This design comes from an exercise in tuning for small area on the open sky130 flow, not from production work. At most, simulation tests tie the RTL to the original design; equivalence was not proved. Some runs may be left out. An edit can pass the tests and still lose a function that they never use. Only the layout flow was run in run 3; the RTL was not checked for function there. No driver is modelled on the clock port, so clocking that relies on it looks cheaper here than on a real chip.

[design/flow/config.mk]
export PLATFORM = sky130hd
export DESIGN_NAME = node
export DESIGN_NICKNAME = node
export VERILOG_FILES = /design/flow/design.v
export SDC_FILE = /design/flow/constraint.sdc
export NUM_CORES = 4
export LEC_CHECK = 0
export CAP_MARGIN = 20
export CORE_MARGIN = 2
export CORE_UTILIZATION = 40
export SLEW_MARGIN = 20
export SYNTH_MEMORY_MAX_BITS = 8192
[design/flow/run.sh]
#!/bin/bash
# synth_recipe.tcl (not shown) runs the flow's synth.tcl, then flattens the netlist and writes it again
# the make line also repeats each setting of config.mk as NAME=value (left out here)
make -C /OpenROAD-flow-scripts/flow DESIGN_CONFIG=/design/flow/config.mk WORK_HOME=/design/flow/orfs CLKGATE_MAP_FILE= SYNTH_SCRIPT=/design/flow/synth_recipe.tcl finish
[design/flow/design.v]
module letter_div(clk, rst, data_in, data_wr, write_free, letter_out, out_en);
	parameter data_size = 32;	
	parameter START		= 4'b0000;
	parameter IDLE 		= 4'b0001;
	parameter RECEIVE	= 4'b0010;
	parameter CHECK_BL	= 4'b0011;
	input clk;	
	input rst;
	input [data_size-1:0] data_in;	 	 
	input data_wr;						 
	output reg write_free;				 
	output [7:0] letter_out;			 
	output out_en;						 
	reg [7:0] letter_out_reg;			 
	reg data_wr_0;
	reg data_wr_1;
	reg data_wr_2;
	reg data_wr_3;
	reg data_wr_4;	   
	reg data_wr_5;
	reg data_wr_6;	  
	reg data_wr_7;
	reg letter_out_en; 
	reg letter_out_en_1;
	assign out_en = letter_out_en;
	always@(posedge clk or negedge rst)
		if(!rst)
			data_wr_0 <= 0;
		else
			data_wr_0 <= data_wr;
	always@(posedge clk or negedge rst)
		if(!rst)
			data_wr_1 <= 0;
		else
			data_wr_1 <= data_wr_0;
	always@(posedge clk or negedge rst)
		if(!rst)
			data_wr_2 <= 0;
		else
			data_wr_2 <= data_wr_1;
	always@(posedge clk or negedge rst)
		if(!rst)
			data_wr_3 <= 0;
		else
			data_wr_3 <= data_wr_2;
	always@(posedge clk or negedge rst)
		if(!rst)
			data_wr_4 <= 0;
		else
			data_wr_4 <= data_wr_3;
	always@(posedge clk or negedge rst)
		if(!rst)
			data_wr_5 <= 0;
		else
			data_wr_5 <= data_wr_4;
	always@(posedge clk or negedge rst)
		if(!rst)
			data_wr_6 <= 0;
		else
			data_wr_6 <= data_wr_5;
	always@(posedge clk or negedge rst)
		if(!rst)
			data_wr_7 <= 0;
		else
			data_wr_7 <= data_wr_6;
	always@(posedge clk or negedge rst)
		if(!rst)
			letter_out_en <= 0;
		else if(data_wr_1)
			letter_out_en <= 1;
		else if(data_wr_6)
			letter_out_en <= 0;		
	always@(posedge clk or negedge rst)
		if(!rst)
			letter_out_en_1 <= 0;
		else if(data_wr_2)
			letter_out_en_1 <= 1;
		else if(data_wr_6)
			letter_out_en_1 <= 0;
	assign letter_out = letter_out_en_1==1?letter_out_reg:8'h00;
	reg [data_size-1:0] mem_receive;		     
	reg [7:0] mem_letter [15:0];				 
	reg [4:0] current_state;
	reg [3:0] next_state;	  
	reg [3:0] check_pt;					 
	reg [3:0] letter_pt;				 
	reg [3:0] out_pt;					 
	always@(posedge clk or negedge rst)
		if(!rst)
			out_pt <= 0;
		else
			out_pt <= letter_pt;
	always@(posedge clk or negedge rst)
		if(!rst)
			letter_out_reg <= 8'h00;
		else
			letter_out_reg <= mem_letter[out_pt];
	always@(posedge clk or negedge rst)
		if(!rst)
			current_state <= IDLE;
		else
			current_state <= next_state;
	always@*
		begin
			case(current_state)	  
				START:	begin
					if(data_wr == 1)	next_state = RECEIVE;	
					else 				next_state = START;
				end	   
				IDLE:	begin
							if(data_wr == 1)	next_state = RECEIVE;		  
							else 				next_state = IDLE;	  
						end
				RECEIVE:	begin
								next_state = CHECK_BL;		
				end
				CHECK_BL:	begin
								if(check_pt == 1)	next_state = IDLE;	   
								else				next_state = CHECK_BL;
				end
				default:	begin
								next_state = START;
				end
			endcase
		end
	always@(posedge clk)
		case(current_state)	 
			START:	begin
				letter_pt <= 1;		 
				write_free <= 1'b1;
				check_pt <= 7;	
			end
			IDLE:	begin
						write_free <= 1'b1;
						check_pt <= 7;					
			end
			RECEIVE:	begin
							write_free <= 1'b0;
							mem_receive[data_size-1:0] <= data_in;
			end
			CHECK_BL:	begin
							write_free <= 1'b0;					 
							mem_letter[0] <= 8'h00;	 
							case(check_pt)
								7: begin
										if( (mem_receive[7:0]<=8'h2f && mem_receive[7:0]>=8'h20)||(mem_receive[7:0]==8'h3a)||(mem_receive[7:0]==8'h3b)||(mem_receive[7:0]==8'h3f) ) begin
											mem_letter[letter_pt] <= 8'h00;	
										end
										else begin
											mem_letter[letter_pt] <= mem_receive[7:0];
										end	
									end	   
								5: begin
										if( (mem_receive[15:8]<=8'h2f && mem_receive[15:8]>=8'h20)||(mem_receive[15:8]==8'h3a)||(mem_receive[15:8]==8'h3b)||(mem_receive[15:8]==8'h3f) ) begin
											mem_letter[letter_pt] <= 8'h00;	
										end
										else begin
											mem_letter[letter_pt] <= mem_receive[15:8];
										end	
								end
								3: begin
										if( (mem_receive[23:16]<=8'h2f && mem_receive[23:16]>=8'h20)||(mem_receive[23:16]==8'h3a)||(mem_receive[23:16]==8'h3b)||(mem_receive[23:16]==8'h3f) ) begin
											mem_letter[letter_pt] <= 8'h00;	
										end
										else begin
											mem_letter[letter_pt] <= mem_receive[23:16];
										end	
								end
								1: begin
										if( (mem_receive[31:24]<=8'h2f && mem_receive[31:24]>=8'h20)||(mem_receive[31:24]==8'h3a)||(mem_receive[31:24]==8'h3b)||(mem_receive[31:24]==8'h3f) ) begin
											mem_letter[letter_pt] <= 8'h00;	
										end
										else begin
											mem_letter[letter_pt] <= mem_receive[31:24];
										end	
									end
								default: begin
										end
							endcase	
							if(letter_pt == 15) letter_pt <= 1;
							else letter_pt <= letter_pt + 1'b1; 
							check_pt <= check_pt - 2;
			end
			default: begin  end	
		endcase
endmodule
module word_com(clk, rst, data_in, letter_in, row_pt, last_word);
	parameter letter_size = 8; 
	parameter word_length = 128;	 
	parameter word_num	  = 16;		 
	parameter START		= 4'b0000;
	parameter IDLE 		= 4'b0001; 
	parameter COMBINE	= 4'b0010;
	input clk;
	input rst;	
	input data_in;		 
	input [letter_size-1:0] letter_in;		 
	output reg [3:0] row_pt;				 
	output [word_length-1:0] last_word;		 
	reg [word_length-1:0] mem_word [word_num-1:0];		 
	reg [7:0] col_pt;			 
	reg [6:0] i;				 
	wire [3:0] prev_row = row_pt - 4'd1;
	assign last_word = mem_word[prev_row];
	reg [3:0] current_state;
	reg [3:0] next_state; 
	always@(posedge clk or negedge rst)	
		if(!rst)
			current_state <= START;
		else
			current_state <= next_state;
	always@*	  
		begin
			case(current_state)	
				START:	begin  
					if(data_in == 1)	next_state = COMBINE;
					else	next_state = START;
					end
				IDLE:	begin  
					if(data_in == 1)	next_state = COMBINE;
					else	next_state = IDLE;	
					end	
				COMBINE: begin 
					if(data_in == 0)	next_state = IDLE;
					else	next_state = COMBINE;
					end
				default: begin	
					next_state = START;
					end
			endcase
		end	  
	always@(posedge clk)
		case(current_state)
			START: begin 
				row_pt <= 0;
				col_pt <= 0;	  
				for(i=0; i<word_num; i=i+1)
					mem_word[i] <= 128'b0; 
			end
			IDLE: begin
			end	  
			COMBINE: begin	  
				if( data_in && (letter_in==8'h00)&&(col_pt==0)) begin
					row_pt <= row_pt;	
				end
				else if ( data_in && (letter_in==8'h00)&&(col_pt!=0) ) begin	 
					row_pt <= row_pt + 1; 
					col_pt <= 0;
				end	
				else if (col_pt == 128) begin
					row_pt <= row_pt + 1;
					col_pt <= 0;
				end
				else if(data_in == 1) begin
					mem_word[row_pt] <= mem_word[row_pt] + (letter_in<<col_pt);	  
					col_pt <= col_pt + 8;
				end
				else begin
				end
			end
			default: begin
			end
		endcase
endmodule
module mapper(clk, rst, data_in_1, keyword, key_en, data_wr, write_free, pair, pair_out); 
	parameter data_size = 32;	 
	parameter IDLE		=	3'b000;
	parameter RECEIVE0	=	3'b001;
	parameter RECEIVE1	=	3'b010;
	parameter RECEIVE2	=	3'b011;
	parameter RECEIVE3	=	3'b100;	 	 
	parameter COM_IDLE	=	4'b0101;
	parameter COM_DO	=	4'b0110;
	parameter COM_SEND	=	4'b0111;
	parameter SEND0	=	4'b1000;	 
	parameter SEND1	=	4'b1001;
	parameter SEND2	=	4'b1010;
	parameter SEND3	=	4'b1011;
	parameter SEND4 =	4'b1100;
	input clk;
	input rst;
	input [data_size-1:0] data_in_1;	 
	input [data_size-1:0] keyword;		 
	input data_wr;						 
	input key_en;
	wire key_en_reg;
	reg key_en_0;
	reg key_en_1;
	output write_free;					 
	output reg [data_size-1:0] pair;		 
	output pair_out;
	wire data_in_2;						 
	wire [7:0] letter;					 
	reg [3:0] row_pt_reg;						 
	wire row_pt_pulse;
	reg [2:0] current_state;
	reg [2:0] next_state;  
	reg [3:0] com_cu_state;
	reg [3:0] com_ne_state;
	reg [3:0] send_cu_state;
	reg [3:0] send_ne_state;
	reg [data_size-1:0] keyword_0;
	reg [data_size-1:0] keyword_1;
	reg [127:0] keyword_conv;
	wire [3:0] wc_row_pt;					 
	wire [127:0] wc_last_word;				 
	assign pair_out = (send_cu_state == SEND1)||(send_cu_state == SEND2)||(send_cu_state == SEND3)||(send_cu_state == SEND4);		
	always@(posedge clk or negedge rst)
		if(!rst)
			key_en_0 <= 0;
		else
			key_en_0 <= key_en; 
	always@(posedge clk or negedge rst)
		if(!rst)
			key_en_1 <= 0;
		else
			key_en_1 <= key_en_0;
	assign key_en_reg = key_en_1 | key_en;
	always@(posedge clk or negedge rst)
		if(!rst)
			keyword_0 <= 0;
		else if(key_en_reg || key_en)
			keyword_0 <= keyword;
		else
			keyword_0 <= 0;	 
	always@(posedge clk or negedge rst)
		if(!rst)
			keyword_1 <= 0;
		else if(key_en_reg || key_en)
			keyword_1 <= keyword_0;
		else
			keyword_1 <= 0;
	always@(posedge clk or negedge rst)
		if(!rst)
			com_cu_state <= COM_IDLE;
		else
			com_cu_state <= com_ne_state;
	always@*
		case(com_cu_state)
			COM_IDLE: begin	
				if(row_pt_pulse == 1) com_ne_state = COM_DO;
				else com_ne_state = COM_IDLE;
			end
			COM_DO: begin
				if(keyword_conv == wc_last_word) com_ne_state = COM_SEND;
				else	com_ne_state = COM_IDLE;
			end
			COM_SEND: begin	
				com_ne_state = COM_IDLE;
			end		  
			default: begin 
				com_ne_state = COM_IDLE;
			end
		endcase	
	always@(posedge clk)
		case(com_cu_state)	 
			COM_IDLE: begin
			end
			COM_DO: begin 
			end
			default: begin
			end
		endcase
	always@(posedge clk or negedge rst)
		if(!rst)
			row_pt_reg <= 0;
		else
			row_pt_reg <= wc_row_pt; 
	assign row_pt_pulse = wc_row_pt ^ row_pt_reg;		
	always@(posedge clk or negedge rst)
		 if(!rst)
			send_cu_state <= SEND0;
		else
			send_cu_state <= send_ne_state;	
	always@*
		case(send_cu_state)
			SEND0: begin 
				if(com_cu_state == COM_SEND) send_ne_state = SEND1;
				else send_ne_state = SEND0; 
			end
			SEND1: begin 
				send_ne_state = SEND2; 
			end
			SEND2: begin
				send_ne_state = SEND3; 
			end
			SEND3: begin 
				send_ne_state = SEND4; 
			end
			SEND4: begin			 
				send_ne_state = SEND0; 
			end
			default: begin
				send_ne_state = SEND0;
			end
		endcase
	always@(posedge clk)
		case(send_cu_state)
			SEND0: begin 
				pair <= 0;
			end
			SEND1: begin 
				pair <= keyword_conv[31:0];
			end
			SEND2: begin
				pair <= keyword_conv[63:32]; 
			end
			SEND3: begin 
				pair <= keyword_conv[95:64]; 
			end
			SEND4: begin			 
				pair <= keyword_conv[127:96]; 
			end
		endcase
	always@(posedge clk or negedge rst)
		if(!rst)
			current_state <= IDLE;
		else
			current_state <= next_state;
	always@*
		case(current_state)
			IDLE: begin
				if(key_en == 1) next_state = RECEIVE0;
				else	next_state = IDLE;
			end	
			RECEIVE0: begin
				if(key_en == 1) next_state = RECEIVE1;
				else	next_state = IDLE;
			end				
			RECEIVE1: begin
				if(key_en == 1) next_state = RECEIVE2;
				else	next_state = IDLE;
			end
			RECEIVE2: begin
				if(key_en == 1) next_state = RECEIVE3;
				else	next_state = IDLE;
			end
			RECEIVE3: begin
				if(key_en == 1) next_state = IDLE;
				else	next_state = IDLE;
			end
			default: next_state = IDLE;
		endcase
	always@(posedge clk)
		case(current_state)
			IDLE: begin
			end
			RECEIVE0: begin
				keyword_conv[7:0] <= keyword_0[7:0];
				keyword_conv[15:8] <= keyword_0[15:8];
				keyword_conv[23:16] <= keyword_0[23:16];
				keyword_conv[31:24] <= keyword_0[31:24];
			end	 
			RECEIVE1: begin
				keyword_conv[39:32] <= keyword_0[7:0];
				keyword_conv[47:40] <= keyword_0[15:8];
				keyword_conv[55:48] <= keyword_0[23:16];
				keyword_conv[63:56] <= keyword_0[31:24];
			end
			RECEIVE2: begin
				keyword_conv[71:64] <= keyword_0[7:0];
				keyword_conv[79:72] <= keyword_0[15:8];
				keyword_conv[87:80] <= keyword_0[23:16];
				keyword_conv[95:88] <= keyword_0[31:24];
			end
			RECEIVE3: begin
				keyword_conv[103:96] <= keyword_0[7:0];
				keyword_conv[111:104] <= keyword_0[15:8];
				keyword_conv[119:112] <= keyword_0[23:16];
				keyword_conv[127:120] <= keyword_0[31:24];
			end
			default: begin
			end
		endcase	  
	letter_div ld0(
	.clk(clk),
	.rst(rst), 
	.data_in(data_in_1),	 
	.data_wr(data_wr), 
	.write_free(write_free),
	.letter_out(letter),	  
	.out_en(data_in_2));
	word_com wc0(
	.clk(clk),
	.rst(rst), 
	.data_in(data_in_2),  
	.letter_in(letter),
	.row_pt(wc_row_pt),
	.last_word(wc_last_word));
endmodule
module reducer(clk, rst, write_in, pair_in, result);
	parameter data_size = 32; 
	parameter word_length = 128;	
	parameter word_num	  = 16;		
	parameter START		= 4'b0000;
	parameter IDLE 		= 4'b0001; 
	parameter COMBINE	= 4'b0010;
	input clk;
	input rst;	
	input write_in;		 
	input [data_size-1:0] pair_in;		 
	output reg [31:0] result;
	reg [3:0] count; 
	reg count_flag;	  
	reg count_flag_1;
  	always@(posedge clk or negedge rst)
		  if(!rst) begin
			 count_flag <= 0;
		  end
	  	  else 
			count_flag <= write_in;
	always@(posedge clk or negedge rst)
		  if(!rst) begin
			 count_flag_1 <= 0;
		  end
		  else if(write_in && ~count_flag) 
		     count_flag_1 <= 1;
		else
			count_flag_1 <= 0;	   
	always@(posedge clk or negedge rst)	
		if(!rst)
			count <= 0;
		else if(count_flag_1)
			count <= count + 1;
	reg [word_length-1:0] mem_word [word_num-1:0];		 
	reg [word_length-1:0] key_lut [3:0];
	reg [3:0] row_pt;			 
	reg [3:0] row_pt_pre;
	reg [7:0] col_pt;			 
	reg [7:0] pt;                
	reg [2:0] lut_pt;            
	reg [6:0] i;				 
	reg [3:0] current_state;
	reg [3:0] next_state; 
	always@(posedge clk or negedge rst)
		if(!rst)
			row_pt_pre <= 4'b0;
		else
			row_pt_pre <= row_pt;
	wire row_change;		
	assign row_change = (row_pt != row_pt_pre);		
	wire [3:0] prev_row = row_pt - 4'd1;
	always@(posedge clk)	
		if(!rst)
			current_state <= START;
		else
			current_state <= next_state;
	always@*	  
		begin
			case(current_state)	
				START:	begin  
					if(write_in == 1)	next_state = COMBINE;
					else	next_state = START;
					end
				IDLE:	begin  
					if(write_in == 1)	next_state = COMBINE;
					else	next_state = IDLE;	
					end	
				COMBINE: begin 
					if(write_in == 0)	next_state = IDLE;
					else	next_state = COMBINE;
					end
				default: begin	
					next_state = START;
					end
			endcase
		end	  
	always@(posedge clk)
		case(current_state)
			START: begin 
				row_pt <= 0;
				col_pt <= 0;	  
				for(i=0; i<word_num; i=i+1)
					mem_word[i] <= 128'b0; 
			end
			IDLE: begin
			end	  
			COMBINE: begin	  
				if (col_pt == 128) begin
					row_pt <= row_pt + 1;
					col_pt <= 0;
				end
				else if(write_in == 1) begin
					mem_word[row_pt] <= mem_word[row_pt] + (pair_in<<col_pt);	  
					col_pt <= col_pt + 32;
				end
			end
		endcase
  always@(posedge clk)
  if (!rst)
    begin
    lut_pt <= 0;
    pt<= 0;
    result <= 32'b0;
    key_lut[0] <= 128'b0;
    key_lut[1] <= 128'b0;
    key_lut[2] <= 128'b0;
    key_lut[3] <= 128'b0;
  end
    else if ((mem_word[prev_row]!=key_lut[0]) && (mem_word[prev_row]!=key_lut[1]) && (mem_word[prev_row]!=key_lut[2]) && (mem_word[prev_row]!=key_lut[3])  && (col_pt==0)&&(row_change==1))
      begin
        result <= result + (8'b00000001 << pt);
        key_lut[lut_pt] <= mem_word[prev_row];
        lut_pt <= lut_pt +1;
        pt <= pt+8;
      end
      else if ((mem_word[prev_row]==key_lut[0]) && (key_lut[0]!=0)&& (col_pt==0)&&(row_change==1))
      begin
      result[7:0] <= result[7:0] + 1;
      end
      else if ((mem_word[prev_row]==key_lut[1]) && (key_lut[1]!=0)&& (col_pt==0)&&(row_change==1))
           begin
           result[15:8] <= result[15:8] + 1;
           end
      else if ((mem_word[prev_row]==key_lut[2]) && (key_lut[2]!=0)&& (col_pt==0)&&(row_change==1))
                 begin
                 result[23:16] <= result[23:16] + 1;
                 end
                 else if ((mem_word[prev_row]==key_lut[3]) && (key_lut[3]!=0)&& (col_pt==0)&&(row_change==1))
                            begin
                            result[31:24] <= result[31:24] + 1;
                            end
endmodule
module node(clk, rst, textfile, keyword, data_wr, key_en, result);
	parameter data_size = 32;
	input clk;
	input rst;
	input [data_size-1:0] textfile;							 
	input [data_size-1:0] keyword;							 
	input data_wr;											 
	input key_en;											 
	output [31:0] result;								 
	wire [data_size-1:0] pair;								 
	wire pair_out;											 
	wire write_in;											 
	reg pair_out_reg;
	wire pair_out_ext;
	always@(posedge clk or negedge rst)
		if(!rst)
			pair_out_reg <= 1'b0;
		else
			pair_out_reg <= pair_out;  
	assign pair_out_ext = pair_out|pair_out_reg;
	assign write_in = pair_out_ext;		
	wire write_free;
	mapper mapper0(
	.clk(clk),
	.rst(rst),
	.data_in_1(textfile),
	.keyword(keyword),
	.key_en(key_en),
	.data_wr(data_wr),
	.write_free(write_free),
	.pair(pair),
	.pair_out(pair_out)
	);
	reducer reducer0(
	.clk(clk),
	.rst(rst),
	.write_in(write_in),
	.pair_in(pair),
	.result(result)
	);
endmodule
[design/flow/constraint.sdc]
create_clock -name core_clock -period 10.0 [get_ports {clk}]
set_input_delay 2.0000 -clock core_clock [delete_from_list [all_inputs] [get_ports {clk}]]
set_output_delay 2.0000 -clock core_clock [all_outputs]
set_load 0.01 [all_outputs]
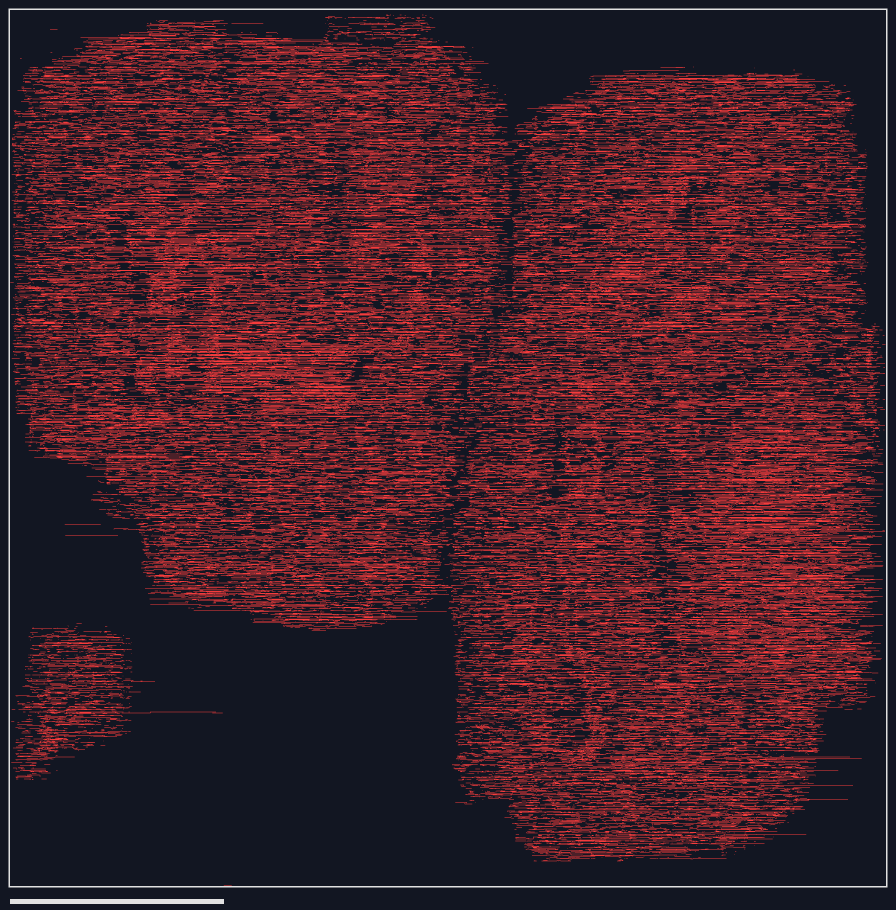
*Metal 1, run 1*
The bar under the picture is 200 microns long.
- wire length on this layer: 356 mm
- longest straight run: 121 microns
- share of all routed wire: 34%
- main direction: horizontal

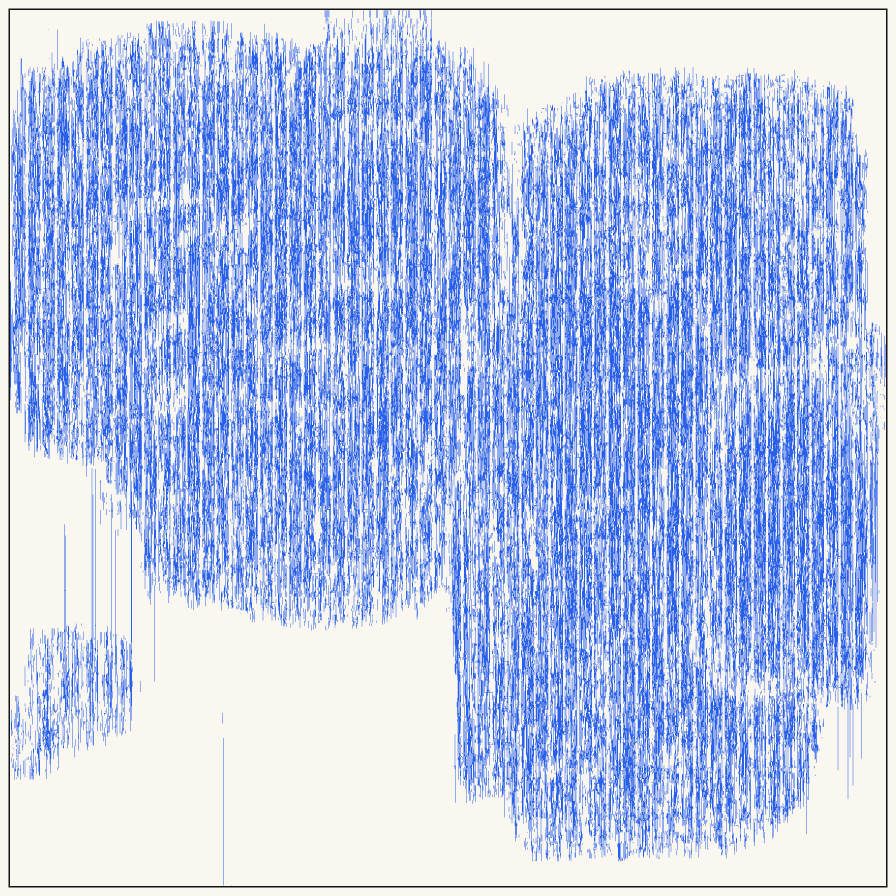
*M2 wires, run 1*
- nets with wire on the layer: 16359
- main direction: vertical
- share of all routed wire: 46%
- wire length on this layer: 477 mm

==> reports/results.tsv, run 1 <==
metric	value	unit
fp-row-count	299	
seq_share	51.1	%
slowest_stage	a21oi_2	
cts.htree.levels	6	
coreArea	663000	sq um
post-cts-setup-buffers	0	
antenna_cells	47	
wl_met3	123000	microns
crit_end	mapper0.wc0.mem_word[8][123]	
critPathLaunchType	flip-flop	
yosys_register_bits	5076	
clock_path_buffers	4	
synth-xor-area-share	2.86	%
cpPeakStageDelay	0.91	ns
num_vias	182000	
critical_path_arrival	9.51	ns
cp_num_buf_inv	1	
status	no timing/DRC/antenna violations	
final.min_clock_period	8.68	ns
drt_iter0_markers	27100	
synth_top_family_by_area	multiplexers	
largestClassByArea	registers	
stdcell_count	27800	
holdWs	0.347	ns
synthArstFlopShare	1.44	%
inverters	244	
clock_buffers	710	
holdPathStages	0	
finalSetupViolCount	0	
critPathRequiredTime	10.82	ns
tap_cells	8879	
multi_input_area	108000	sq um
wl_met2	477000	microns
nFillCells	58500	
cts.sink_count	5076	
final_common_cell	edfxtp_1	
top_regs	mapper0.wc0.mem_word: 2048 flops, reducer0.mem_word: 2048 flops, reducer0.key_lut: 512 flops	
synth_cells	18800	
signal_buffers	716	
crit_cells	24	
grtUsageTotal	30.2	%
synthDominantCellAreaShare	56.0	%
reg2reg_from	mapper0.wc0.col_pt[0]	
routed.top_layer	met5	
tightest_slew	1.32	ns
final_area	297000	sq um
holdPathEnd	mapper0.key_en_1	
synth_edf_count	4954	
drv_cap	0	
fin_ws	1.32	ns
rsz0062_at_grt	false	
routed_wl	1040000	microns
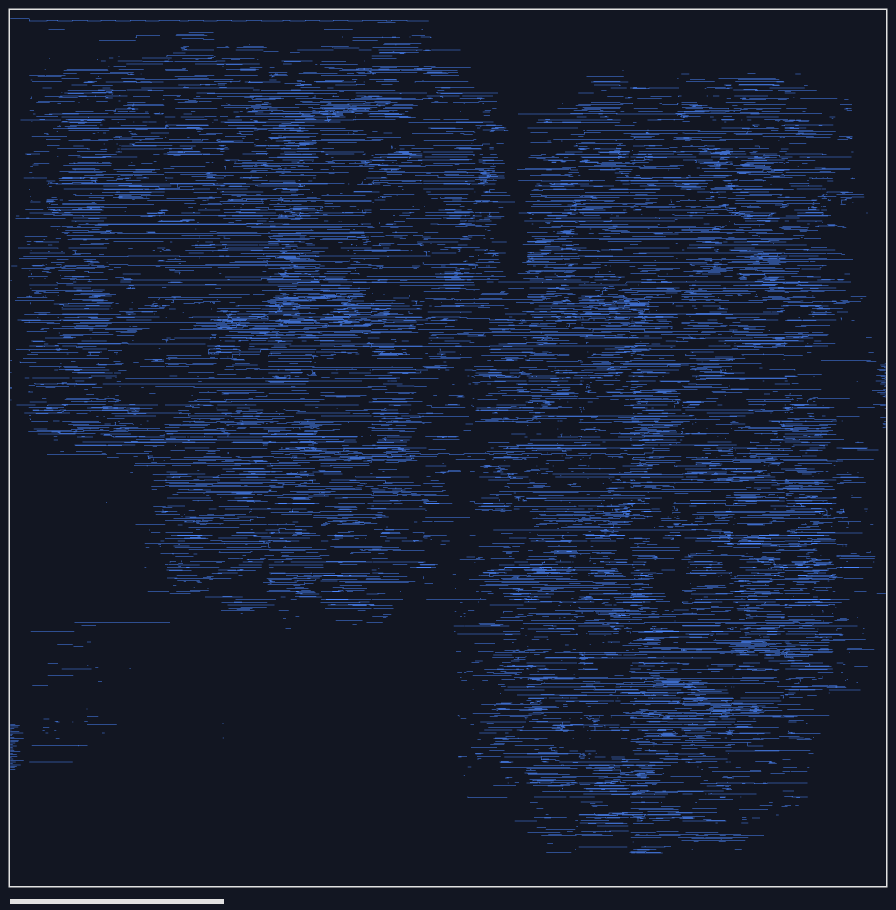
*The metal 3 layer, run 1*
The bar under the picture is 200 microns long.
- wire length on this layer: 123 mm
- longest straight run: 291 microns
- nets with wire on the layer: 2879
- share of all routed wire: 12%

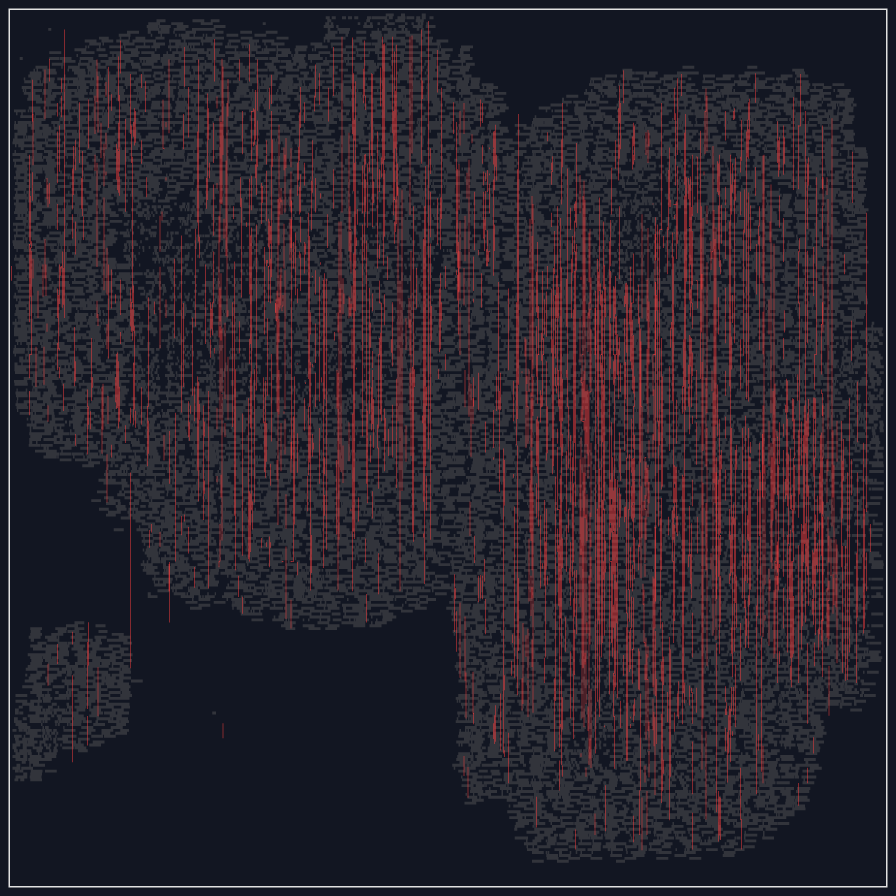
*The metal 4 layer, run 1*
Cells faint in the background.
- main direction: vertical
- wire length on this layer: 80.6 mm
- longest straight run: 465 microns
- share of all routed wire: 7.8%
- nets with wire on the layer: 716

==> run 2: a larger rewrite; changed files in full <==
==> design/flow/design.v <==
module node(clk, rst, textfile, keyword, data_wr, key_en, result);
	input clk;
	input rst;
	input [31:0] textfile;
	input [31:0] keyword;
	input data_wr;
	input key_en;
	output [31:0] result;
	reg [127:0] kc, ka, kb;
	reg ken_d;
	reg eq_c, eq_a, eq_b;
	reg cur_valid;		 
	reg cur_stored;		 
	reg [1:0] cur_slot;	 
	reg a_valid, b_valid;
	reg [1:0] a_slot, b_slot;
	reg [1:0] nslots;	 
	wire kfirst = key_en & ~ken_d;
	wire kdone  = ken_d & ~key_en;
	wire st_a = cur_valid & ~cur_stored & ~a_valid;
	wire st_b = cur_valid & ~cur_stored & a_valid & ~b_valid;
	always @(posedge clk) begin
		ken_d <= key_en;
		if (key_en) begin
			kc <= {keyword, kc[127:32]};
			ka <= {(st_a ? kc[31:0] : ka[31:0]), ka[127:32]};
			kb <= {(st_b ? kc[31:0] : kb[31:0]), kb[127:32]};
			eq_c <= (kfirst | eq_c) & (keyword == kc[31:0]);
			eq_a <= (kfirst | eq_a) & (keyword == ka[31:0]);
			eq_b <= (kfirst | eq_b) & (keyword == kb[31:0]);
		end
	end
	reg d1, d2, d3, d4;
	reg [15:0] t1;
	reg [7:0] t2;
	always @(posedge clk) begin
		d1 <= data_wr;
		d2 <= d1;
		d3 <= d2;
		d4 <= d3;
		t1 <= textfile[31:16];
		t2 <= t1[15:8];
	end
	wire [7:0] b = data_wr ? textfile[7:0] :
	               d1      ? textfile[15:8] :
	               d2      ? t1[7:0] : t2;
	wire lv = data_wr | d1 | d2 | d3;
	wire sep = (b == 8'h00) || (b[7:4] == 4'h2) || (b == 8'h3a) || (b == 8'h3b) || (b == 8'h3f);
	reg [4:0] col;		 
	reg match;		 
	wire [7:0] kl = kc[{col[3:0], 3'b000} +: 8];
	wire full = col[4];
	wire comp = (lv & sep & (col != 5'd0)) | ((lv & ~sep | d4) & full);
	wire eqw = match & (full | (kl == 8'h00));
	always @(posedge clk or negedge rst)
		if (!rst) begin
			col <= 5'd0;
		end else if (comp) begin
			col <= 5'd0;
		end else if (lv & ~sep) begin
			col <= col + 5'd1;
		end
	always @(posedge clk)
		if (lv & ~sep & ~full)
			match <= ((col == 5'd0) | match) & (b == kl);
	reg s1, s2;
	reg [13:0] r;
	wire s = comp & eqw & ~s2;
	wire f = s & ~(r[0] | r[1] | r[2] | r[3]);
	always @(posedge clk) begin
		s1 <= s;
		s2 <= s1;
	end
	always @(posedge clk or negedge rst)
		if (!rst)
			r <= 14'd0;
		else
			r <= {r[12:0], f};
	wire upd = r[13];
	reg [4:0] c0;
	reg [3:0] c1, c2, c3;
	always @(posedge clk or negedge rst)
		if (!rst) begin
			c0 <= 0; c1 <= 0; c2 <= 0; c3 <= 0;
			cur_valid <= 0; cur_stored <= 0; cur_slot <= 0;
			a_valid <= 0; b_valid <= 0; a_slot <= 0; b_slot <= 0;
			nslots <= 0;
		end else begin
			if (upd) begin
				case (cur_slot)
					2'd0: c0 <= c0 + 5'd1;
					2'd1: c1 <= c1 + 4'd1;
					2'd2: c2 <= c2 + 4'd1;
					2'd3: c3 <= c3 + 4'd1;
				endcase
				if (!cur_valid) begin
					cur_valid <= 1'b1;
					nslots <= nslots + 2'd1;
				end
			end
			if (kdone) begin
				if (st_a) begin a_valid <= 1'b1; a_slot <= cur_slot; end
				if (st_b) begin b_valid <= 1'b1; b_slot <= cur_slot; end
				if (eq_c & cur_valid) begin
					cur_stored <= cur_stored | st_a | st_b;
				end else if (eq_a & a_valid) begin
					cur_valid <= 1'b1; cur_stored <= 1'b1; cur_slot <= a_slot;
				end else if (eq_b & b_valid) begin
					cur_valid <= 1'b1; cur_stored <= 1'b1; cur_slot <= b_slot;
				end else begin
					cur_valid <= 1'b0; cur_stored <= 1'b0; cur_slot <= nslots;
				end
			end
		end
	assign result = {4'b0, c3, 4'b0, c2, 4'b0, c1, 3'b0, c0};
endmodule
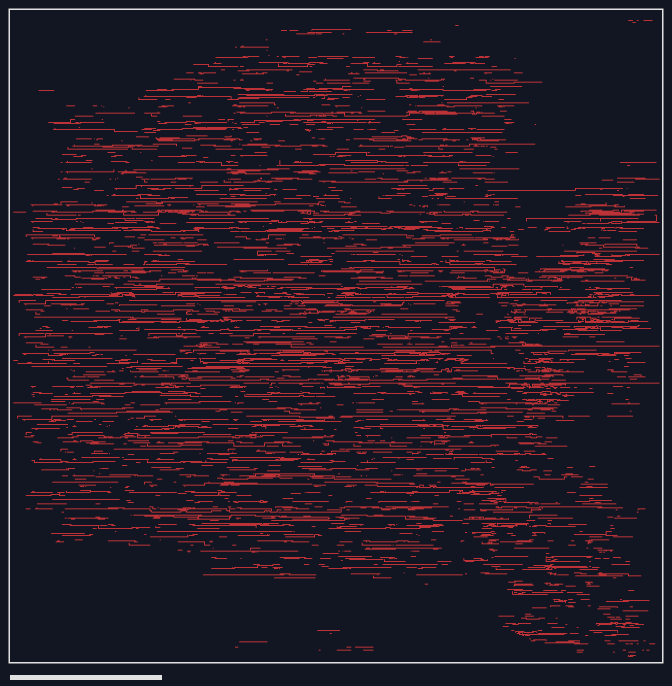
*Metal 1, run 2*
The bar under the picture is 50 microns long.
- nets with wire on the layer: 1065
- main direction: horizontal
- share of all routed wire: 47%
- longest straight run: 58.0 microns

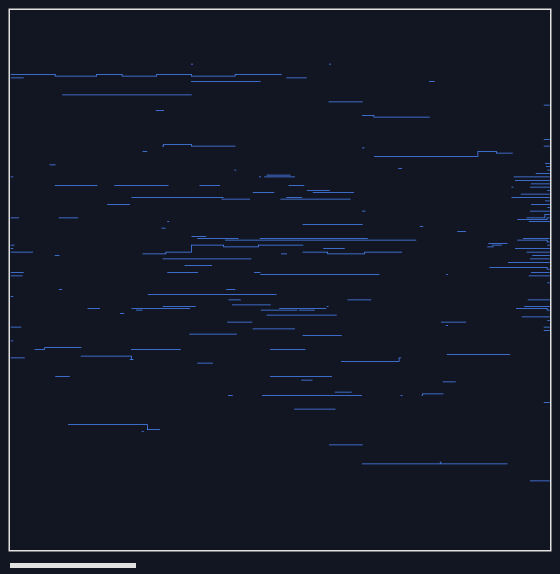
*The metal 3 layer, run 2*
The bar under the picture is 50 microns long.
- longest straight run: 75.9 microns
- share of all routed wire: 5.4%
- main direction: horizontal
- wire length on this layer: 1920 microns

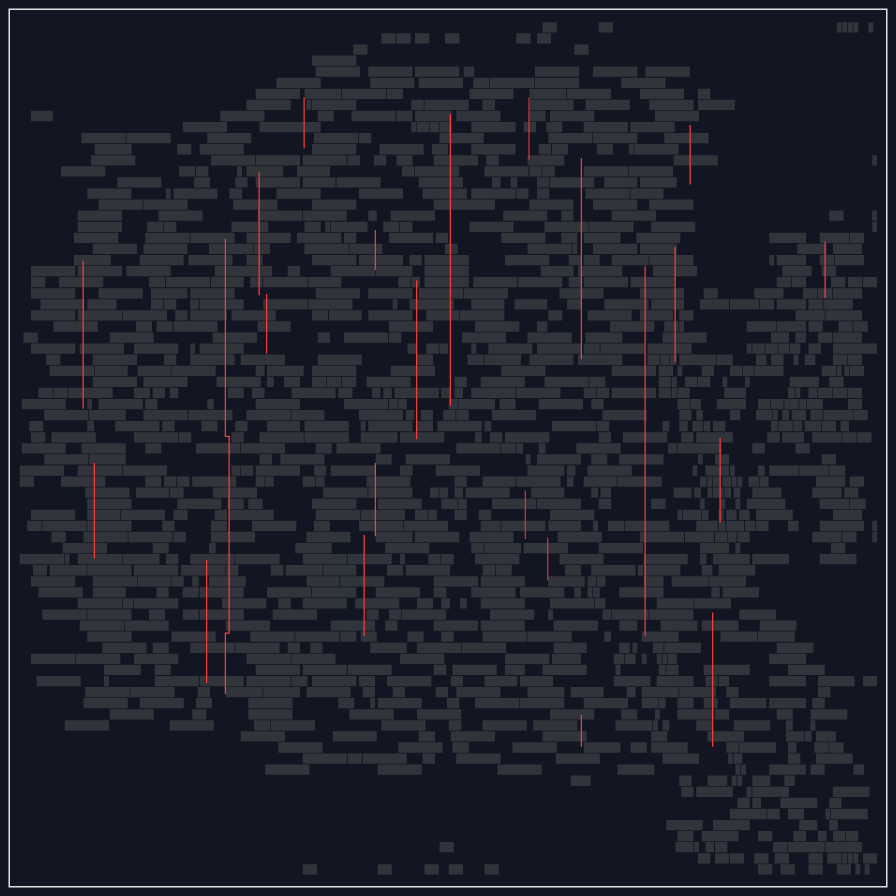
*The metal 4 layer, run 2*
Cells faint in the background.
- main direction: vertical
- share of all routed wire: 2.0%

==> run 2 against run 1 <==
Compared with the run above: hold slack got worse by 0.022 ns; non-clock buffer count decreased by 625; first-iteration DRC count decreased by 97%; critical path depth decreased by 17; critical endpoint is now match; critical path type is now in2reg; synthesized cell count decreased by 95%; clock skew decreased by 0.075 ns; cell area decreased by 93%; maximum frequency increased by 110%.
==> reports/results.tsv, run 2 <==
metric	value	unit	change
status	no timing/DRC/antenna violations		unchanged
final_area	20800	sq um	was 297000 sq um
stdcell_count	1685		was 27800
drt_iter0_markers	883		was 27100
critPathLaunchType	input port		was flip-flop
grtUsageTotal	15.5	%	was 30.2%
synthDominantCellAreaShare	65.4	%	was 56.0%
ios	100		unchanged
coreArea	44100	sq um	was 663000 sq um
top_regs	ka: 128 flops, kb: 128 flops, kc: 128 flops		was mapper0.wc0.mem_word: 2048 flops, reducer0.mem_word: 2048 flops, reducer0.key_lut: 512 flops
synthAdderAreaFrac	0.421	%	was 1.40%
synth_edf_count	388		was 4954
clock_path_buffers	3		was 4
multi_input_area	4120	sq um	was 108000 sq um
critical_path_arrival	4.37	ns	was 9.51 ns
clkLatencyLatePin	0.57	ns	was 1.14 ns
clock_buffers	69		was 710
synth_top_family_by_area	multiplexers		unchanged
post-cts-setup-buffers	0		unchanged
cp-end-kind	flip-flop		unchanged
synth-xor-area-share	6.00	%	was 2.86%
tap_cells	592		was 8879
seq_share	64.8	%	was 51.1%
start_util	40.4	%	was 40.1%
yosys_register_bits	467		was 5076
crit_cells	7		was 24
reg2reg_from	col[0]		was mapper0.wc0.col_pt[0]
fp-row-count	77		was 299
wl_met3	1920	microns	was 123000 microns
placed_area	19300	sq um	was 278000 sq um
holdPathStages	0		unchanged
wl_met2	16200	microns	was 477000 microns
holdWs	0.325	ns	was 0.347 ns
final.min_clock_period	4.09	ns	was 8.68 ns
grt_max_degree	194		was 129
finalSetupViolCount	0		unchanged
dp_cells	1599		was 26700
num_vias	8504		was 182000
signal_buffers	91		was 716
slowest_stage	clkdlybuf4s50_1		was a21oi_2
final_common_cell	edfxtp_1		unchanged
rsz0062_at_grt	false		unchanged
nFillCells	3788		was 58500
routed.top_layer	met4		was met5
synthArstFlopShare	10.3	%	was 1.44%
fin_ws	5.91	ns	was 1.32 ns
drv_cap	0		unchanged
inverters	5		was 244
critPathRequiredTime	10.28	ns	was 10.82 ns
largestClassByArea	registers		unchanged
antenna_cells	0		was 47
cts.sink_count	467		was 5076
==> run 2 -> run 3 <==
==> design/flow/design.v (replaced) <==
module node(clk, rst, textfile, keyword, data_wr, key_en, result);
	input clk;
	input rst;
	input [31:0] textfile;
	input [31:0] keyword;
	input data_wr;
	input key_en;
	output [31:0] result;
	reg [2:0] ph;
	reg [127:0] kc;
	reg [255:0] kr;
	reg ken_d;
	reg eq_c;		 
	reg er;			 
	reg eqa, eqb;		 
	reg cur_valid;		 
	reg [1:0] cur_slot;	 
	reg a_valid, b_valid;
	reg [1:0] a_slot, b_slot;
	reg [1:0] nslots;	 
	wire kfirst = key_en & ~ken_d;
	wire kdone  = ken_d & ~key_en;
	wire [31:0] m = kc[{ph[1:0], 5'b00000} +: 32];
	wire mr = (kr[31:0] == m);
	wire cp = ~key_en & ~ken_d & (ph[2] ? (a_valid & ~b_valid) : ~a_valid);
	always @(posedge clk or negedge rst)
		if (!rst)
			ph <= 3'd0;
		else
			ph <= ph + 3'd1;
	always @(posedge clk) begin
		ken_d <= key_en;
		if (key_en) begin
			kc <= {keyword, kc[127:32]};
			eq_c <= (kfirst | eq_c) & (keyword == kc[31:0]);
		end
		kr <= {(cp ? m : kr[31:0]), kr[255:32]};
		er <= ((ph[1:0] == 2'd0) | er) & mr;
		if (ph == 3'd3)
			eqa <= er & mr;
		if (ph == 3'd7)
			eqb <= er & mr;
	end
	wire hit_a = eqa & a_valid;
	wire hit_b = eqb & b_valid;
	wire [1:0] idx = cur_valid ? cur_slot : hit_a ? a_slot : hit_b ? b_slot : nslots;
	reg d1, d2, d3, d4;
	reg [7:0] p, q;
	always @(posedge clk) begin
		d1 <= data_wr;
		d2 <= d1;
		d3 <= d2;
		d4 <= d3;
		q <= textfile[31:24];
		p <= d2 ? q : textfile[23:16];
	end
	wire [7:0] b = data_wr ? textfile[7:0] : d1 ? textfile[15:8] : p;
	wire lv = data_wr | d1 | d2 | d3;
	wire sep = (b == 8'h00) || (b[7:4] == 4'h2) || (b == 8'h3a) || (b == 8'h3b) || (b == 8'h3f);
	reg [4:0] col;		 
	reg match;		 
	wire [7:0] kl = kc[{col[3:0], 3'b000} +: 8];
	wire full = col[4];
	wire comp = (lv & sep & (col != 5'd0)) | ((lv & ~sep | d4) & full);
	wire eqw = match & (full | (kl == 8'h00));
	always @(posedge clk or negedge rst)
		if (!rst)
			col <= 5'd0;
		else if (comp)
			col <= 5'd0;
		else if (lv & ~sep)
			col <= col + 5'd1;
	always @(posedge clk)
		if (lv & ~sep & ~full)
			match <= ((col == 5'd0) | match) & (b == kl);
	reg s1, s2;
	reg [13:0] r;
	wire s = comp & eqw & ~s2;
	wire f = s & ~(r[0] | r[1] | r[2] | r[3]);
	always @(posedge clk) begin
		s1 <= s;
		s2 <= s1;
	end
	always @(posedge clk or negedge rst)
		if (!rst)
			r <= 14'd0;
		else
			r <= {r[12:0], f};
	wire upd = r[13];
	reg [4:0] c0;
	reg [3:0] c1, c2, c3;
	always @(posedge clk or negedge rst)
		if (!rst) begin
			c0 <= 0; c1 <= 0; c2 <= 0; c3 <= 0;
			cur_valid <= 0; cur_slot <= 0;
			a_valid <= 0; b_valid <= 0; a_slot <= 0; b_slot <= 0;
			nslots <= 0;
		end else begin
			if (upd) begin
				case (idx)
					2'd0: c0 <= c0 + 5'd1;
					2'd1: c1 <= c1 + 4'd1;
					2'd2: c2 <= c2 + 4'd1;
					2'd3: c3 <= c3 + 4'd1;
				endcase
				cur_valid <= 1'b1;
				cur_slot <= idx;
				if (!cur_valid & !hit_a & !hit_b)
					nslots <= nslots + 2'd1;
			end
			if (kdone) begin
				if (cur_valid & ~a_valid) begin
					a_valid <= 1'b1; a_slot <= cur_slot;
				end else if (cur_valid & ~b_valid) begin
					b_valid <= 1'b1; b_slot <= cur_slot;
				end
				cur_valid <= cur_valid & eq_c;
			end
		end
	assign result = {4'b0, c3, 4'b0, c2, 4'b0, c1, 3'b0, c0};
endmodule
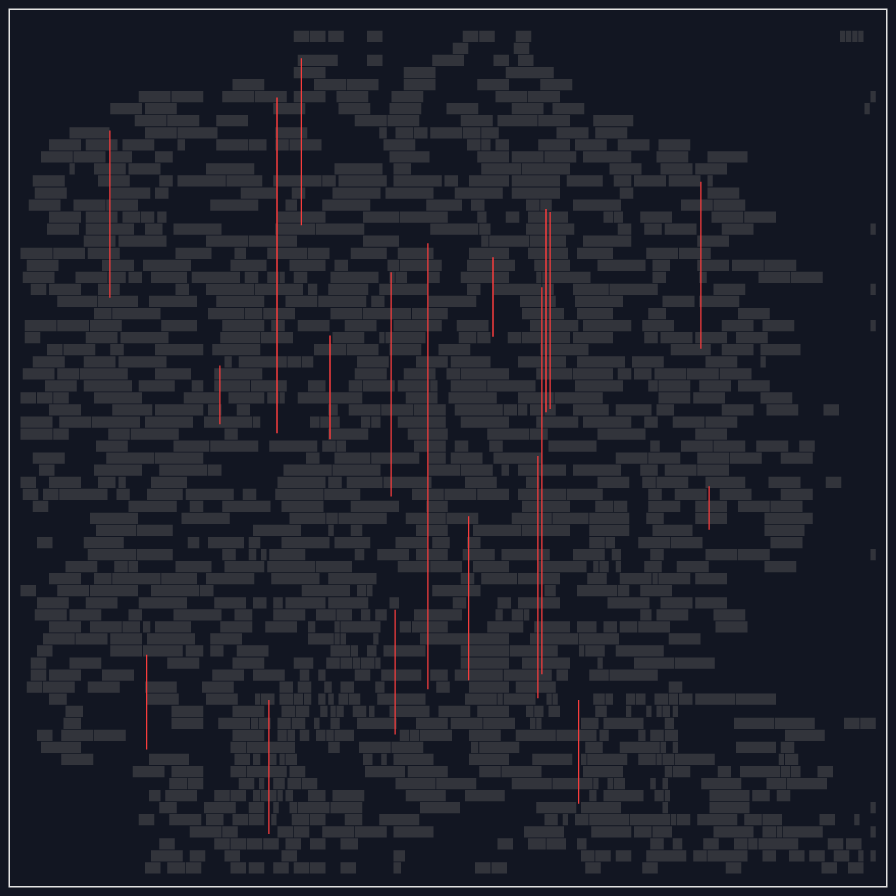
*The metal 4 layer, run 3*
Cells faint in the background.
- main direction: vertical
- share of all routed wire: 2.7%
- longest straight run: 100 microns
- wire length on this layer: 772 microns

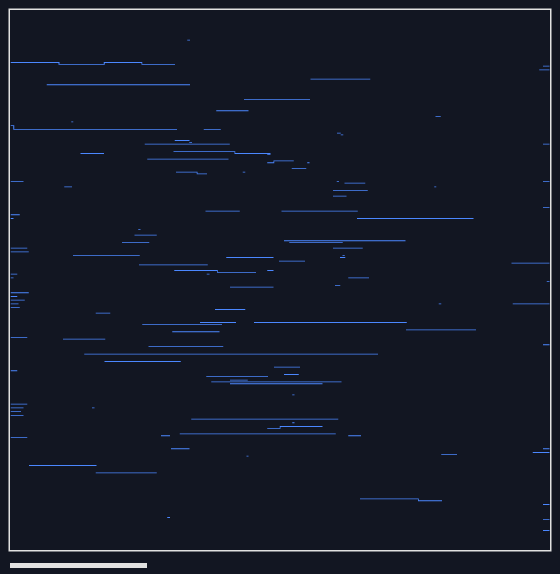
*The metal 3 layer, run 3*
The bar under the picture is 50 microns long.
- share of all routed wire: 5.3%
- wire length on this layer: 1530 microns
- longest straight run: 107 microns
- main direction: horizontal

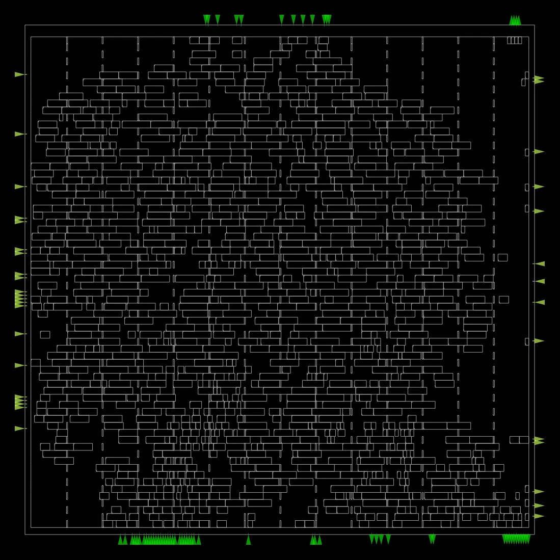
*Placement view, run 3*
Placeable Area: 36800 sq um
row count: 70
Final Non-Filler Cells: 1510
fill count: 3144

==> run 3 against run 2 <==
Compared with the run above: wire length is 18% lower; die area is 15% lower; cell area is 13% lower; sequential cell count is 5 lower; via count is 13% lower; first-iteration DRC count is 46% lower; critical path depth stayed put; count of clock-buffer cells in the layout stayed put; non-clock buffer count is 2 higher; largest cell class unchanged.
==> reports/results.tsv, run 3 <==
metric	value	unit	change
start_util	40.8	%	was 40.4%
final_common_cell	dfxtp_1		was edfxtp_1
inverters	7		was 5
cts.htree.levels	2		unchanged
slowest_stage	clkdlybuf4s50_1		unchanged
final_area	18100	sq um	was 20800 sq um
routed.top_layer	met4		unchanged
cts.sink_count	462		was 467
finalSetupViolCount	0		unchanged
synthArstFlopShare	10.8	%	was 10.3%
grt_max_degree	70		was 194
signal_buffers	93		was 91
wl_met3	1530	microns	was 1920 microns
cpPeakStageDelay	0.80	ns	was 0.71 ns
synth_cells	884		was 942
drv_cap	0		unchanged
critPathLaunchType	input port		unchanged
num_vias	7385		was 8504
clock_buffers	69		unchanged
tightest_slew	1.15	ns	was 1.03 ns
routed_wl	29000	microns	was 35500 microns
wl_met2	13400	microns	was 16200 microns
drt_iter0_markers	475		was 883
largestClassByArea	registers		unchanged
critPathRequiredTime	10.46	ns	was 10.28 ns
status	no timing/DRC/antenna violations		unchanged
seq_share	59.9	%	was 64.8%
antenna_cells	1		was 0
synth-xor-area-share	5.19	%	was 6.00%
ios	100		unchanged
post-cts-setup-buffers	0		unchanged
holdWs	0.320	ns	was 0.325 ns
reg2reg_from	ph[0]		was col[0]
tap_cells	468		was 592
clock_path_buffers	3		unchanged
crit_cells	7		unchanged
holdPathStages	0		unchanged
holdPathEnd	kr[147]		was t2[4]
==> run 3 -> run 4 <==
--- a/design/flow/design.v
+++ b/design/flow/design.v
@@ -83,7 +83,15 @@
 	end
+	always @(posedge clk) begin
+		r[3:0] <= {r[2:0], f};
+		r[8:5] <= r[7:4];
+		r[13:10] <= r[12:9];
+	end
 	always @(posedge clk or negedge rst)
-		if (!rst)
-			r <= 14'd0;
-		else
-			r <= {r[12:0], f};
+		if (!rst) begin
+			r[4] <= 1'b0;
+			r[9] <= 1'b0;
+		end else begin
+			r[4] <= r[3];
+			r[9] <= r[8];
+		end
 	wire upd = r[13];
@@ -94,4 +102,4 @@
 			c0 <= 0; c1 <= 0; c2 <= 0; c3 <= 0;
-			cur_valid <= 0; cur_slot <= 0;
-			a_valid <= 0; b_valid <= 0; a_slot <= 0; b_slot <= 0;
+			cur_valid <= 0;
+			a_valid <= 0; b_valid <= 0;
 			nslots <= 0;
@@ -106,3 +114,2 @@
 				cur_valid <= 1'b1;
-				cur_slot <= idx;
 				if (!cur_valid & !hit_a & !hit_b)
@@ -111,7 +118,6 @@
 			if (kdone) begin
-				if (cur_valid & ~a_valid) begin
-					a_valid <= 1'b1; a_slot <= cur_slot;
-				end else if (cur_valid & ~b_valid) begin
-					b_valid <= 1'b1; b_slot <= cur_slot;
-				end
+				if (cur_valid & ~a_valid)
+					a_valid <= 1'b1;
+				else if (cur_valid & ~b_valid)
+					b_valid <= 1'b1;
 				cur_valid <= cur_valid & eq_c;
@@ -119,2 +125,10 @@
 		end
+	always @(posedge clk) begin
+		if (upd)
+			cur_slot <= idx;
+		if (kdone & cur_valid & ~a_valid)
+			a_slot <= cur_slot;
+		if (kdone & cur_valid & a_valid & ~b_valid)
+			b_slot <= cur_slot;
+	end
 	assign result = {4'b0, c3, 4'b0, c2, 4'b0, c1, 3'b0, c0};
--- a/design/flow/config.mk
+++ b/design/flow/config.mk
@@ -9,3 +9,6 @@
 export CORE_MARGIN = 2
-export CORE_UTILIZATION = 40
+export CORE_UTILIZATION = 70
+export CTS_BUF_LIST = sky130_fd_sc_hd__clkbuf_16
+export CTS_CLUSTER_DIAMETER = 60
+export CTS_CLUSTER_SIZE = 30
 export SLEW_MARGIN = 20
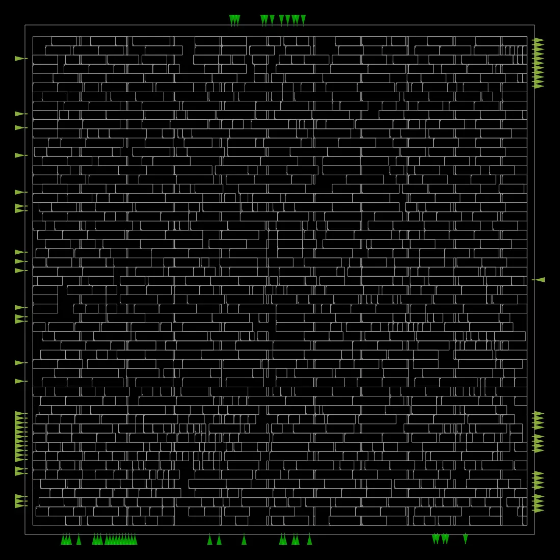
*Placement view, run 4*
fill count: 1096
row count: 53
# Taps: 275

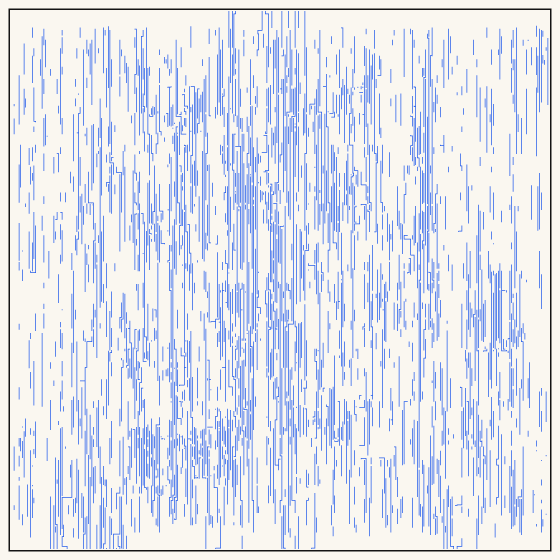
*M2 wires, run 4*
- longest straight run: 72.8 microns
- wire length on this layer: 13500 microns

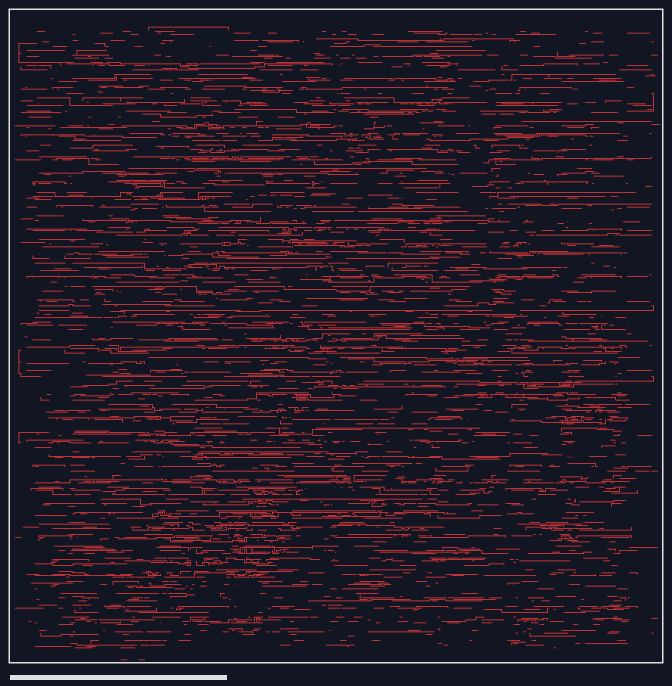
*Metal 1, run 4*
The bar under the picture is 50 microns long.
- longest straight run: 53.4 microns
- share of all routed wire: 42%

==> run 4 against run 3 <==
Compared with the run above: still clean; non-clock buffer count down 4; synthesized area down 0.16%; hold slack better by 0.0049 ns; largest cell class unchanged.
==> reports/results.tsv, run 4 <==
metric	value	unit	change
final_common_cell	dfxtp_1		unchanged
wl_met2	13500	microns	was 13400 microns
clkLatencyLatePin	0.55	ns	about the same
stdcell_count	1252		was 1510
first_pass_iters	5		was 4
top_regs	kr: 256 flops, kc: 128 flops, r: 14 flops		unchanged
signal_buffers	89		was 93
num_vias	7477		was 7385
cts.sink_count	462		unchanged
crit_end	s1		was col[2]
grtUsageTotal	25.0	%	was 15.4%
largestClassByArea	registers		unchanged
clock_path_buffers	3		unchanged
holdPathEnd	kr[63]		was kr[147]
dp_cells	1211		was 1419
critical_path_arrival	4.51	ns	was 4.36 ns
clock_buffers	25		was 69
status	no timing/DRC/antenna violations		unchanged
post-cts-setup-buffers	0		unchanged
grt_max_degree	75		was 70
synthAdderAreaFrac	0.835	%	was 0.834%
synth_top_family_by_area	multiplexers		unchanged
critPathLaunchType	input port		unchanged
final_layout_size_suffix_gt1_share	16.3	%	was 19.8%
holdWs	0.325	ns	was 0.320 ns
cpPeakStageDelay	0.89	ns	was 0.80 ns
start_util	71.3	%	was 40.8%
slowest_stage	clkdlybuf4s50_1		unchanged
synth-xor-area-share	5.08	%	was 5.19%
drt_iter0_markers	725		was 475
critPathRequiredTime	10.49	ns	was 10.46 ns
finalSetupViolCount	0		unchanged
tightest_slew	1.18	ns	was 1.15 ns
wl_met3	1880	microns	was 1530 microns
cp_num_buf_inv	1		unchanged
synth_edf_count	138		was 132
reg2reg_from	ph[0]		unchanged
ios	100		unchanged
fin_setup_tns	0	ns	unchanged
inverters	11		was 7
rsz0062_at_grt	false		unchanged
synthDominantCellAreaShare	39.0	%	was 37.3%
coreArea	21000	sq um	was 36800 sq um
placed_area	16000	sq um	was 16300 sq um
synth_cells	873		was 884
routed.top_layer	met4		unchanged
==> run 4 -> run 5 <==
--- a/design/flow/config.mk
+++ b/design/flow/config.mk
@@ -12,3 +12,3 @@
 export CTS_CLUSTER_DIAMETER = 60
-export CTS_CLUSTER_SIZE = 30
+export CTS_CLUSTER_SIZE = 34
 export SLEW_MARGIN = 20
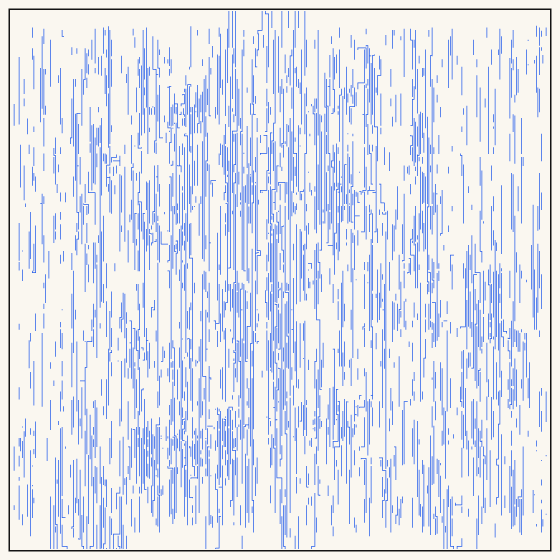
*M2 wires, run 5*
- main direction: vertical
- share of all routed wire: 49%
- longest straight run: 77.2 microns

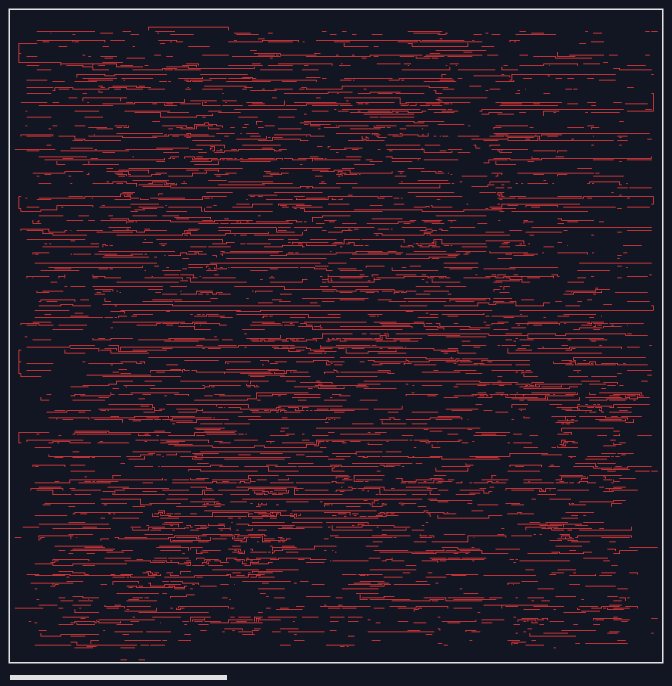
*Metal 1, run 5*
The bar under the picture is 50 microns long.
- main direction: horizontal
- wire length on this layer: 11700 microns
- longest straight run: 53.4 microns
- share of all routed wire: 42%

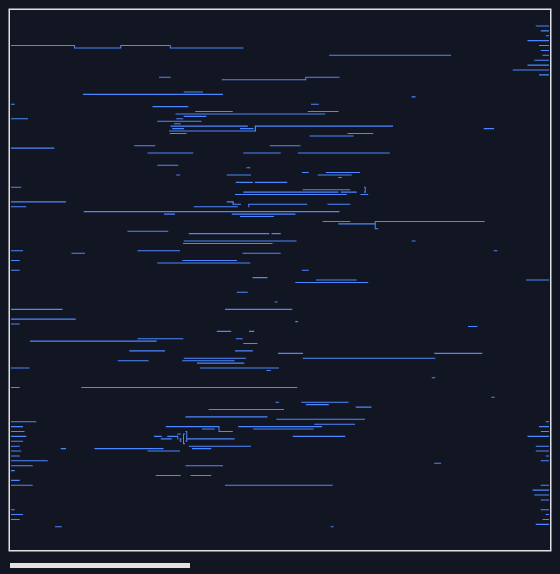
*The metal 3 layer, run 5*
The bar under the picture is 50 microns long.
- share of all routed wire: 6.4%
- main direction: horizontal
- wire length on this layer: 1790 microns
- longest straight run: 70.8 microns

==> run 5 against run 4 <==
Compared with the run above: count of clock-buffer cells in the layout down 2; sequential share of layout area is 0.058 points lower; sequential cell count stayed put; register-to-register slack worse by 0.03 ns; wire length rose by 0.57%; synthesized area unchanged; via count barely moved; critical path depth unchanged; non-clock buffer count unchanged; largest cell class unchanged.
==> reports/results.tsv, run 5 <==
metric	value	unit	change
num_vias	7470		was 7477
drt_iter0_markers	690		was 725
yosys_register_bits	462		unchanged
clock_buffers	23		was 25
critical_path_arrival	4.50	ns	was 4.51 ns
ios	100		unchanged
fin_ws	5.99	ns	was 5.98 ns
synthAdderAreaFrac	0.835	%	unchanged
nFillCells	1102		was 1096
wl_met2	13700	microns	was 13500 microns
status	no timing/DRC/antenna violations		unchanged
holdPathStages	0		unchanged
multi_input_area	3940	sq um	unchanged
tightest_slew	1.13	ns	was 1.18 ns
critPathLaunchType	input port		unchanged
clock_path_buffers	3		unchanged
first_pass_iters	5		unchanged
tap_cells	275		unchanged
cts.sink_count	462		unchanged
stdcell_count	1252		unchanged
routed_wl	27800	microns	was 27700 microns
dp_cells	1211		unchanged
final_area	16800	sq um	about the same
fin_setup_tns	0	ns	unchanged
reg2reg_from	ph[0]		unchanged
crit_end	s1		unchanged
start_util	71.3	%	unchanged
slowest_stage	clkdlybuf4s50_1		unchanged
==> run 5 -> run 6 <==
--- a/design/flow/config.mk
+++ b/design/flow/config.mk
@@ -10,5 +10,5 @@
 export CORE_UTILIZATION = 70
-export CTS_BUF_LIST = sky130_fd_sc_hd__clkbuf_16
-export CTS_CLUSTER_DIAMETER = 60
-export CTS_CLUSTER_SIZE = 34
+export CTS_BUF_LIST = sky130_fd_sc_hd__clkbuf_8 sky130_fd_sc_hd__clkbuf_16
+export CTS_CLUSTER_DIAMETER = 100
+export CTS_CLUSTER_SIZE = 24
 export SLEW_MARGIN = 20
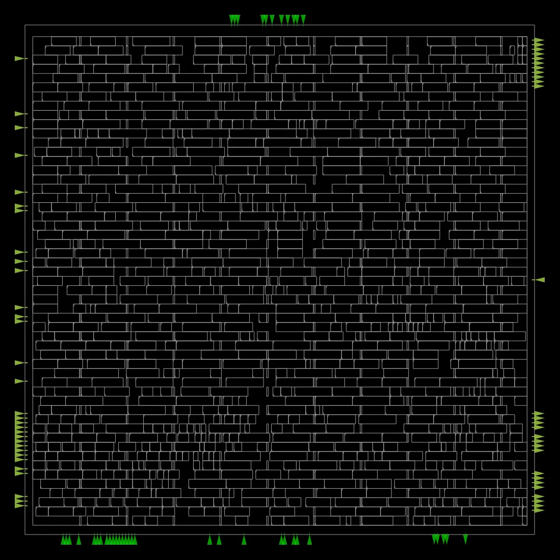
*Placement view, run 6*
fill count: 1112
sequential cell count: 462
Final Non-Filler Cells: 1251
fraction of area in registers: 64.8%
Placeable Area: 21000 sq um

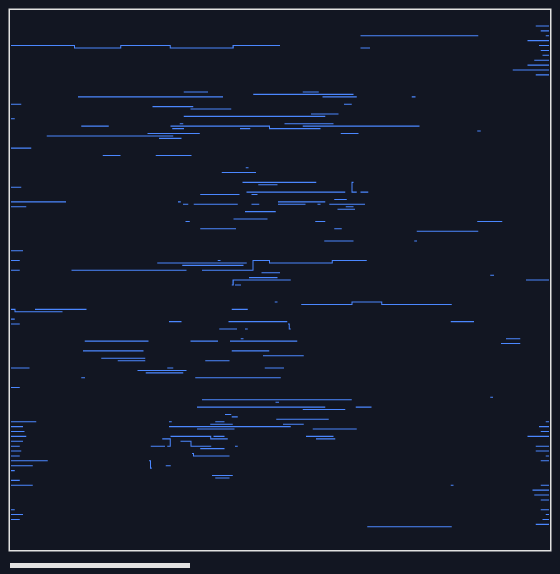
*The metal 3 layer, run 6*
The bar under the picture is 50 microns long.
- share of all routed wire: 5.6%
- main direction: horizontal
- nets with wire on the layer: 131
- longest straight run: 41.4 microns
- wire length on this layer: 1550 microns

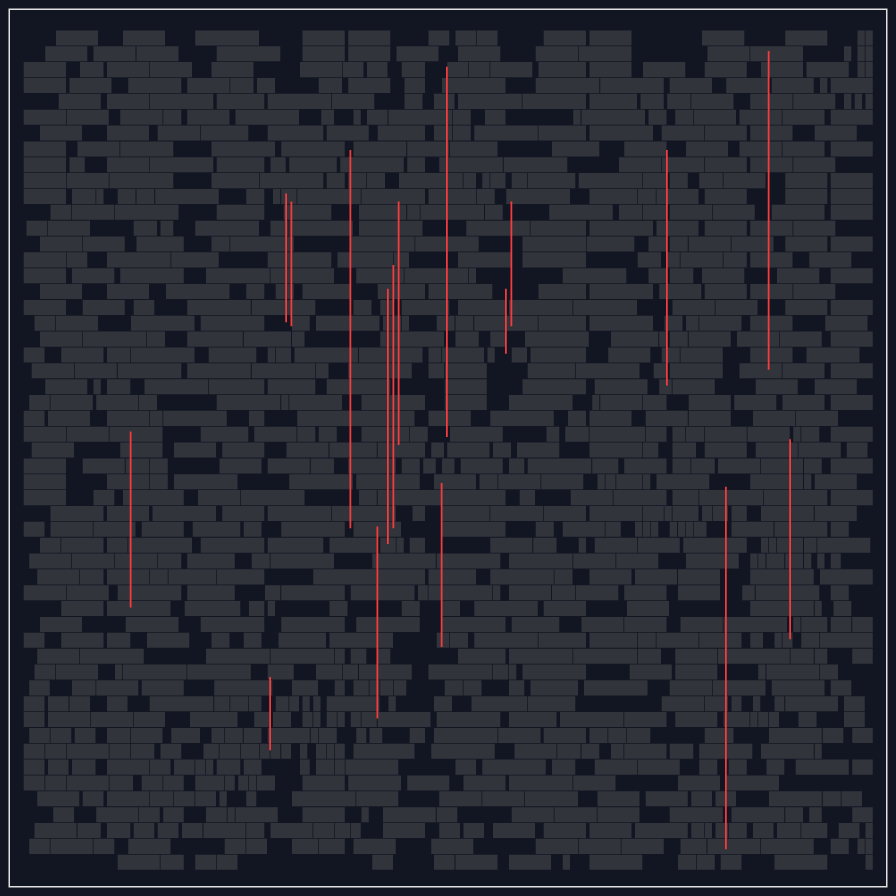
*The metal 4 layer, run 6*
Cells faint in the background.
- wire length on this layer: 626 microns
- main direction: vertical
- nets with wire on the layer: 12
- longest straight run: 64.6 microns

==> run 6 against run 5 <==
Compared with the run above: still clean on timing, DRC and antenna; setup slack worse by 0.017 ns; sequential share of layout area up 0.56 points; cell count is essentially flat; utilization is 0.68 points lower; hold slack worse by 0.0033 ns; clock skew up 0.0034 ns; register-to-register slack about the same; wire length down 0.70%; global-route usage decreased by 0.20 points; die area unchanged; via count decreased by 0.31%; critical endpoint unchanged; largest cell class unchanged; highest routed layer unchanged.
==> reports/results.tsv, run 6 <==
metric	value	unit	change
fin_setup_tns	0	ns	unchanged
cp_num_buf_inv	1		unchanged
cts.sink_count	462		unchanged
wl_met2	13700	microns	about the same
final.min_clock_period	4.03	ns	was 4.01 ns
drv_cap	0		unchanged
final_area	16700	sq um	was 16800 sq um
reg2reg_from	ph[0]		unchanged
wl_met3	1550	microns	was 1790 microns
holdPathStages	0		unchanged
routed_wl	27600	microns	was 27800 microns
multi_input_area	3940	sq um	unchanged
antenna_cells	0		unchanged
routed.top_layer	met4		unchanged
yosys_register_bits	462		unchanged
clock_path_buffers	3		unchanged
clock_buffers	23		unchanged
first_pass_iters	5		unchanged
inverters	11		unchanged
synth-xor-area-share	5.08	%	unchanged
final_common_cell	dfxtp_1		unchanged
synth_edf_count	138		unchanged
slowest_stage	clkdlybuf4s50_1		unchanged
cts.htree.levels	1		unchanged
rsz0062_at_grt	false		unchanged
crit_end	s1		unchanged
synth_top_family_by_area	multiplexers		unchanged
placed_area	16000	sq um	unchanged
clkLatencyLatePin	0.54	ns	was 0.56 ns
cpPeakStageDelay	0.89	ns	about the same
critical_path_arrival	4.50	ns	about the same
start_util	71.3	%	unchanged
synthAdderAreaFrac	0.835	%	unchanged
finalSetupViolCount	0		unchanged
holdPathEnd	kr[179]		was kr[39]
crit_cells	6		unchanged
fp-row-count	53		unchanged
post-cts-setup-buffers	0		unchanged
grtUsageTotal	24.9	%	was 25.1%
largestClassByArea	registers		unchanged
tap_cells	275		unchanged
holdWs	0.319	ns	was 0.322 ns
synthDominantCellAreaShare	39.0	%	unchanged
status	no timing/DRC/antenna violations		unchanged
grt_max_degree	75		unchanged
cp-end-kind	flip-flop		unchanged
synthArstFlopShare	6.93	%	unchanged
==> run 6 -> run 7 <==
==> design/flow/flow/run.sh (new file) <==
#!/bin/bash
# Standard ORFS layout with three changes to how it is made:
#  - port buffers use the smallest buffer cell,
#  - buffers inserted by ABC are removed before placement (repair re-adds
#    any that timing or slew needs),
#  - CTS clusters more flip-flops per clock buffer and adds no dummy loads.
set -euo pipefail
export BUFFER_PORTS_ARGS="-buffer_cell sky130_fd_sc_hd__buf_1"
export REMOVE_ABC_BUFFERS=1
export CTS_ARGS="-sink_clustering_enable -repair_clock_nets -sink_clustering_size 34 -sink_clustering_max_diameter 60 -buf_list sky130_fd_sc_hd__clkbuf_16 -dont_use_dummy_load"
bash standard.sh synth > synth.log 2>&1
bash standard.sh finish > layout.log 2>&1
==> design/flow/standard.sh (new file) <==
#!/bin/bash
# synth_recipe.tcl (not shown) runs the flow's synth.tcl, then flattens the netlist and writes it again
# the make line also repeats each setting of config.mk as NAME=value (left out here)
make -C /OpenROAD-flow-scripts/flow DESIGN_CONFIG=/design/flow/config.mk WORK_HOME=/design/flow/orfs CLKGATE_MAP_FILE= SYNTH_SCRIPT=/design/flow/synth_recipe.tcl "${@:-finish}"
--- a/design/flow/config.mk
+++ b/design/flow/config.mk
@@ -10,5 +10,2 @@
 export CORE_UTILIZATION = 70
-export CTS_BUF_LIST = sky130_fd_sc_hd__clkbuf_8 sky130_fd_sc_hd__clkbuf_16
-export CTS_CLUSTER_DIAMETER = 100
-export CTS_CLUSTER_SIZE = 24
 export SLEW_MARGIN = 20
removed: design/flow/run.sh
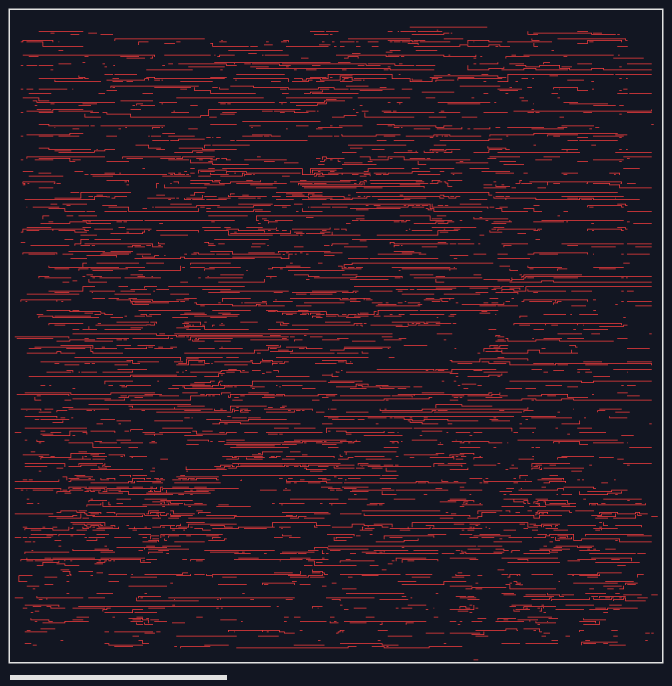
*Metal 1, run 7*
The bar under the picture is 50 microns long.
- share of all routed wire: 42%
- wire length on this layer: 11500 microns
- main direction: horizontal

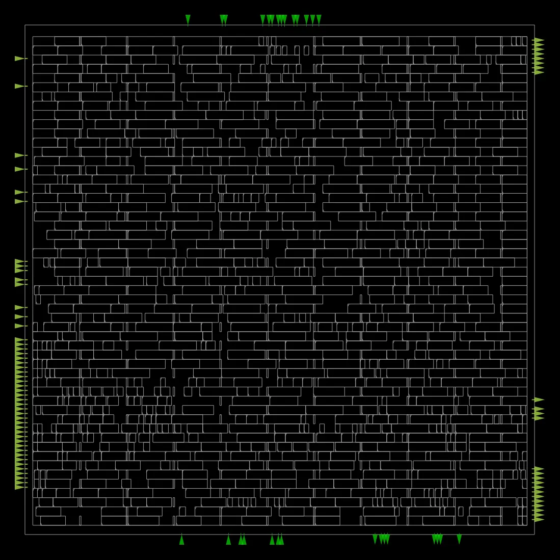
*Placement view, run 7*
fill count: 1189
Final Non-Filler Cells: 1235
fraction of area in registers: 67.2%
Final Util: 76.4%

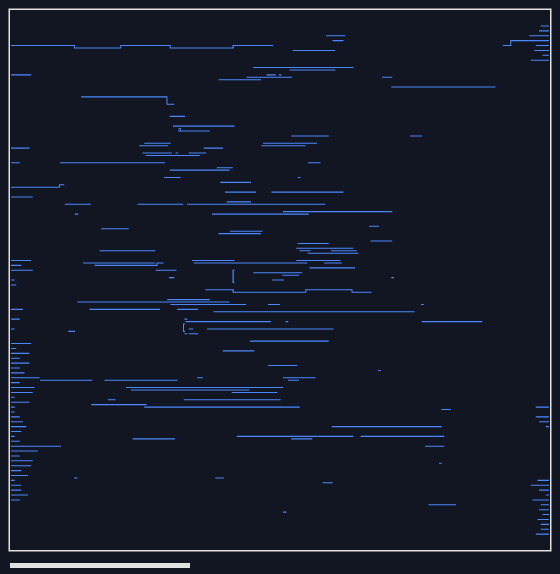
*The metal 3 layer, run 7*
The bar under the picture is 50 microns long.
- share of all routed wire: 6.3%
- main direction: horizontal
- wire length on this layer: 1720 microns
- longest straight run: 55.7 microns
- nets with wire on the layer: 137

==> run 7 against run 6 <==
Compared with the run above: wire length fell by 1.3%; maximum frequency increased by 6.0%; die area is the same; cell count down 1.3%; cell area is 3.5% lower; via count down 0.99%; largest cell class unchanged; highest routed layer unchanged.
==> reports/results.tsv, run 7 <==
metric	value	unit	change
status	no timing/DRC/antenna violations		unchanged
finalSetupViolCount	0		unchanged
synth_edf_count	138		unchanged
final_area	16100	sq um	was 16700 sq um
synthArstFlopShare	6.93	%	unchanged
holdPathStages	0		unchanged
critical_path_arrival	4.25	ns	was 4.50 ns
final.min_clock_period	3.80	ns	was 4.03 ns
ios	100		unchanged
yosys_register_bits	462		unchanged
cp_num_buf_inv	1		unchanged
inverters	11		unchanged
placed_area	15500	sq um	was 16000 sq um
fin_ws	6.20	ns	was 5.97 ns
fin_setup_tns	0	ns	unchanged
cts.htree.levels	1		unchanged
fp-row-count	53		unchanged
dp_cells	1212		was 1211
grtUsageTotal	24.9	%	about the same
holdPathEnd	kr[139]		was kr[179]
crit_cells	6		unchanged
clock_path_buffers	3		unchanged
top_regs	kr: 256 flops, kc: 128 flops, r: 14 flops		unchanged
critPathRequiredTime	10.45	ns	was 10.47 ns
tightest_slew	1.07	ns	was 1.14 ns
clkLatencyLatePin	0.54	ns	about the same
wl_met3	1720	microns	was 1550 microns
routed.top_layer	met4		unchanged
final_layout_size_suffix_gt1_share	15.0	%	was 14.9%
synth_top_family_by_area	multiplexers		unchanged
==> run 7 -> run 8 <==
--- a/design/flow/design.v
+++ b/design/flow/design.v
@@ -9,2 +9,3 @@
 	reg [2:0] ph;
+	reg [1:0] cph;
 	reg [127:0] kc;
@@ -22,5 +23,7 @@
 	wire kdone  = ken_d & ~key_en;
-	wire [31:0] m = kc[{ph[1:0], 5'b00000} +: 32];
-	wire mr = (kr[31:0] == m);
-	wire cp = ~key_en & ~ken_d & (ph[2] ? (a_valid & ~b_valid) : ~a_valid);
+	wire full3  = a_valid & b_valid & cur_valid;
+	wire align  = (cph == ph[1:0]);
+	wire rot    = ~key_en & (full3 ? (cph != 2'd0) : align);
+	wire mr = (kr[31:0] == kc[31:0]);
+	wire cp = ~key_en & ~ken_d & align & (ph[2] ? (a_valid & ~b_valid) : ~a_valid);
 	always @(posedge clk or negedge rst)
@@ -32,7 +35,11 @@
 		ken_d <= key_en;
-		if (key_en) begin
-			kc <= {keyword, kc[127:32]};
+		if (key_en | rot)
+			kc <= {(key_en ? keyword : kc[31:0]), kc[127:32]};
+		if (key_en)
+			cph <= 2'd0;
+		else if (rot)
+			cph <= cph + 2'd1;
+		if (key_en)
 			eq_c <= (kfirst | eq_c) & (keyword == kc[31:0]);
-		end
-		kr <= {(cp ? m : kr[31:0]), kr[255:32]};
+		kr <= {(cp ? kc[31:0] : kr[31:0]), kr[255:32]};
 		er <= ((ph[1:0] == 2'd0) | er) & mr;
@@ -61,3 +68,4 @@
 	reg match;		 
-	wire [7:0] kl = kc[{col[3:0], 3'b000} +: 8];
+	wire [1:0] kch = col[3:2] - cph;
+	wire [7:0] kl = kc[{kch, col[1:0], 3'b000} +: 8];
 	wire full = col[4];
@@ -84,5 +92,6 @@
 	always @(posedge clk) begin
-		r[3:0] <= {r[2:0], f};
-		r[8:5] <= r[7:4];
-		r[13:10] <= r[12:9];
+		r[2:0] <= {r[1:0], f};
+		r[6:4] <= r[5:3];
+		r[10:8] <= r[9:7];
+		r[13:12] <= r[12:11];
 	end
@@ -90,7 +99,9 @@
 		if (!rst) begin
-			r[4] <= 1'b0;
-			r[9] <= 1'b0;
+			r[3] <= 1'b0;
+			r[7] <= 1'b0;
+			r[11] <= 1'b0;
 		end else begin
-			r[4] <= r[3];
-			r[9] <= r[8];
+			r[3] <= r[2];
+			r[7] <= r[6];
+			r[11] <= r[10];
 		end
@@ -122,3 +133,3 @@
 					b_valid <= 1'b1;
-				cur_valid <= cur_valid & eq_c;
+				cur_valid <= full3 & eq_c;
 			end
--- a/design/flow/flow/run.sh
+++ b/design/flow/flow/run.sh
@@ -9,3 +9,3 @@
 export REMOVE_ABC_BUFFERS=1
-export CTS_ARGS="-sink_clustering_enable -repair_clock_nets -sink_clustering_size 34 -sink_clustering_max_diameter 60 -buf_list sky130_fd_sc_hd__clkbuf_16 -dont_use_dummy_load"
+export CTS_ARGS="-sink_clustering_enable -repair_clock_nets -sink_clustering_size 50 -sink_clustering_max_diameter 50 -buf_list sky130_fd_sc_hd__clkbuf_16 -dont_use_dummy_load"
 bash standard.sh synth > synth.log 2>&1
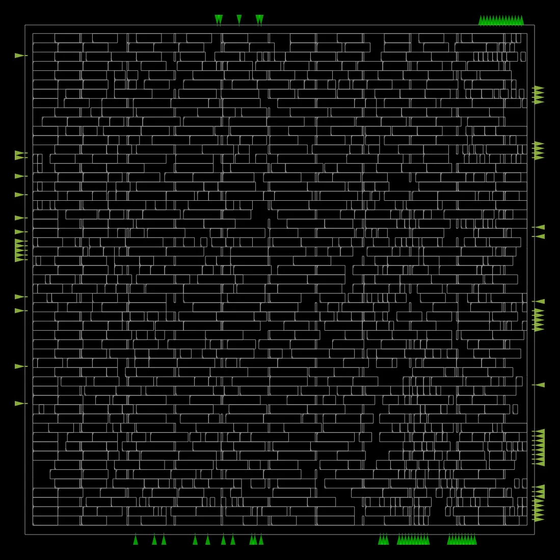
*Placement view, run 8*
sequential cell count: 464
fill count: 1186
Placeable Area: 20900 sq um

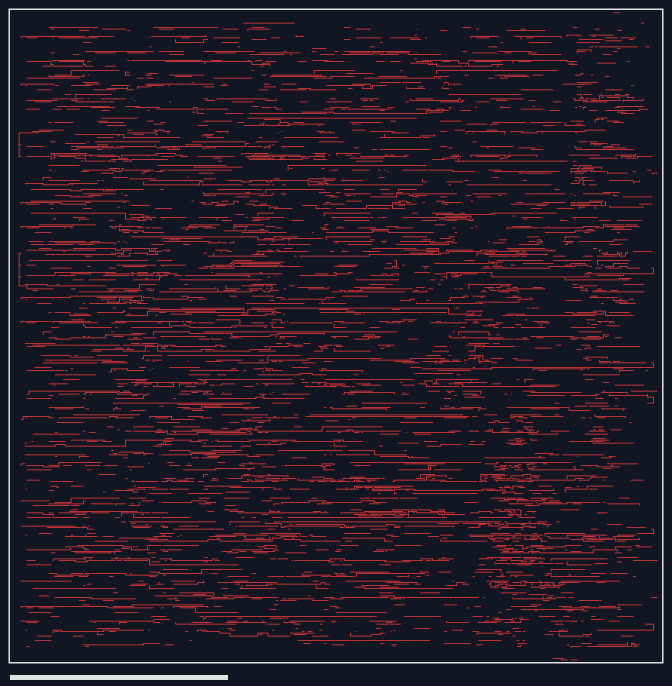
*Metal 1, run 8*
The bar under the picture is 50 microns long.
- main direction: horizontal
- nets with wire on the layer: 990

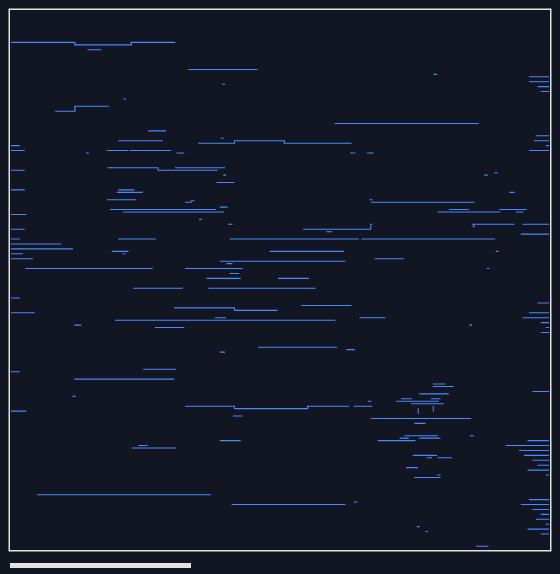
*The metal 3 layer, run 8*
The bar under the picture is 50 microns long.
- share of all routed wire: 5.2%
- main direction: horizontal
- longest straight run: 60.7 microns
- wire length on this layer: 1380 microns
- nets with wire on the layer: 114

==> run 8 against run 7 <==
Compared with the run above: non-clock buffer count unchanged; critical path depth decreased by 2; still clean on timing, DRC and antenna; sequential cell count increased by 2; largest cell class unchanged; cell count increased by 2.4%; hold slack got worse by 0.0086 ns.
==> reports/results.tsv, run 8 <==
metric	value	unit	change
status	no timing/DRC/antenna violations		unchanged
first_pass_iters	5		unchanged
synthArstFlopShare	7.11	%	was 6.93%
critPathRequiredTime	10.10	ns	was 10.45 ns
clock_buffers	35		was 23
cp_num_buf_inv	3		was 1
cp-end-kind	flip-flop		unchanged
seq_share	67.0	%	was 67.2%
tap_cells	275		unchanged
cts.htree.levels	2		was 1
critPathLaunchType	input port		unchanged
final_layout_size_suffix_gt1_share	16.5	%	was 15.0%
final_common_cell	dfxtp_1		unchanged
drt_iter0_markers	426		was 703
ios	100		unchanged
multi_input_area	3710	sq um	was 3940 sq um
fin_setup_tns	0	ns	unchanged
fin_ws	5.93	ns	was 6.20 ns
signal_buffers	90		unchanged
synthDominantCellAreaShare	39.6	%	was 39.0%
yosys_register_bits	464		was 462
top_regs	kr: 256 flops, kc: 128 flops, r: 14 flops		unchanged
grt_max_degree	80		was 85
largestClassByArea	registers		unchanged
fp-row-count	53		unchanged
cpPeakStageDelay	0.84	ns	was 0.60 ns
holdWs	0.286	ns	was 0.294 ns
dp_cells	1230		was 1212
rsz0062_at_grt	false		unchanged
post-cts-setup-buffers	0		unchanged
clock_path_buffers	3		unchanged
reg2reg_from	col[0]		was ph[0]
synth_cells	890		was 873
crit_end	kc[33]		was r[0]
slowest_stage	buf_4		was buf_1
clkLatencyLatePin	0.51	ns	was 0.54 ns
synth_top_family_by_area	multiplexers		unchanged
cts.sink_count	464		was 462
crit_cells	4		was 6
routed.top_layer	met4		unchanged
final_area	16200	sq um	was 16100 sq um
final.min_clock_period	4.07	ns	was 3.80 ns
wl_met2	13400	microns	was 13300 microns
synth-xor-area-share	5.48	%	was 5.08%
wl_met3	1380	microns	was 1720 microns
placed_area	15300	sq um	was 15500 sq um
holdPathEnd	kr[197]		was kr[139]
critical_path_arrival	4.17	ns	was 4.25 ns
grtUsageTotal	24.6	%	was 24.9%
stdcell_count	1265		was 1235
tightest_slew	0.973	ns	was 1.07 ns
==> run 8 -> run 9 <==
--- a/design/flow/flow/run.sh
+++ b/design/flow/flow/run.sh
@@ -9,3 +9,3 @@
 export REMOVE_ABC_BUFFERS=1
-export CTS_ARGS="-sink_clustering_enable -repair_clock_nets -sink_clustering_size 50 -sink_clustering_max_diameter 50 -buf_list sky130_fd_sc_hd__clkbuf_16 -dont_use_dummy_load"
+export CTS_ARGS="-sink_clustering_enable -repair_clock_nets -sink_clustering_size 30 -sink_clustering_max_diameter 120 -buf_list sky130_fd_sc_hd__clkbuf_16 -dont_use_dummy_load"
 bash standard.sh synth > synth.log 2>&1
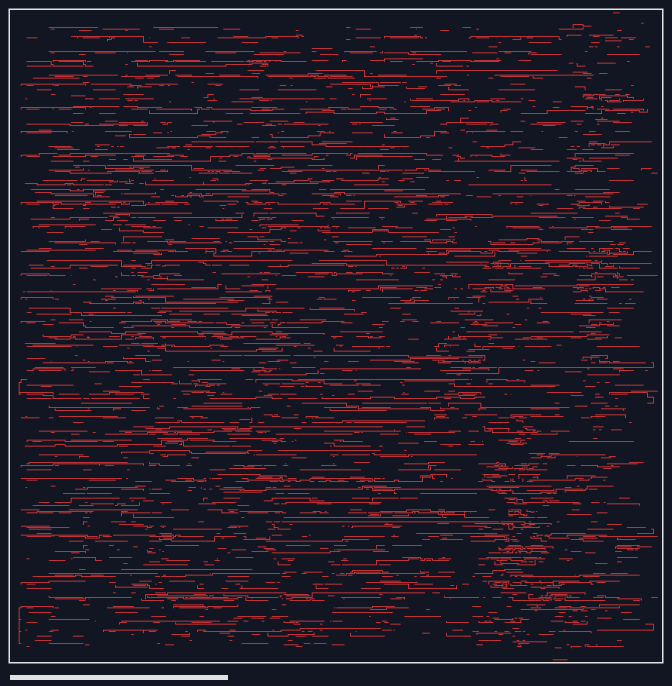
*Metal 1, run 9*
The bar under the picture is 50 microns long.
- main direction: horizontal
- share of all routed wire: 43%
- longest straight run: 49.7 microns
- nets with wire on the layer: 974

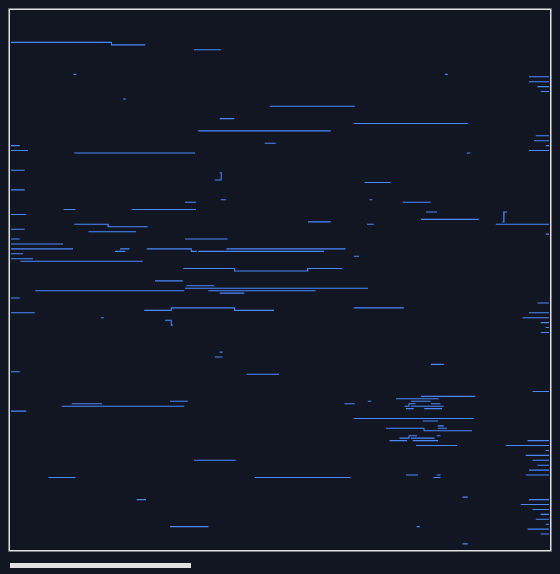
*The metal 3 layer, run 9*
The bar under the picture is 50 microns long.
- share of all routed wire: 4.5%
- main direction: horizontal
- longest straight run: 50.4 microns
- wire length on this layer: 1150 microns
- nets with wire on the layer: 101

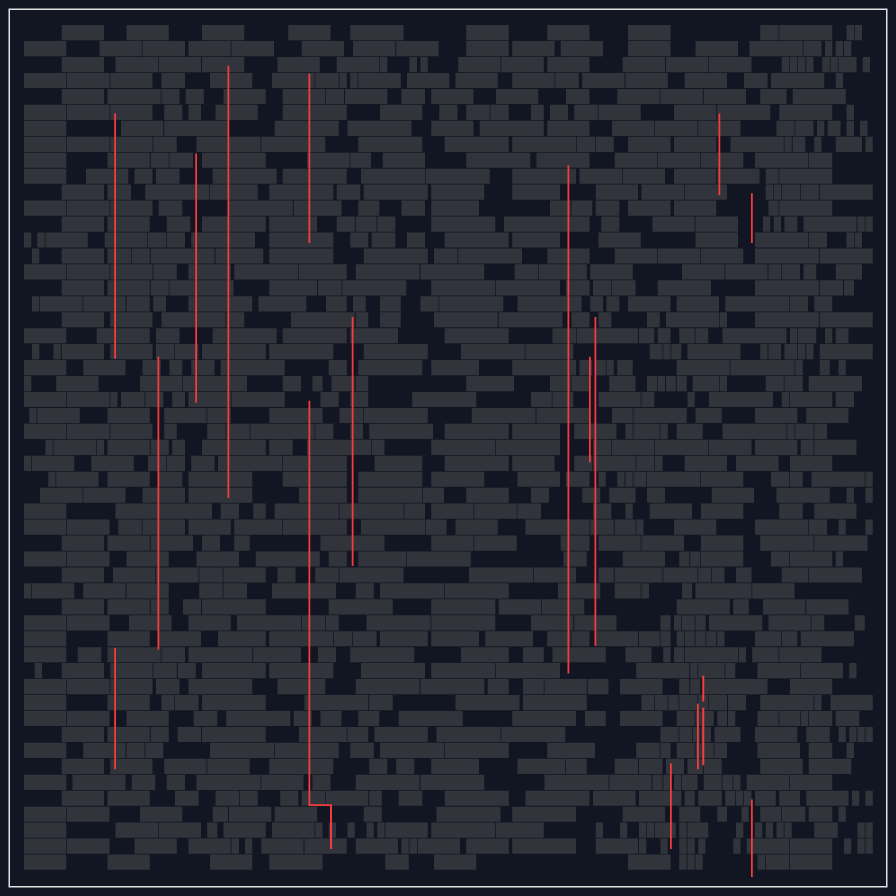
*The metal 4 layer, run 9*
Cells faint in the background.
- wire length on this layer: 611 microns
- share of all routed wire: 2.4%
- longest straight run: 86.4 microns

==> run 9 against run 8 <==
Compared with the run above: maximum frequency grew 0.38%; largest cell class unchanged; via count shrank 2.5%; utilization shrank 1.9 points; first-iteration DRC count shrank 6.1%; global-route usage shrank 1.2 points; synthesized area is the same; still clean on timing, DRC and antenna.
==> reports/results.tsv, run 9 <==
metric	value	unit	change
status	no timing/DRC/antenna violations		unchanged
final_area	15800	sq um	was 16200 sq um
critPathLaunchType	input port		unchanged
final_common_cell	dfxtp_1		unchanged
cts.sink_count	464		unchanged
ios	100		unchanged
fin_ws	5.95	ns	was 5.93 ns
finalSetupViolCount	0		unchanged
post-cts-setup-buffers	0		unchanged
cts.htree.levels	1		was 2
placed_area	15300	sq um	unchanged
fin_setup_tns	0	ns	unchanged
seq_share	68.7	%	was 67.0%
routed_wl	25400	microns	was 26500 microns
multi_input_area	3710	sq um	unchanged
synthArstFlopShare	7.11	%	unchanged
largestClassByArea	registers		unchanged
start_util	70.8	%	unchanged
inverters	14		unchanged
holdPathStages	0		unchanged
cp-end-kind	flip-flop		unchanged
tightest_slew	0.974	ns	was 0.973 ns
nFillCells	1251		was 1186
clock_path_buffers	3		unchanged
seq_cell_count	464		unchanged
clock_buffers	19		was 35
cp_num_buf_inv	3		unchanged
wl_met2	12600	microns	was 13400 microns
wl_met3	1150	microns	was 1380 microns
grtUsageTotal	23.4	%	was 24.6%
num_vias	7073		was 7258
antenna_cells	0		unchanged
final_layout_size_suffix_gt1_share	15.1	%	was 16.5%
synth_cells	890		unchanged
critical_path_arrival	4.19	ns	was 4.17 ns
synth_edf_count	138		unchanged
synthAdderAreaFrac	1.01	%	unchanged
drt_iter0_markers	400		was 426
yosys_register_bits	464		unchanged
critPathRequiredTime	10.13	ns	was 10.10 ns
final.min_clock_period	4.05	ns	was 4.07 ns
signal_buffers	90		unchanged
cpPeakStageDelay	0.85	ns	was 0.84 ns
final_core_util	75.6	%	was 77.5%
crit_cells	4		unchanged
synth-xor-area-share	5.48	%	unchanged
crit_end	kc[13]		was kc[33]
reg2reg_from	col[0]		unchanged
holdWs	0.287	ns	was 0.286 ns
==> run 9 -> run 10 <==
--- a/design/flow/flow/run.sh
+++ b/design/flow/flow/run.sh
@@ -9,3 +9,3 @@
 export REMOVE_ABC_BUFFERS=1
-export CTS_ARGS="-sink_clustering_enable -repair_clock_nets -sink_clustering_size 30 -sink_clustering_max_diameter 120 -buf_list sky130_fd_sc_hd__clkbuf_16 -dont_use_dummy_load"
+export CTS_ARGS="-sink_clustering_enable -repair_clock_nets -sink_clustering_size 27 -sink_clustering_max_diameter 90 -buf_list sky130_fd_sc_hd__clkbuf_16 -dont_use_dummy_load"
 bash standard.sh synth > synth.log 2>&1
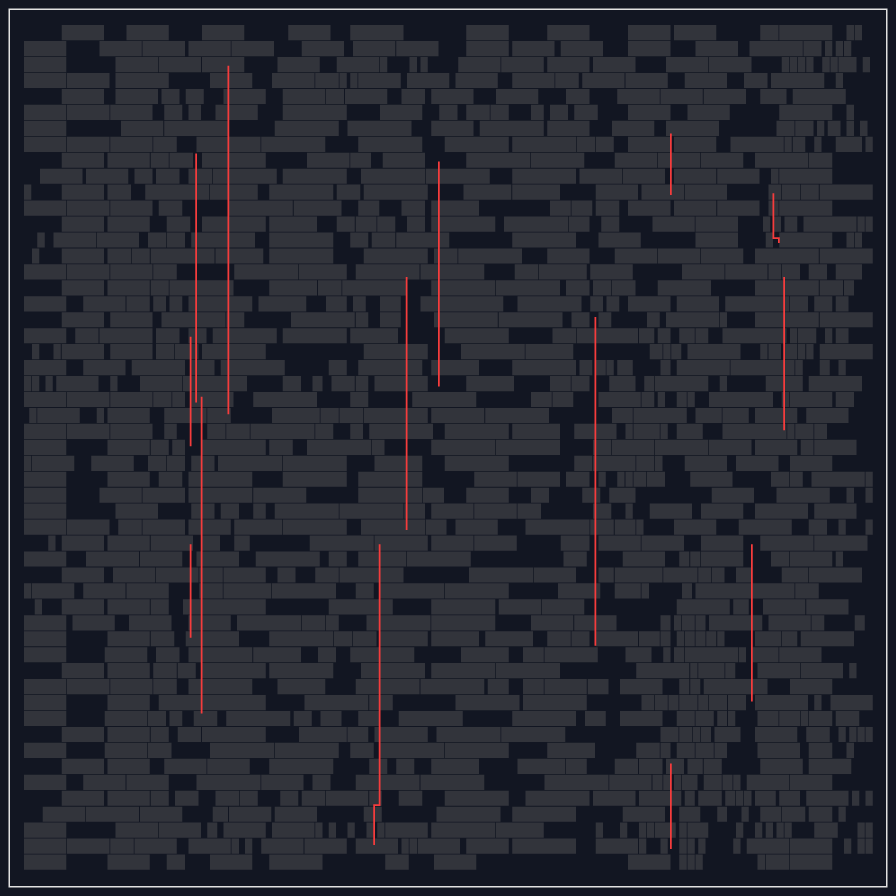
*The metal 4 layer, run 10*
Cells faint in the background.
- wire length on this layer: 464 microns
- nets with wire on the layer: 10
- main direction: vertical
- share of all routed wire: 1.8%
- longest straight run: 59.2 microns

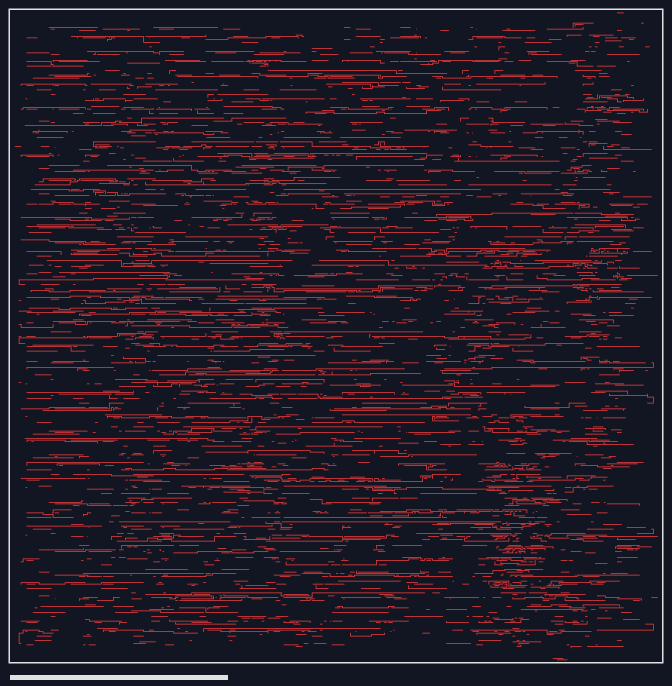
*Metal 1, run 10*
The bar under the picture is 50 microns long.
- longest straight run: 50.1 microns
- nets with wire on the layer: 978
- share of all routed wire: 43%

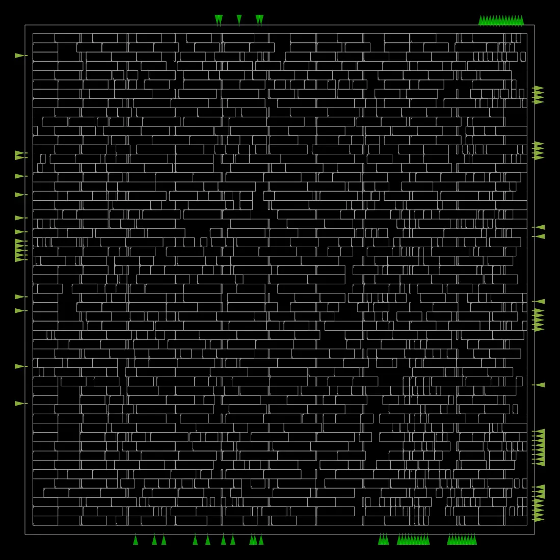
*Placement view, run 10*
Final Non-Filler Cells: 1251
Final Util: 75.8%

==> run 10 against run 9 <==
Compared with the run above: still clean; wire length increased by 1.3%; maximum frequency increased by 0.45%; via count up 0.78%; count of clock-buffer cells in the layout rose by 2; cell area increased by 0.32%; hold slack lost 0.013 ns; cell count is 0.16% higher; largest cell class unchanged; highest routed layer unchanged.
==> reports/results.tsv, run 10 <==
metric	value	unit	change
final.min_clock_period	4.03	ns	was 4.05 ns
inverters	14		unchanged
cpPeakStageDelay	0.84	ns	was 0.85 ns
first_pass_iters	5		unchanged
start_util	70.8	%	unchanged
num_vias	7128		was 7073
synth_cells	890		unchanged
dp_cells	1230		unchanged
yosys_register_bits	464		unchanged
cp-end-kind	flip-flop		unchanged
drt_iter0_markers	395		was 400
rsz0062_at_grt	false		unchanged
holdWs	0.274	ns	was 0.287 ns
ios	100		unchanged
routed_wl	25700	microns	was 25400 microns
largestClassByArea	registers		unchanged
crit_cells	4		unchanged
status	no timing/DRC/antenna violations		unchanged
clkLatencyLatePin	0.53	ns	was 0.55 ns
tap_cells	275		unchanged
slowest_stage	buf_4		unchanged
crit_end	kc[32]		was kc[13]
synthAdderAreaFrac	1.01	%	unchanged
placed_area	15300	sq um	unchanged
antenna_cells	0		unchanged
cts.sink_count	464		unchanged
fin_ws	5.97	ns	was 5.95 ns
coreArea	20900	sq um	unchanged
synth_top_family_by_area	multiplexers		unchanged
signal_buffers	90		unchanged
reg2reg_from	col[0]		unchanged
fp-row-count	53		unchanged
synth_edf_count	138		unchanged
clock_path_buffers	3		unchanged
==> run 10 -> run 11 <==
--- a/design/flow/flow/run.sh
+++ b/design/flow/flow/run.sh
@@ -9,3 +9,3 @@
 export REMOVE_ABC_BUFFERS=1
-export CTS_ARGS="-sink_clustering_enable -repair_clock_nets -sink_clustering_size 27 -sink_clustering_max_diameter 90 -buf_list sky130_fd_sc_hd__clkbuf_16 -dont_use_dummy_load"
+export CTS_ARGS="-sink_clustering_enable -repair_clock_nets -sink_clustering_size 33 -sink_clustering_max_diameter 120 -buf_list sky130_fd_sc_hd__clkbuf_16 -dont_use_dummy_load"
 bash standard.sh synth > synth.log 2>&1
--- a/design/flow/config.mk
+++ b/design/flow/config.mk
@@ -9,3 +9,3 @@
 export CORE_MARGIN = 2
-export CORE_UTILIZATION = 70
+export CORE_UTILIZATION = 85
 export SLEW_MARGIN = 20
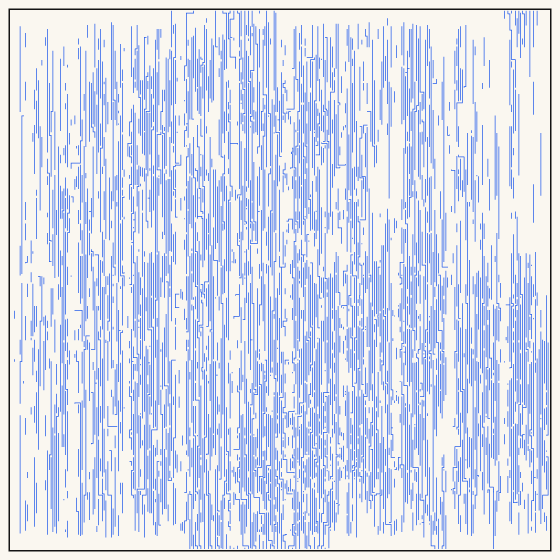
*M2 wires, run 11*
- longest straight run: 64.8 microns
- main direction: vertical
- nets with wire on the layer: 1003
- wire length on this layer: 18000 microns

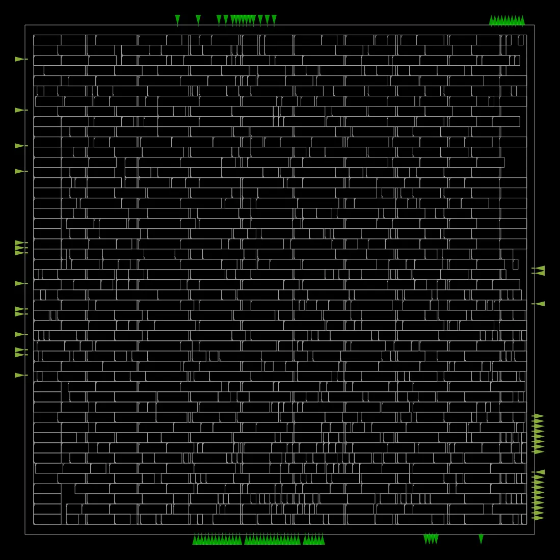
*Placement view, run 11*
fill count: 510
fraction of area in registers: 69.0%
Final Util: 91.4%
Final Non-Filler Cells: 1198
Placeable Area: 17200 sq um

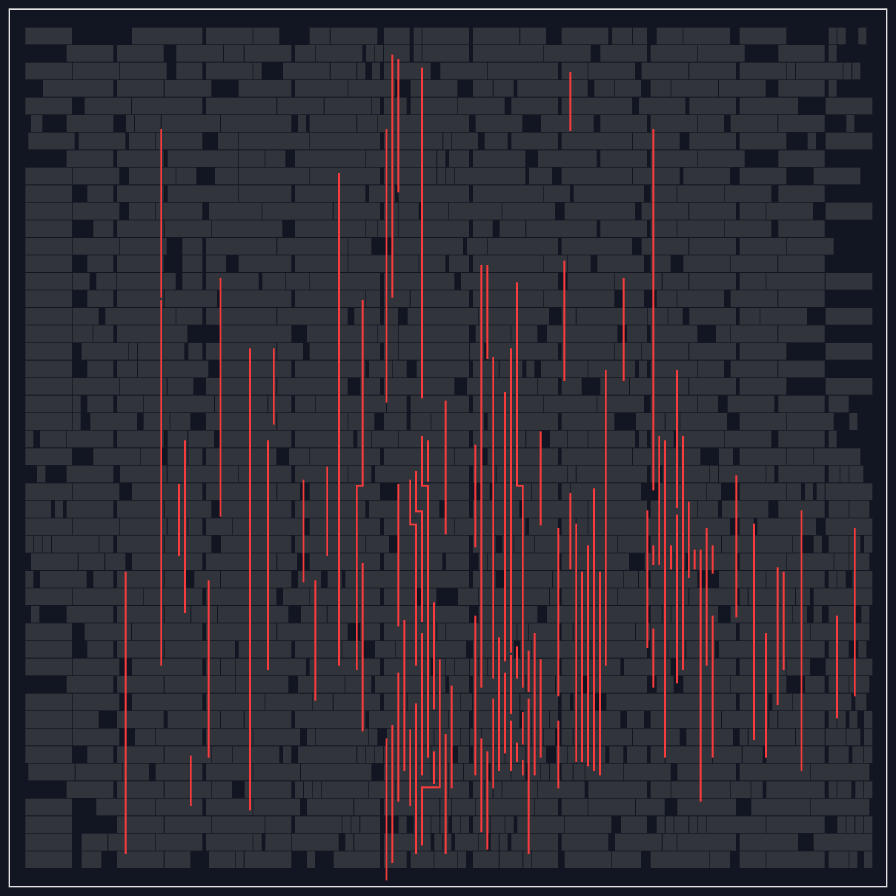
*The metal 4 layer, run 11*
Cells faint in the background.
- share of all routed wire: 6.8%
- longest straight run: 76.2 microns

==> run 11 against run 10 <==
Compared with the run above: maximum frequency about the same; global-route usage increased by 16 points; still clean; wire length up 40%; utilization grew 16 points; largest cell class unchanged; register-to-register slack lost 0.35 ns; critical path depth grew 2; sequential cell count is the same; die area shrank 17%; first-iteration DRC count grew 130%.
==> reports/results.tsv, run 11 <==
metric	value	unit	change
holdPathStages	0		unchanged
synth_cells	890		unchanged
routed_wl	36000	microns	was 25700 microns
synthAdderAreaFrac	1.01	%	unchanged
status	no timing/DRC/antenna violations		unchanged
tightest_slew	0.880	ns	was 0.973 ns
top_regs	kr: 256 flops, kc: 128 flops, r: 14 flops		unchanged
fin_ws	5.96	ns	was 5.97 ns
post-cts-setup-buffers	0		unchanged
multi_input_area	3710	sq um	about the same
final_area	15700	sq um	was 15800 sq um
yosys_register_bits	464		unchanged
holdWs	0.314	ns	was 0.274 ns
cts.htree.levels	1		unchanged
clkLatencyLatePin	0.54	ns	was 0.53 ns
num_vias	8210		was 7128
wl_met3	3380	microns	was 1170 microns
critPathLaunchType	input port		unchanged
fin_setup_tns	0	ns	unchanged
final.min_clock_period	4.04	ns	was 4.03 ns
synth_edf_count	138		unchanged
wl_met2	18000	microns	was 13000 microns
finalSetupViolCount	0		unchanged
clock_buffers	18		was 21
antenna_cells	0		unchanged
placed_area	15200	sq um	was 15300 sq um
synthArstFlopShare	7.11	%	unchanged
dp_cells	1180		was 1230
synth_top_family_by_area	multiplexers		unchanged
drv_cap	0		unchanged
final_common_cell	dfxtp_1		unchanged
slowest_stage	or4_4		was buf_4
rsz0062_at_grt	false		unchanged
cts.sink_count	464		unchanged
reg2reg_from	col[2]		was col[0]
start_util	86.1	%	was 70.8%
==> run 11 -> run 12 <==
--- a/design/flow/flow/run.sh
+++ b/design/flow/flow/run.sh
@@ -9,3 +9,3 @@
 export REMOVE_ABC_BUFFERS=1
-export CTS_ARGS="-sink_clustering_enable -repair_clock_nets -sink_clustering_size 33 -sink_clustering_max_diameter 120 -buf_list sky130_fd_sc_hd__clkbuf_16 -dont_use_dummy_load"
+export CTS_ARGS="-sink_clustering_enable -repair_clock_nets -sink_clustering_size 32 -sink_clustering_max_diameter 120 -buf_list sky130_fd_sc_hd__clkbuf_16 -dont_use_dummy_load"
 bash standard.sh synth > synth.log 2>&1
--- a/design/flow/config.mk
+++ b/design/flow/config.mk
@@ -9,3 +9,3 @@
 export CORE_MARGIN = 2
-export CORE_UTILIZATION = 85
+export CORE_UTILIZATION = 70
 export SLEW_MARGIN = 20
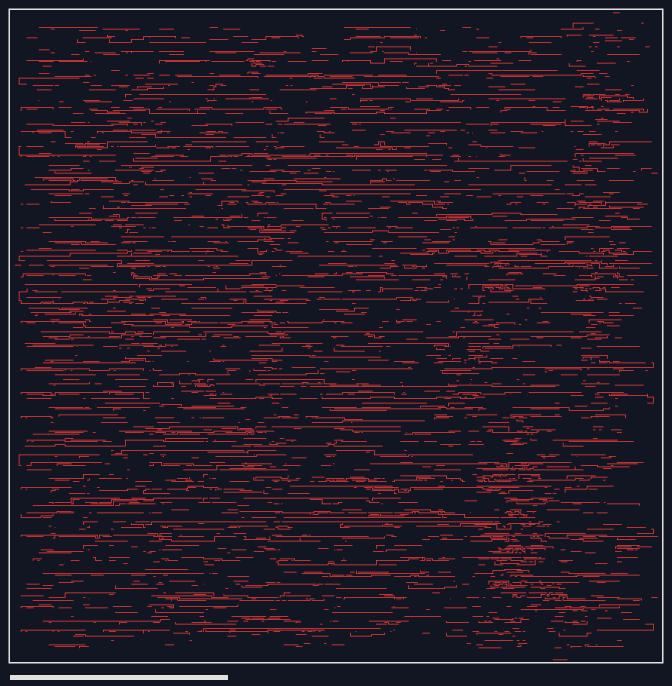
*Metal 1, run 12*
The bar under the picture is 50 microns long.
- longest straight run: 48.3 microns
- main direction: horizontal

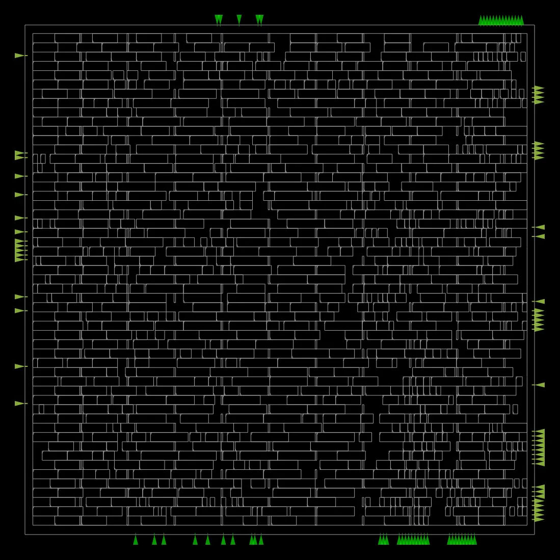
*Placement view, run 12*
Final Util: 75.4%
fill count: 1252
Placeable Area: 20900 sq um
Final Non-Filler Cells: 1248

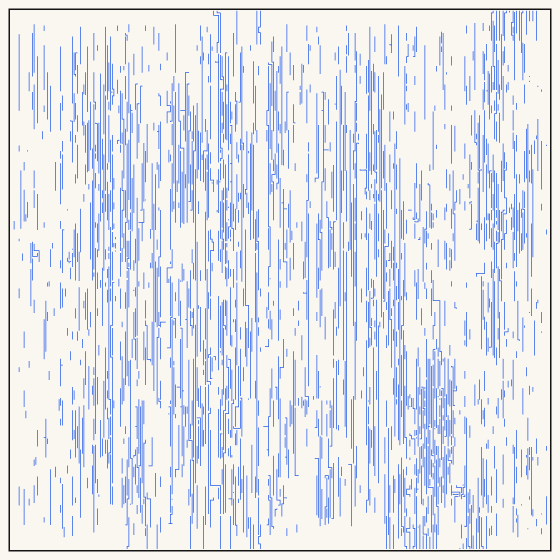
*M2 wires, run 12*
- nets with wire on the layer: 964
- share of all routed wire: 50%
- main direction: vertical

==> run 12 against run 11 <==
Compared with the run above: still clean; utilization fell by 16 points; count of clock-buffer cells in the layout stayed put; critical path type unchanged; critical endpoint is now kc[85].
==> reports/results.tsv, run 12 <==
metric	value	unit	change
tap_cells	275		was 225
yosys_register_bits	464		unchanged
rsz0062_at_grt	false		unchanged
critical_path_arrival	4.18	ns	was 4.51 ns
crit_end	kc[85]		was col[2]
finalSetupViolCount	0		unchanged
fp-row-count	53		was 48
placed_area	15300	sq um	was 15200 sq um
holdWs	0.288	ns	was 0.314 ns
synth_cells	890		unchanged
crit_cells	4		was 6
multi_input_area	3710	sq um	about the same
final_area	15800	sq um	was 15700 sq um
top_regs	kr: 256 flops, kc: 128 flops, r: 14 flops		unchanged
synthDominantCellAreaShare	39.6	%	unchanged
synth_top_family_by_area	multiplexers		unchanged
clkLatencyLatePin	0.53	ns	was 0.54 ns
dp_cells	1230		was 1180
status	no timing/DRC/antenna violations		unchanged
fin_setup_tns	0	ns	unchanged
cpPeakStageDelay	0.86	ns	was 0.60 ns
wl_met3	1380	microns	was 3380 microns
cp-end-kind	flip-flop		unchanged
critPathRequiredTime	10.14	ns	was 10.47 ns
grt_max_degree	80		was 97
wl_met2	12700	microns	was 18000 microns
synth_edf_count	138		unchanged
final_layout_size_suffix_gt1_share	15.0	%	was 15.1%
==> run 12 -> run 13 <==
--- a/design/flow/flow/run.sh
+++ b/design/flow/flow/run.sh
@@ -9,3 +9,3 @@
 export REMOVE_ABC_BUFFERS=1
-export CTS_ARGS="-sink_clustering_enable -repair_clock_nets -sink_clustering_size 32 -sink_clustering_max_diameter 120 -buf_list sky130_fd_sc_hd__clkbuf_16 -dont_use_dummy_load"
+export CTS_ARGS="-sink_clustering_enable -repair_clock_nets -sink_clustering_size 34 -sink_clustering_max_diameter 110 -buf_list sky130_fd_sc_hd__clkbuf_16 -dont_use_dummy_load"
 bash standard.sh synth > synth.log 2>&1
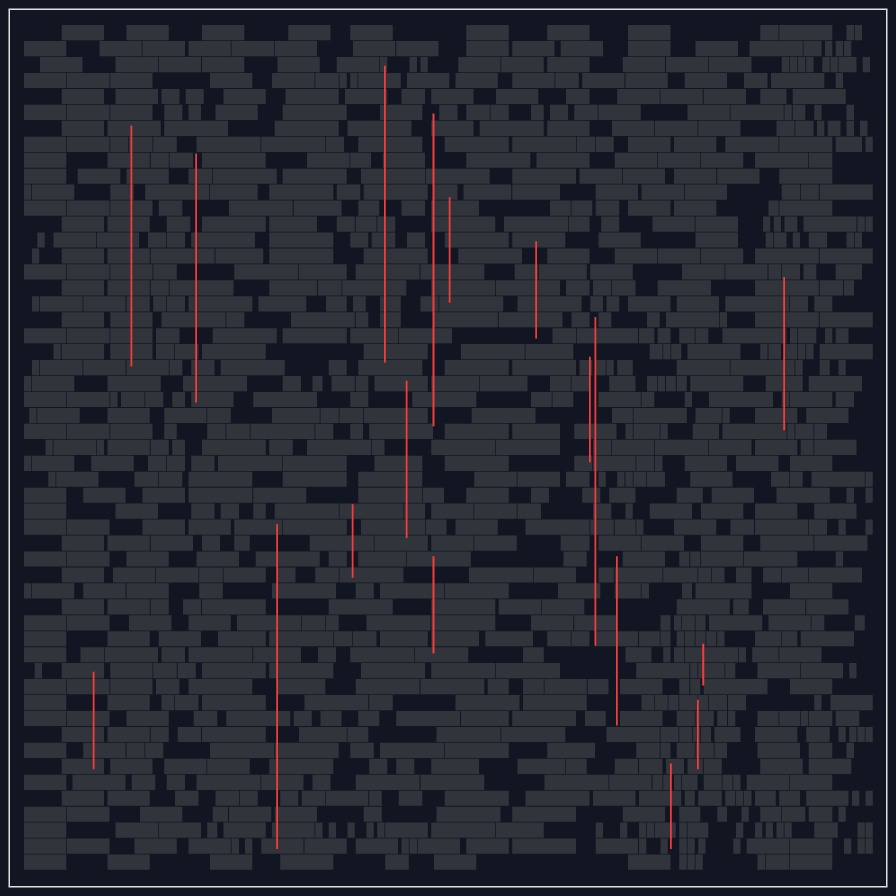
*The metal 4 layer, run 13*
Cells faint in the background.
- nets with wire on the layer: 14
- wire length on this layer: 507 microns
- main direction: vertical

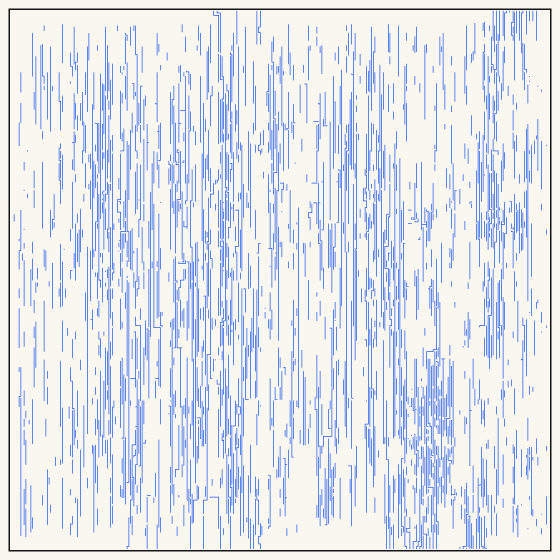
*M2 wires, run 13*
- nets with wire on the layer: 960
- wire length on this layer: 12600 microns
- longest straight run: 80.9 microns
- share of all routed wire: 50%
- main direction: vertical

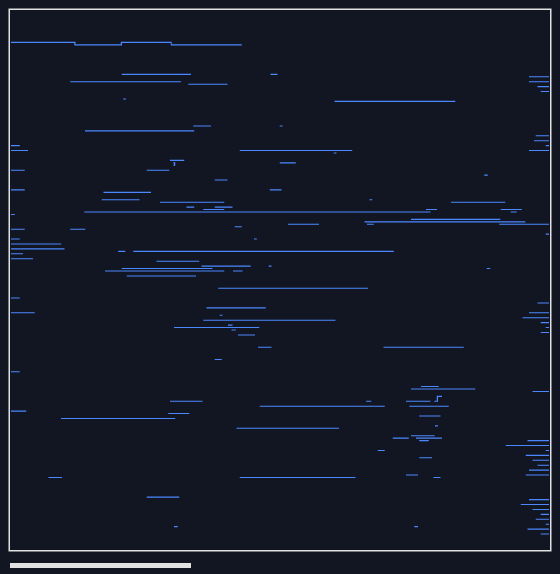
*The metal 3 layer, run 13*
The bar under the picture is 50 microns long.
- nets with wire on the layer: 105
- share of all routed wire: 5.0%
- longest straight run: 95.5 microns
- wire length on this layer: 1280 microns
- main direction: horizontal

==> run 13 against run 12 <==
Compared with the run above: still clean; sequential share of layout area increased by 0.11 points; synthesized area unchanged; die area unchanged; cell count about the same; non-clock buffer count unchanged; critical path depth unchanged; via count increased by 0.90%; utilization shrank 0.12 points; sequential cell count is the same; synthesized cell count unchanged.
==> reports/results.tsv, run 13 <==
metric	value	unit	change
ios	100		unchanged
dp_cells	1230		unchanged
synthAdderAreaFrac	1.01	%	unchanged
critPathRequiredTime	10.14	ns	about the same
crit_cells	4		unchanged
coreArea	20900	sq um	unchanged
signal_buffers	90		unchanged
synth_edf_count	138		unchanged
routed.top_layer	met4		unchanged
fin_setup_tns	0	ns	unchanged
finalSetupViolCount	0		unchanged
num_vias	7088		was 7025
final_layout_size_suffix_gt1_share	14.9	%	was 15.0%
holdPathEnd	kr[52]		was kr[12]
tap_cells	275		unchanged
cp_num_buf_inv	3		unchanged
synth-xor-area-share	5.48	%	unchanged
critical_path_arrival	4.21	ns	was 4.18 ns
wl_met3	1280	microns	was 1380 microns
synthDominantCellAreaShare	39.6	%	unchanged
drt_iter0_markers	353		was 452
holdWs	0.294	ns	was 0.288 ns
multi_input_area	3710	sq um	unchanged
routed_wl	25300	microns	about the same
tightest_slew	0.987	ns	was 0.967 ns
clkLatencyLatePin	0.51	ns	was 0.53 ns
final.min_clock_period	4.07	ns	was 4.04 ns
fin_ws	5.93	ns	was 5.96 ns
critPathLaunchType	input port		unchanged
fp-row-count	53		unchanged
reg2reg_from	cur_valid		was col[0]
final_common_cell	dfxtp_1		unchanged
largestClassByArea	registers		unchanged
holdPathStages	0		unchanged
top_regs	kr: 256 flops, kc: 128 flops, r: 14 flops		unchanged
cpPeakStageDelay	0.85	ns	was 0.86 ns
status	no timing/DRC/antenna violations		unchanged
wl_met2	12600	microns	was 12700 microns
cp-end-kind	flip-flop		unchanged
seq_share	68.9	%	was 68.8%
synth_top_family_by_area	multiplexers		unchanged
cts.sink_count	464		unchanged
clock_buffers	17		was 18
grt_max_degree	80		unchanged
antenna_cells	0		unchanged
inverters	14		unchanged
rsz0062_at_grt	false		unchanged

==> notes/layouts.md <==
Pictures saved along the way, in no particular order.

Metal 1.
The bar under the picture is 50 microns long.
picture 1
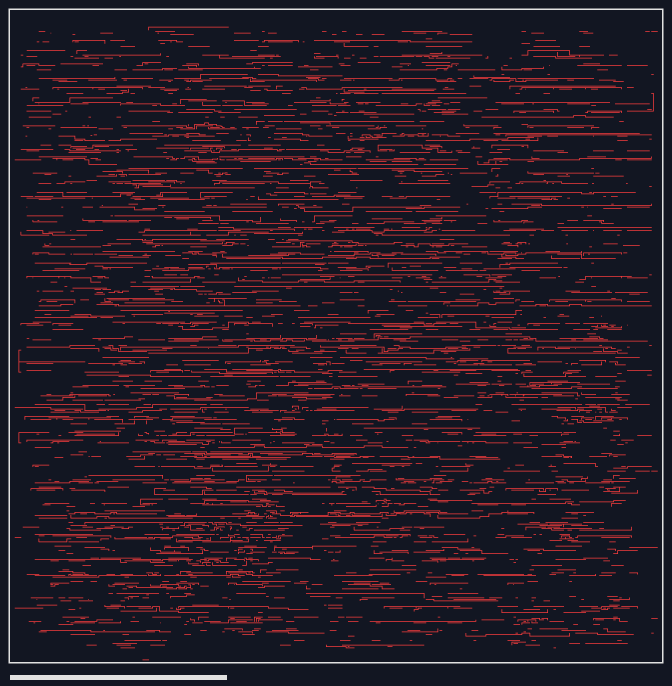
picture 2
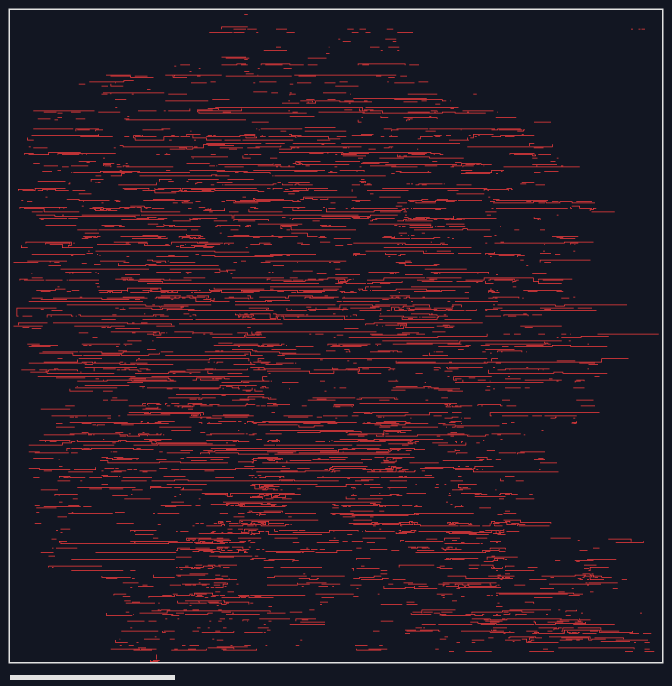
picture 3
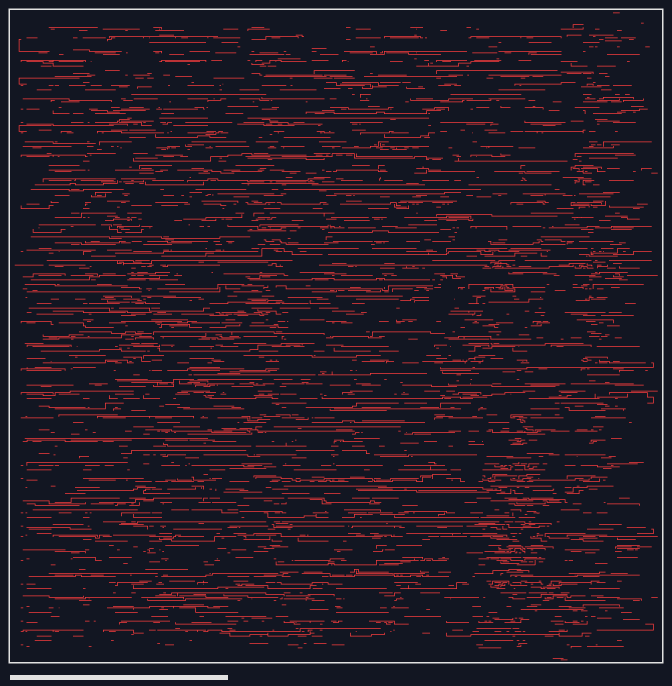
picture 4
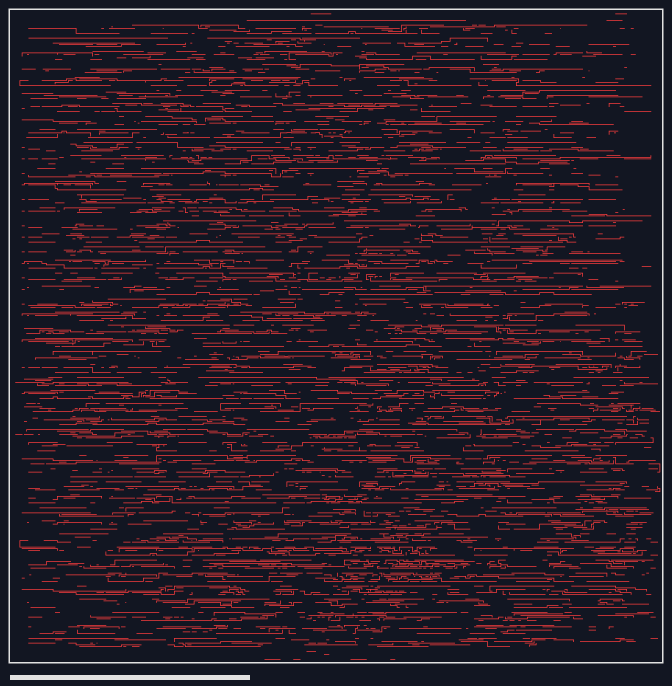
run 6: picture 1
run 11: picture 4
run 13: picture 3
run 3: picture 2
The one with the smallest die is picture 4.

Key to picture 2:
- main direction: horizontal
- longest straight run: 61.2 microns
- nets with wire on the layer: 1019
- share of all routed wire: 46%


==> screenshots <==
Placement view.
(a)
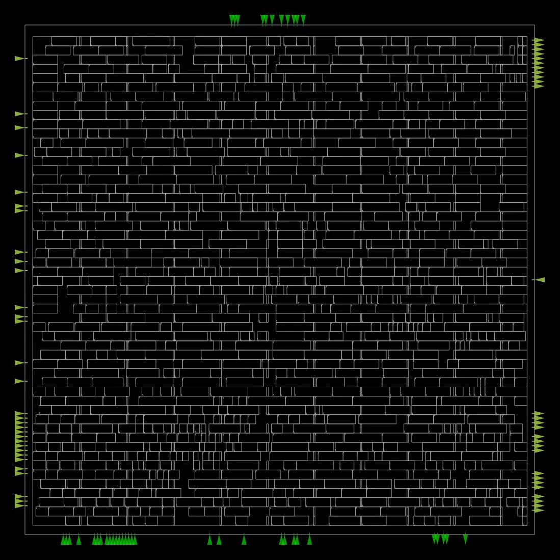
(b)
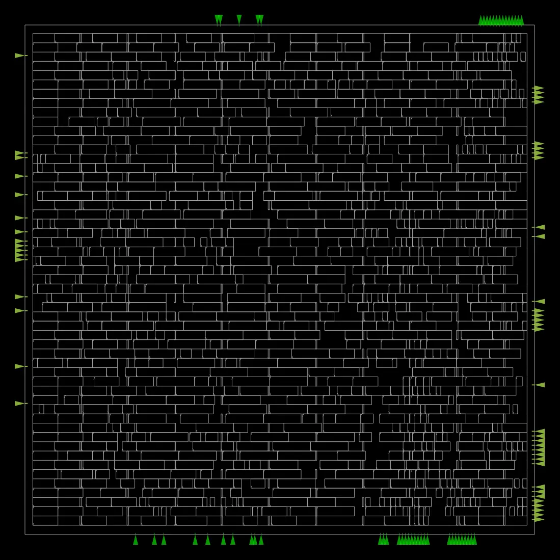
(c)
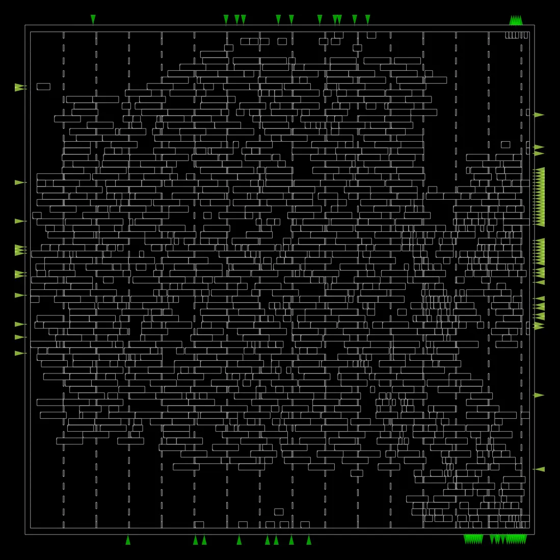
(d)
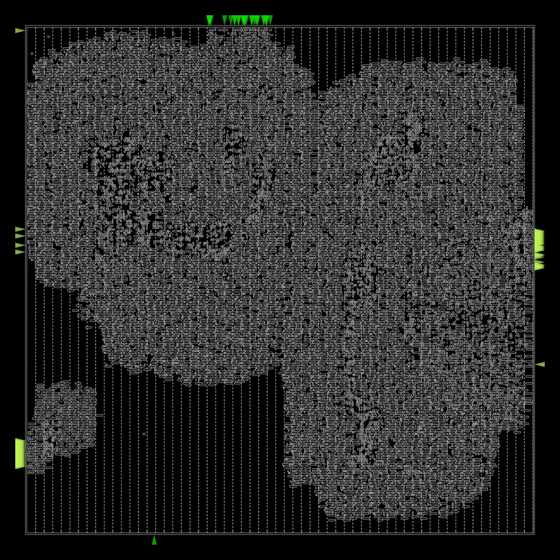
- run 5 = (a)
- run 2 = (c)
- run 1 = (d)
- run 9 = (b)
- most cells: (d)
- most sequential cells: (d)

==> re-timing with driven ports <==
No port has a modelled driver above. Below, the same layouts with a new extraction and two added sets of constraints. Step 1: set_driving_cell puts a clkbuf_16 on clk and a buf_2 on each other input, an assumption about the parent block. Step 2 times the ports against the registers' clock, not the clock port: input delays grow and output delays shrink by t, the midpoint of the rising clock arrivals with the driver on. Slacks: ideal / step 1 / step 2; pairs: ideal / step 1.
| run | t, ns | slack for setup (ns) | hold slack, ns | worst setup path after step 2 | slew at the worst register clock pin (ns) |
|---|---|---|---|---|---|
| run 1 | 1.239 | 1.319 / 1.319 / 1.319 | 0.347 / 0.347 / 0.347 | register to register | 0.07 / 0.07 |
| run 2 | 0.610 | 5.914 / 5.938 / 5.328 | 0.325 / 0.325 / 0.325 | input to register | 0.06 / 0.06 |
| run 3 | 0.595 | 6.097 / 6.119 / 5.524 | 0.320 / 0.320 / 0.320 | input to register | 0.06 / 0.06 |
| run 4 | 0.590 | 5.983 / 6.005 / 5.415 | 0.325 / 0.325 / 0.325 | input to register | 0.10 / 0.10 |
| run 5 | 0.589 | 5.987 / 6.006 / 5.417 | 0.322 / 0.322 / 0.322 | input to register | 0.11 / 0.11 |
| run 6 | 0.581 | 5.971 / 5.994 / 5.413 | 0.319 / 0.319 / 0.319 | input to register | 0.10 / 0.10 |
| run 7 | 0.566 | 6.199 / 6.218 / 5.652 | 0.294 / 0.294 / 0.294 | input to register | 0.11 / 0.11 |
| run 8 | 0.548 | 5.932 / 5.957 / 5.408 | 0.286 / 0.286 / 0.286 | input to register | 0.09 / 0.09 |
| run 9 | 0.569 | 5.948 / 5.969 / 5.401 | 0.287 / 0.287 / 0.287 | input to register | 0.11 / 0.11 |
| run 10 | 0.547 | 5.966 / 5.985 / 5.437 | 0.274 / 0.274 / 0.274 | input to register | 0.10 / 0.10 |
| run 11 | 0.545 | 5.962 / 5.980 / 5.434 | 0.314 / 0.314 / 0.314 | input to register | 0.12 / 0.12 |
| run 12 | 0.556 | 5.961 / 5.984 / 5.427 | 0.288 / 0.288 / 0.288 | input to register | 0.12 / 0.12 |
| run 13 | 0.542 | 5.931 / 5.948 / 5.406 | 0.294 / 0.294 / 0.294 | input to register | 0.12 / 0.12 |
After both steps setup and hold are still met in every run listed. For run 2, which loses most, drivers alone change the setup slack by +0.024 ns; drivers and shift together by -0.586 ns.
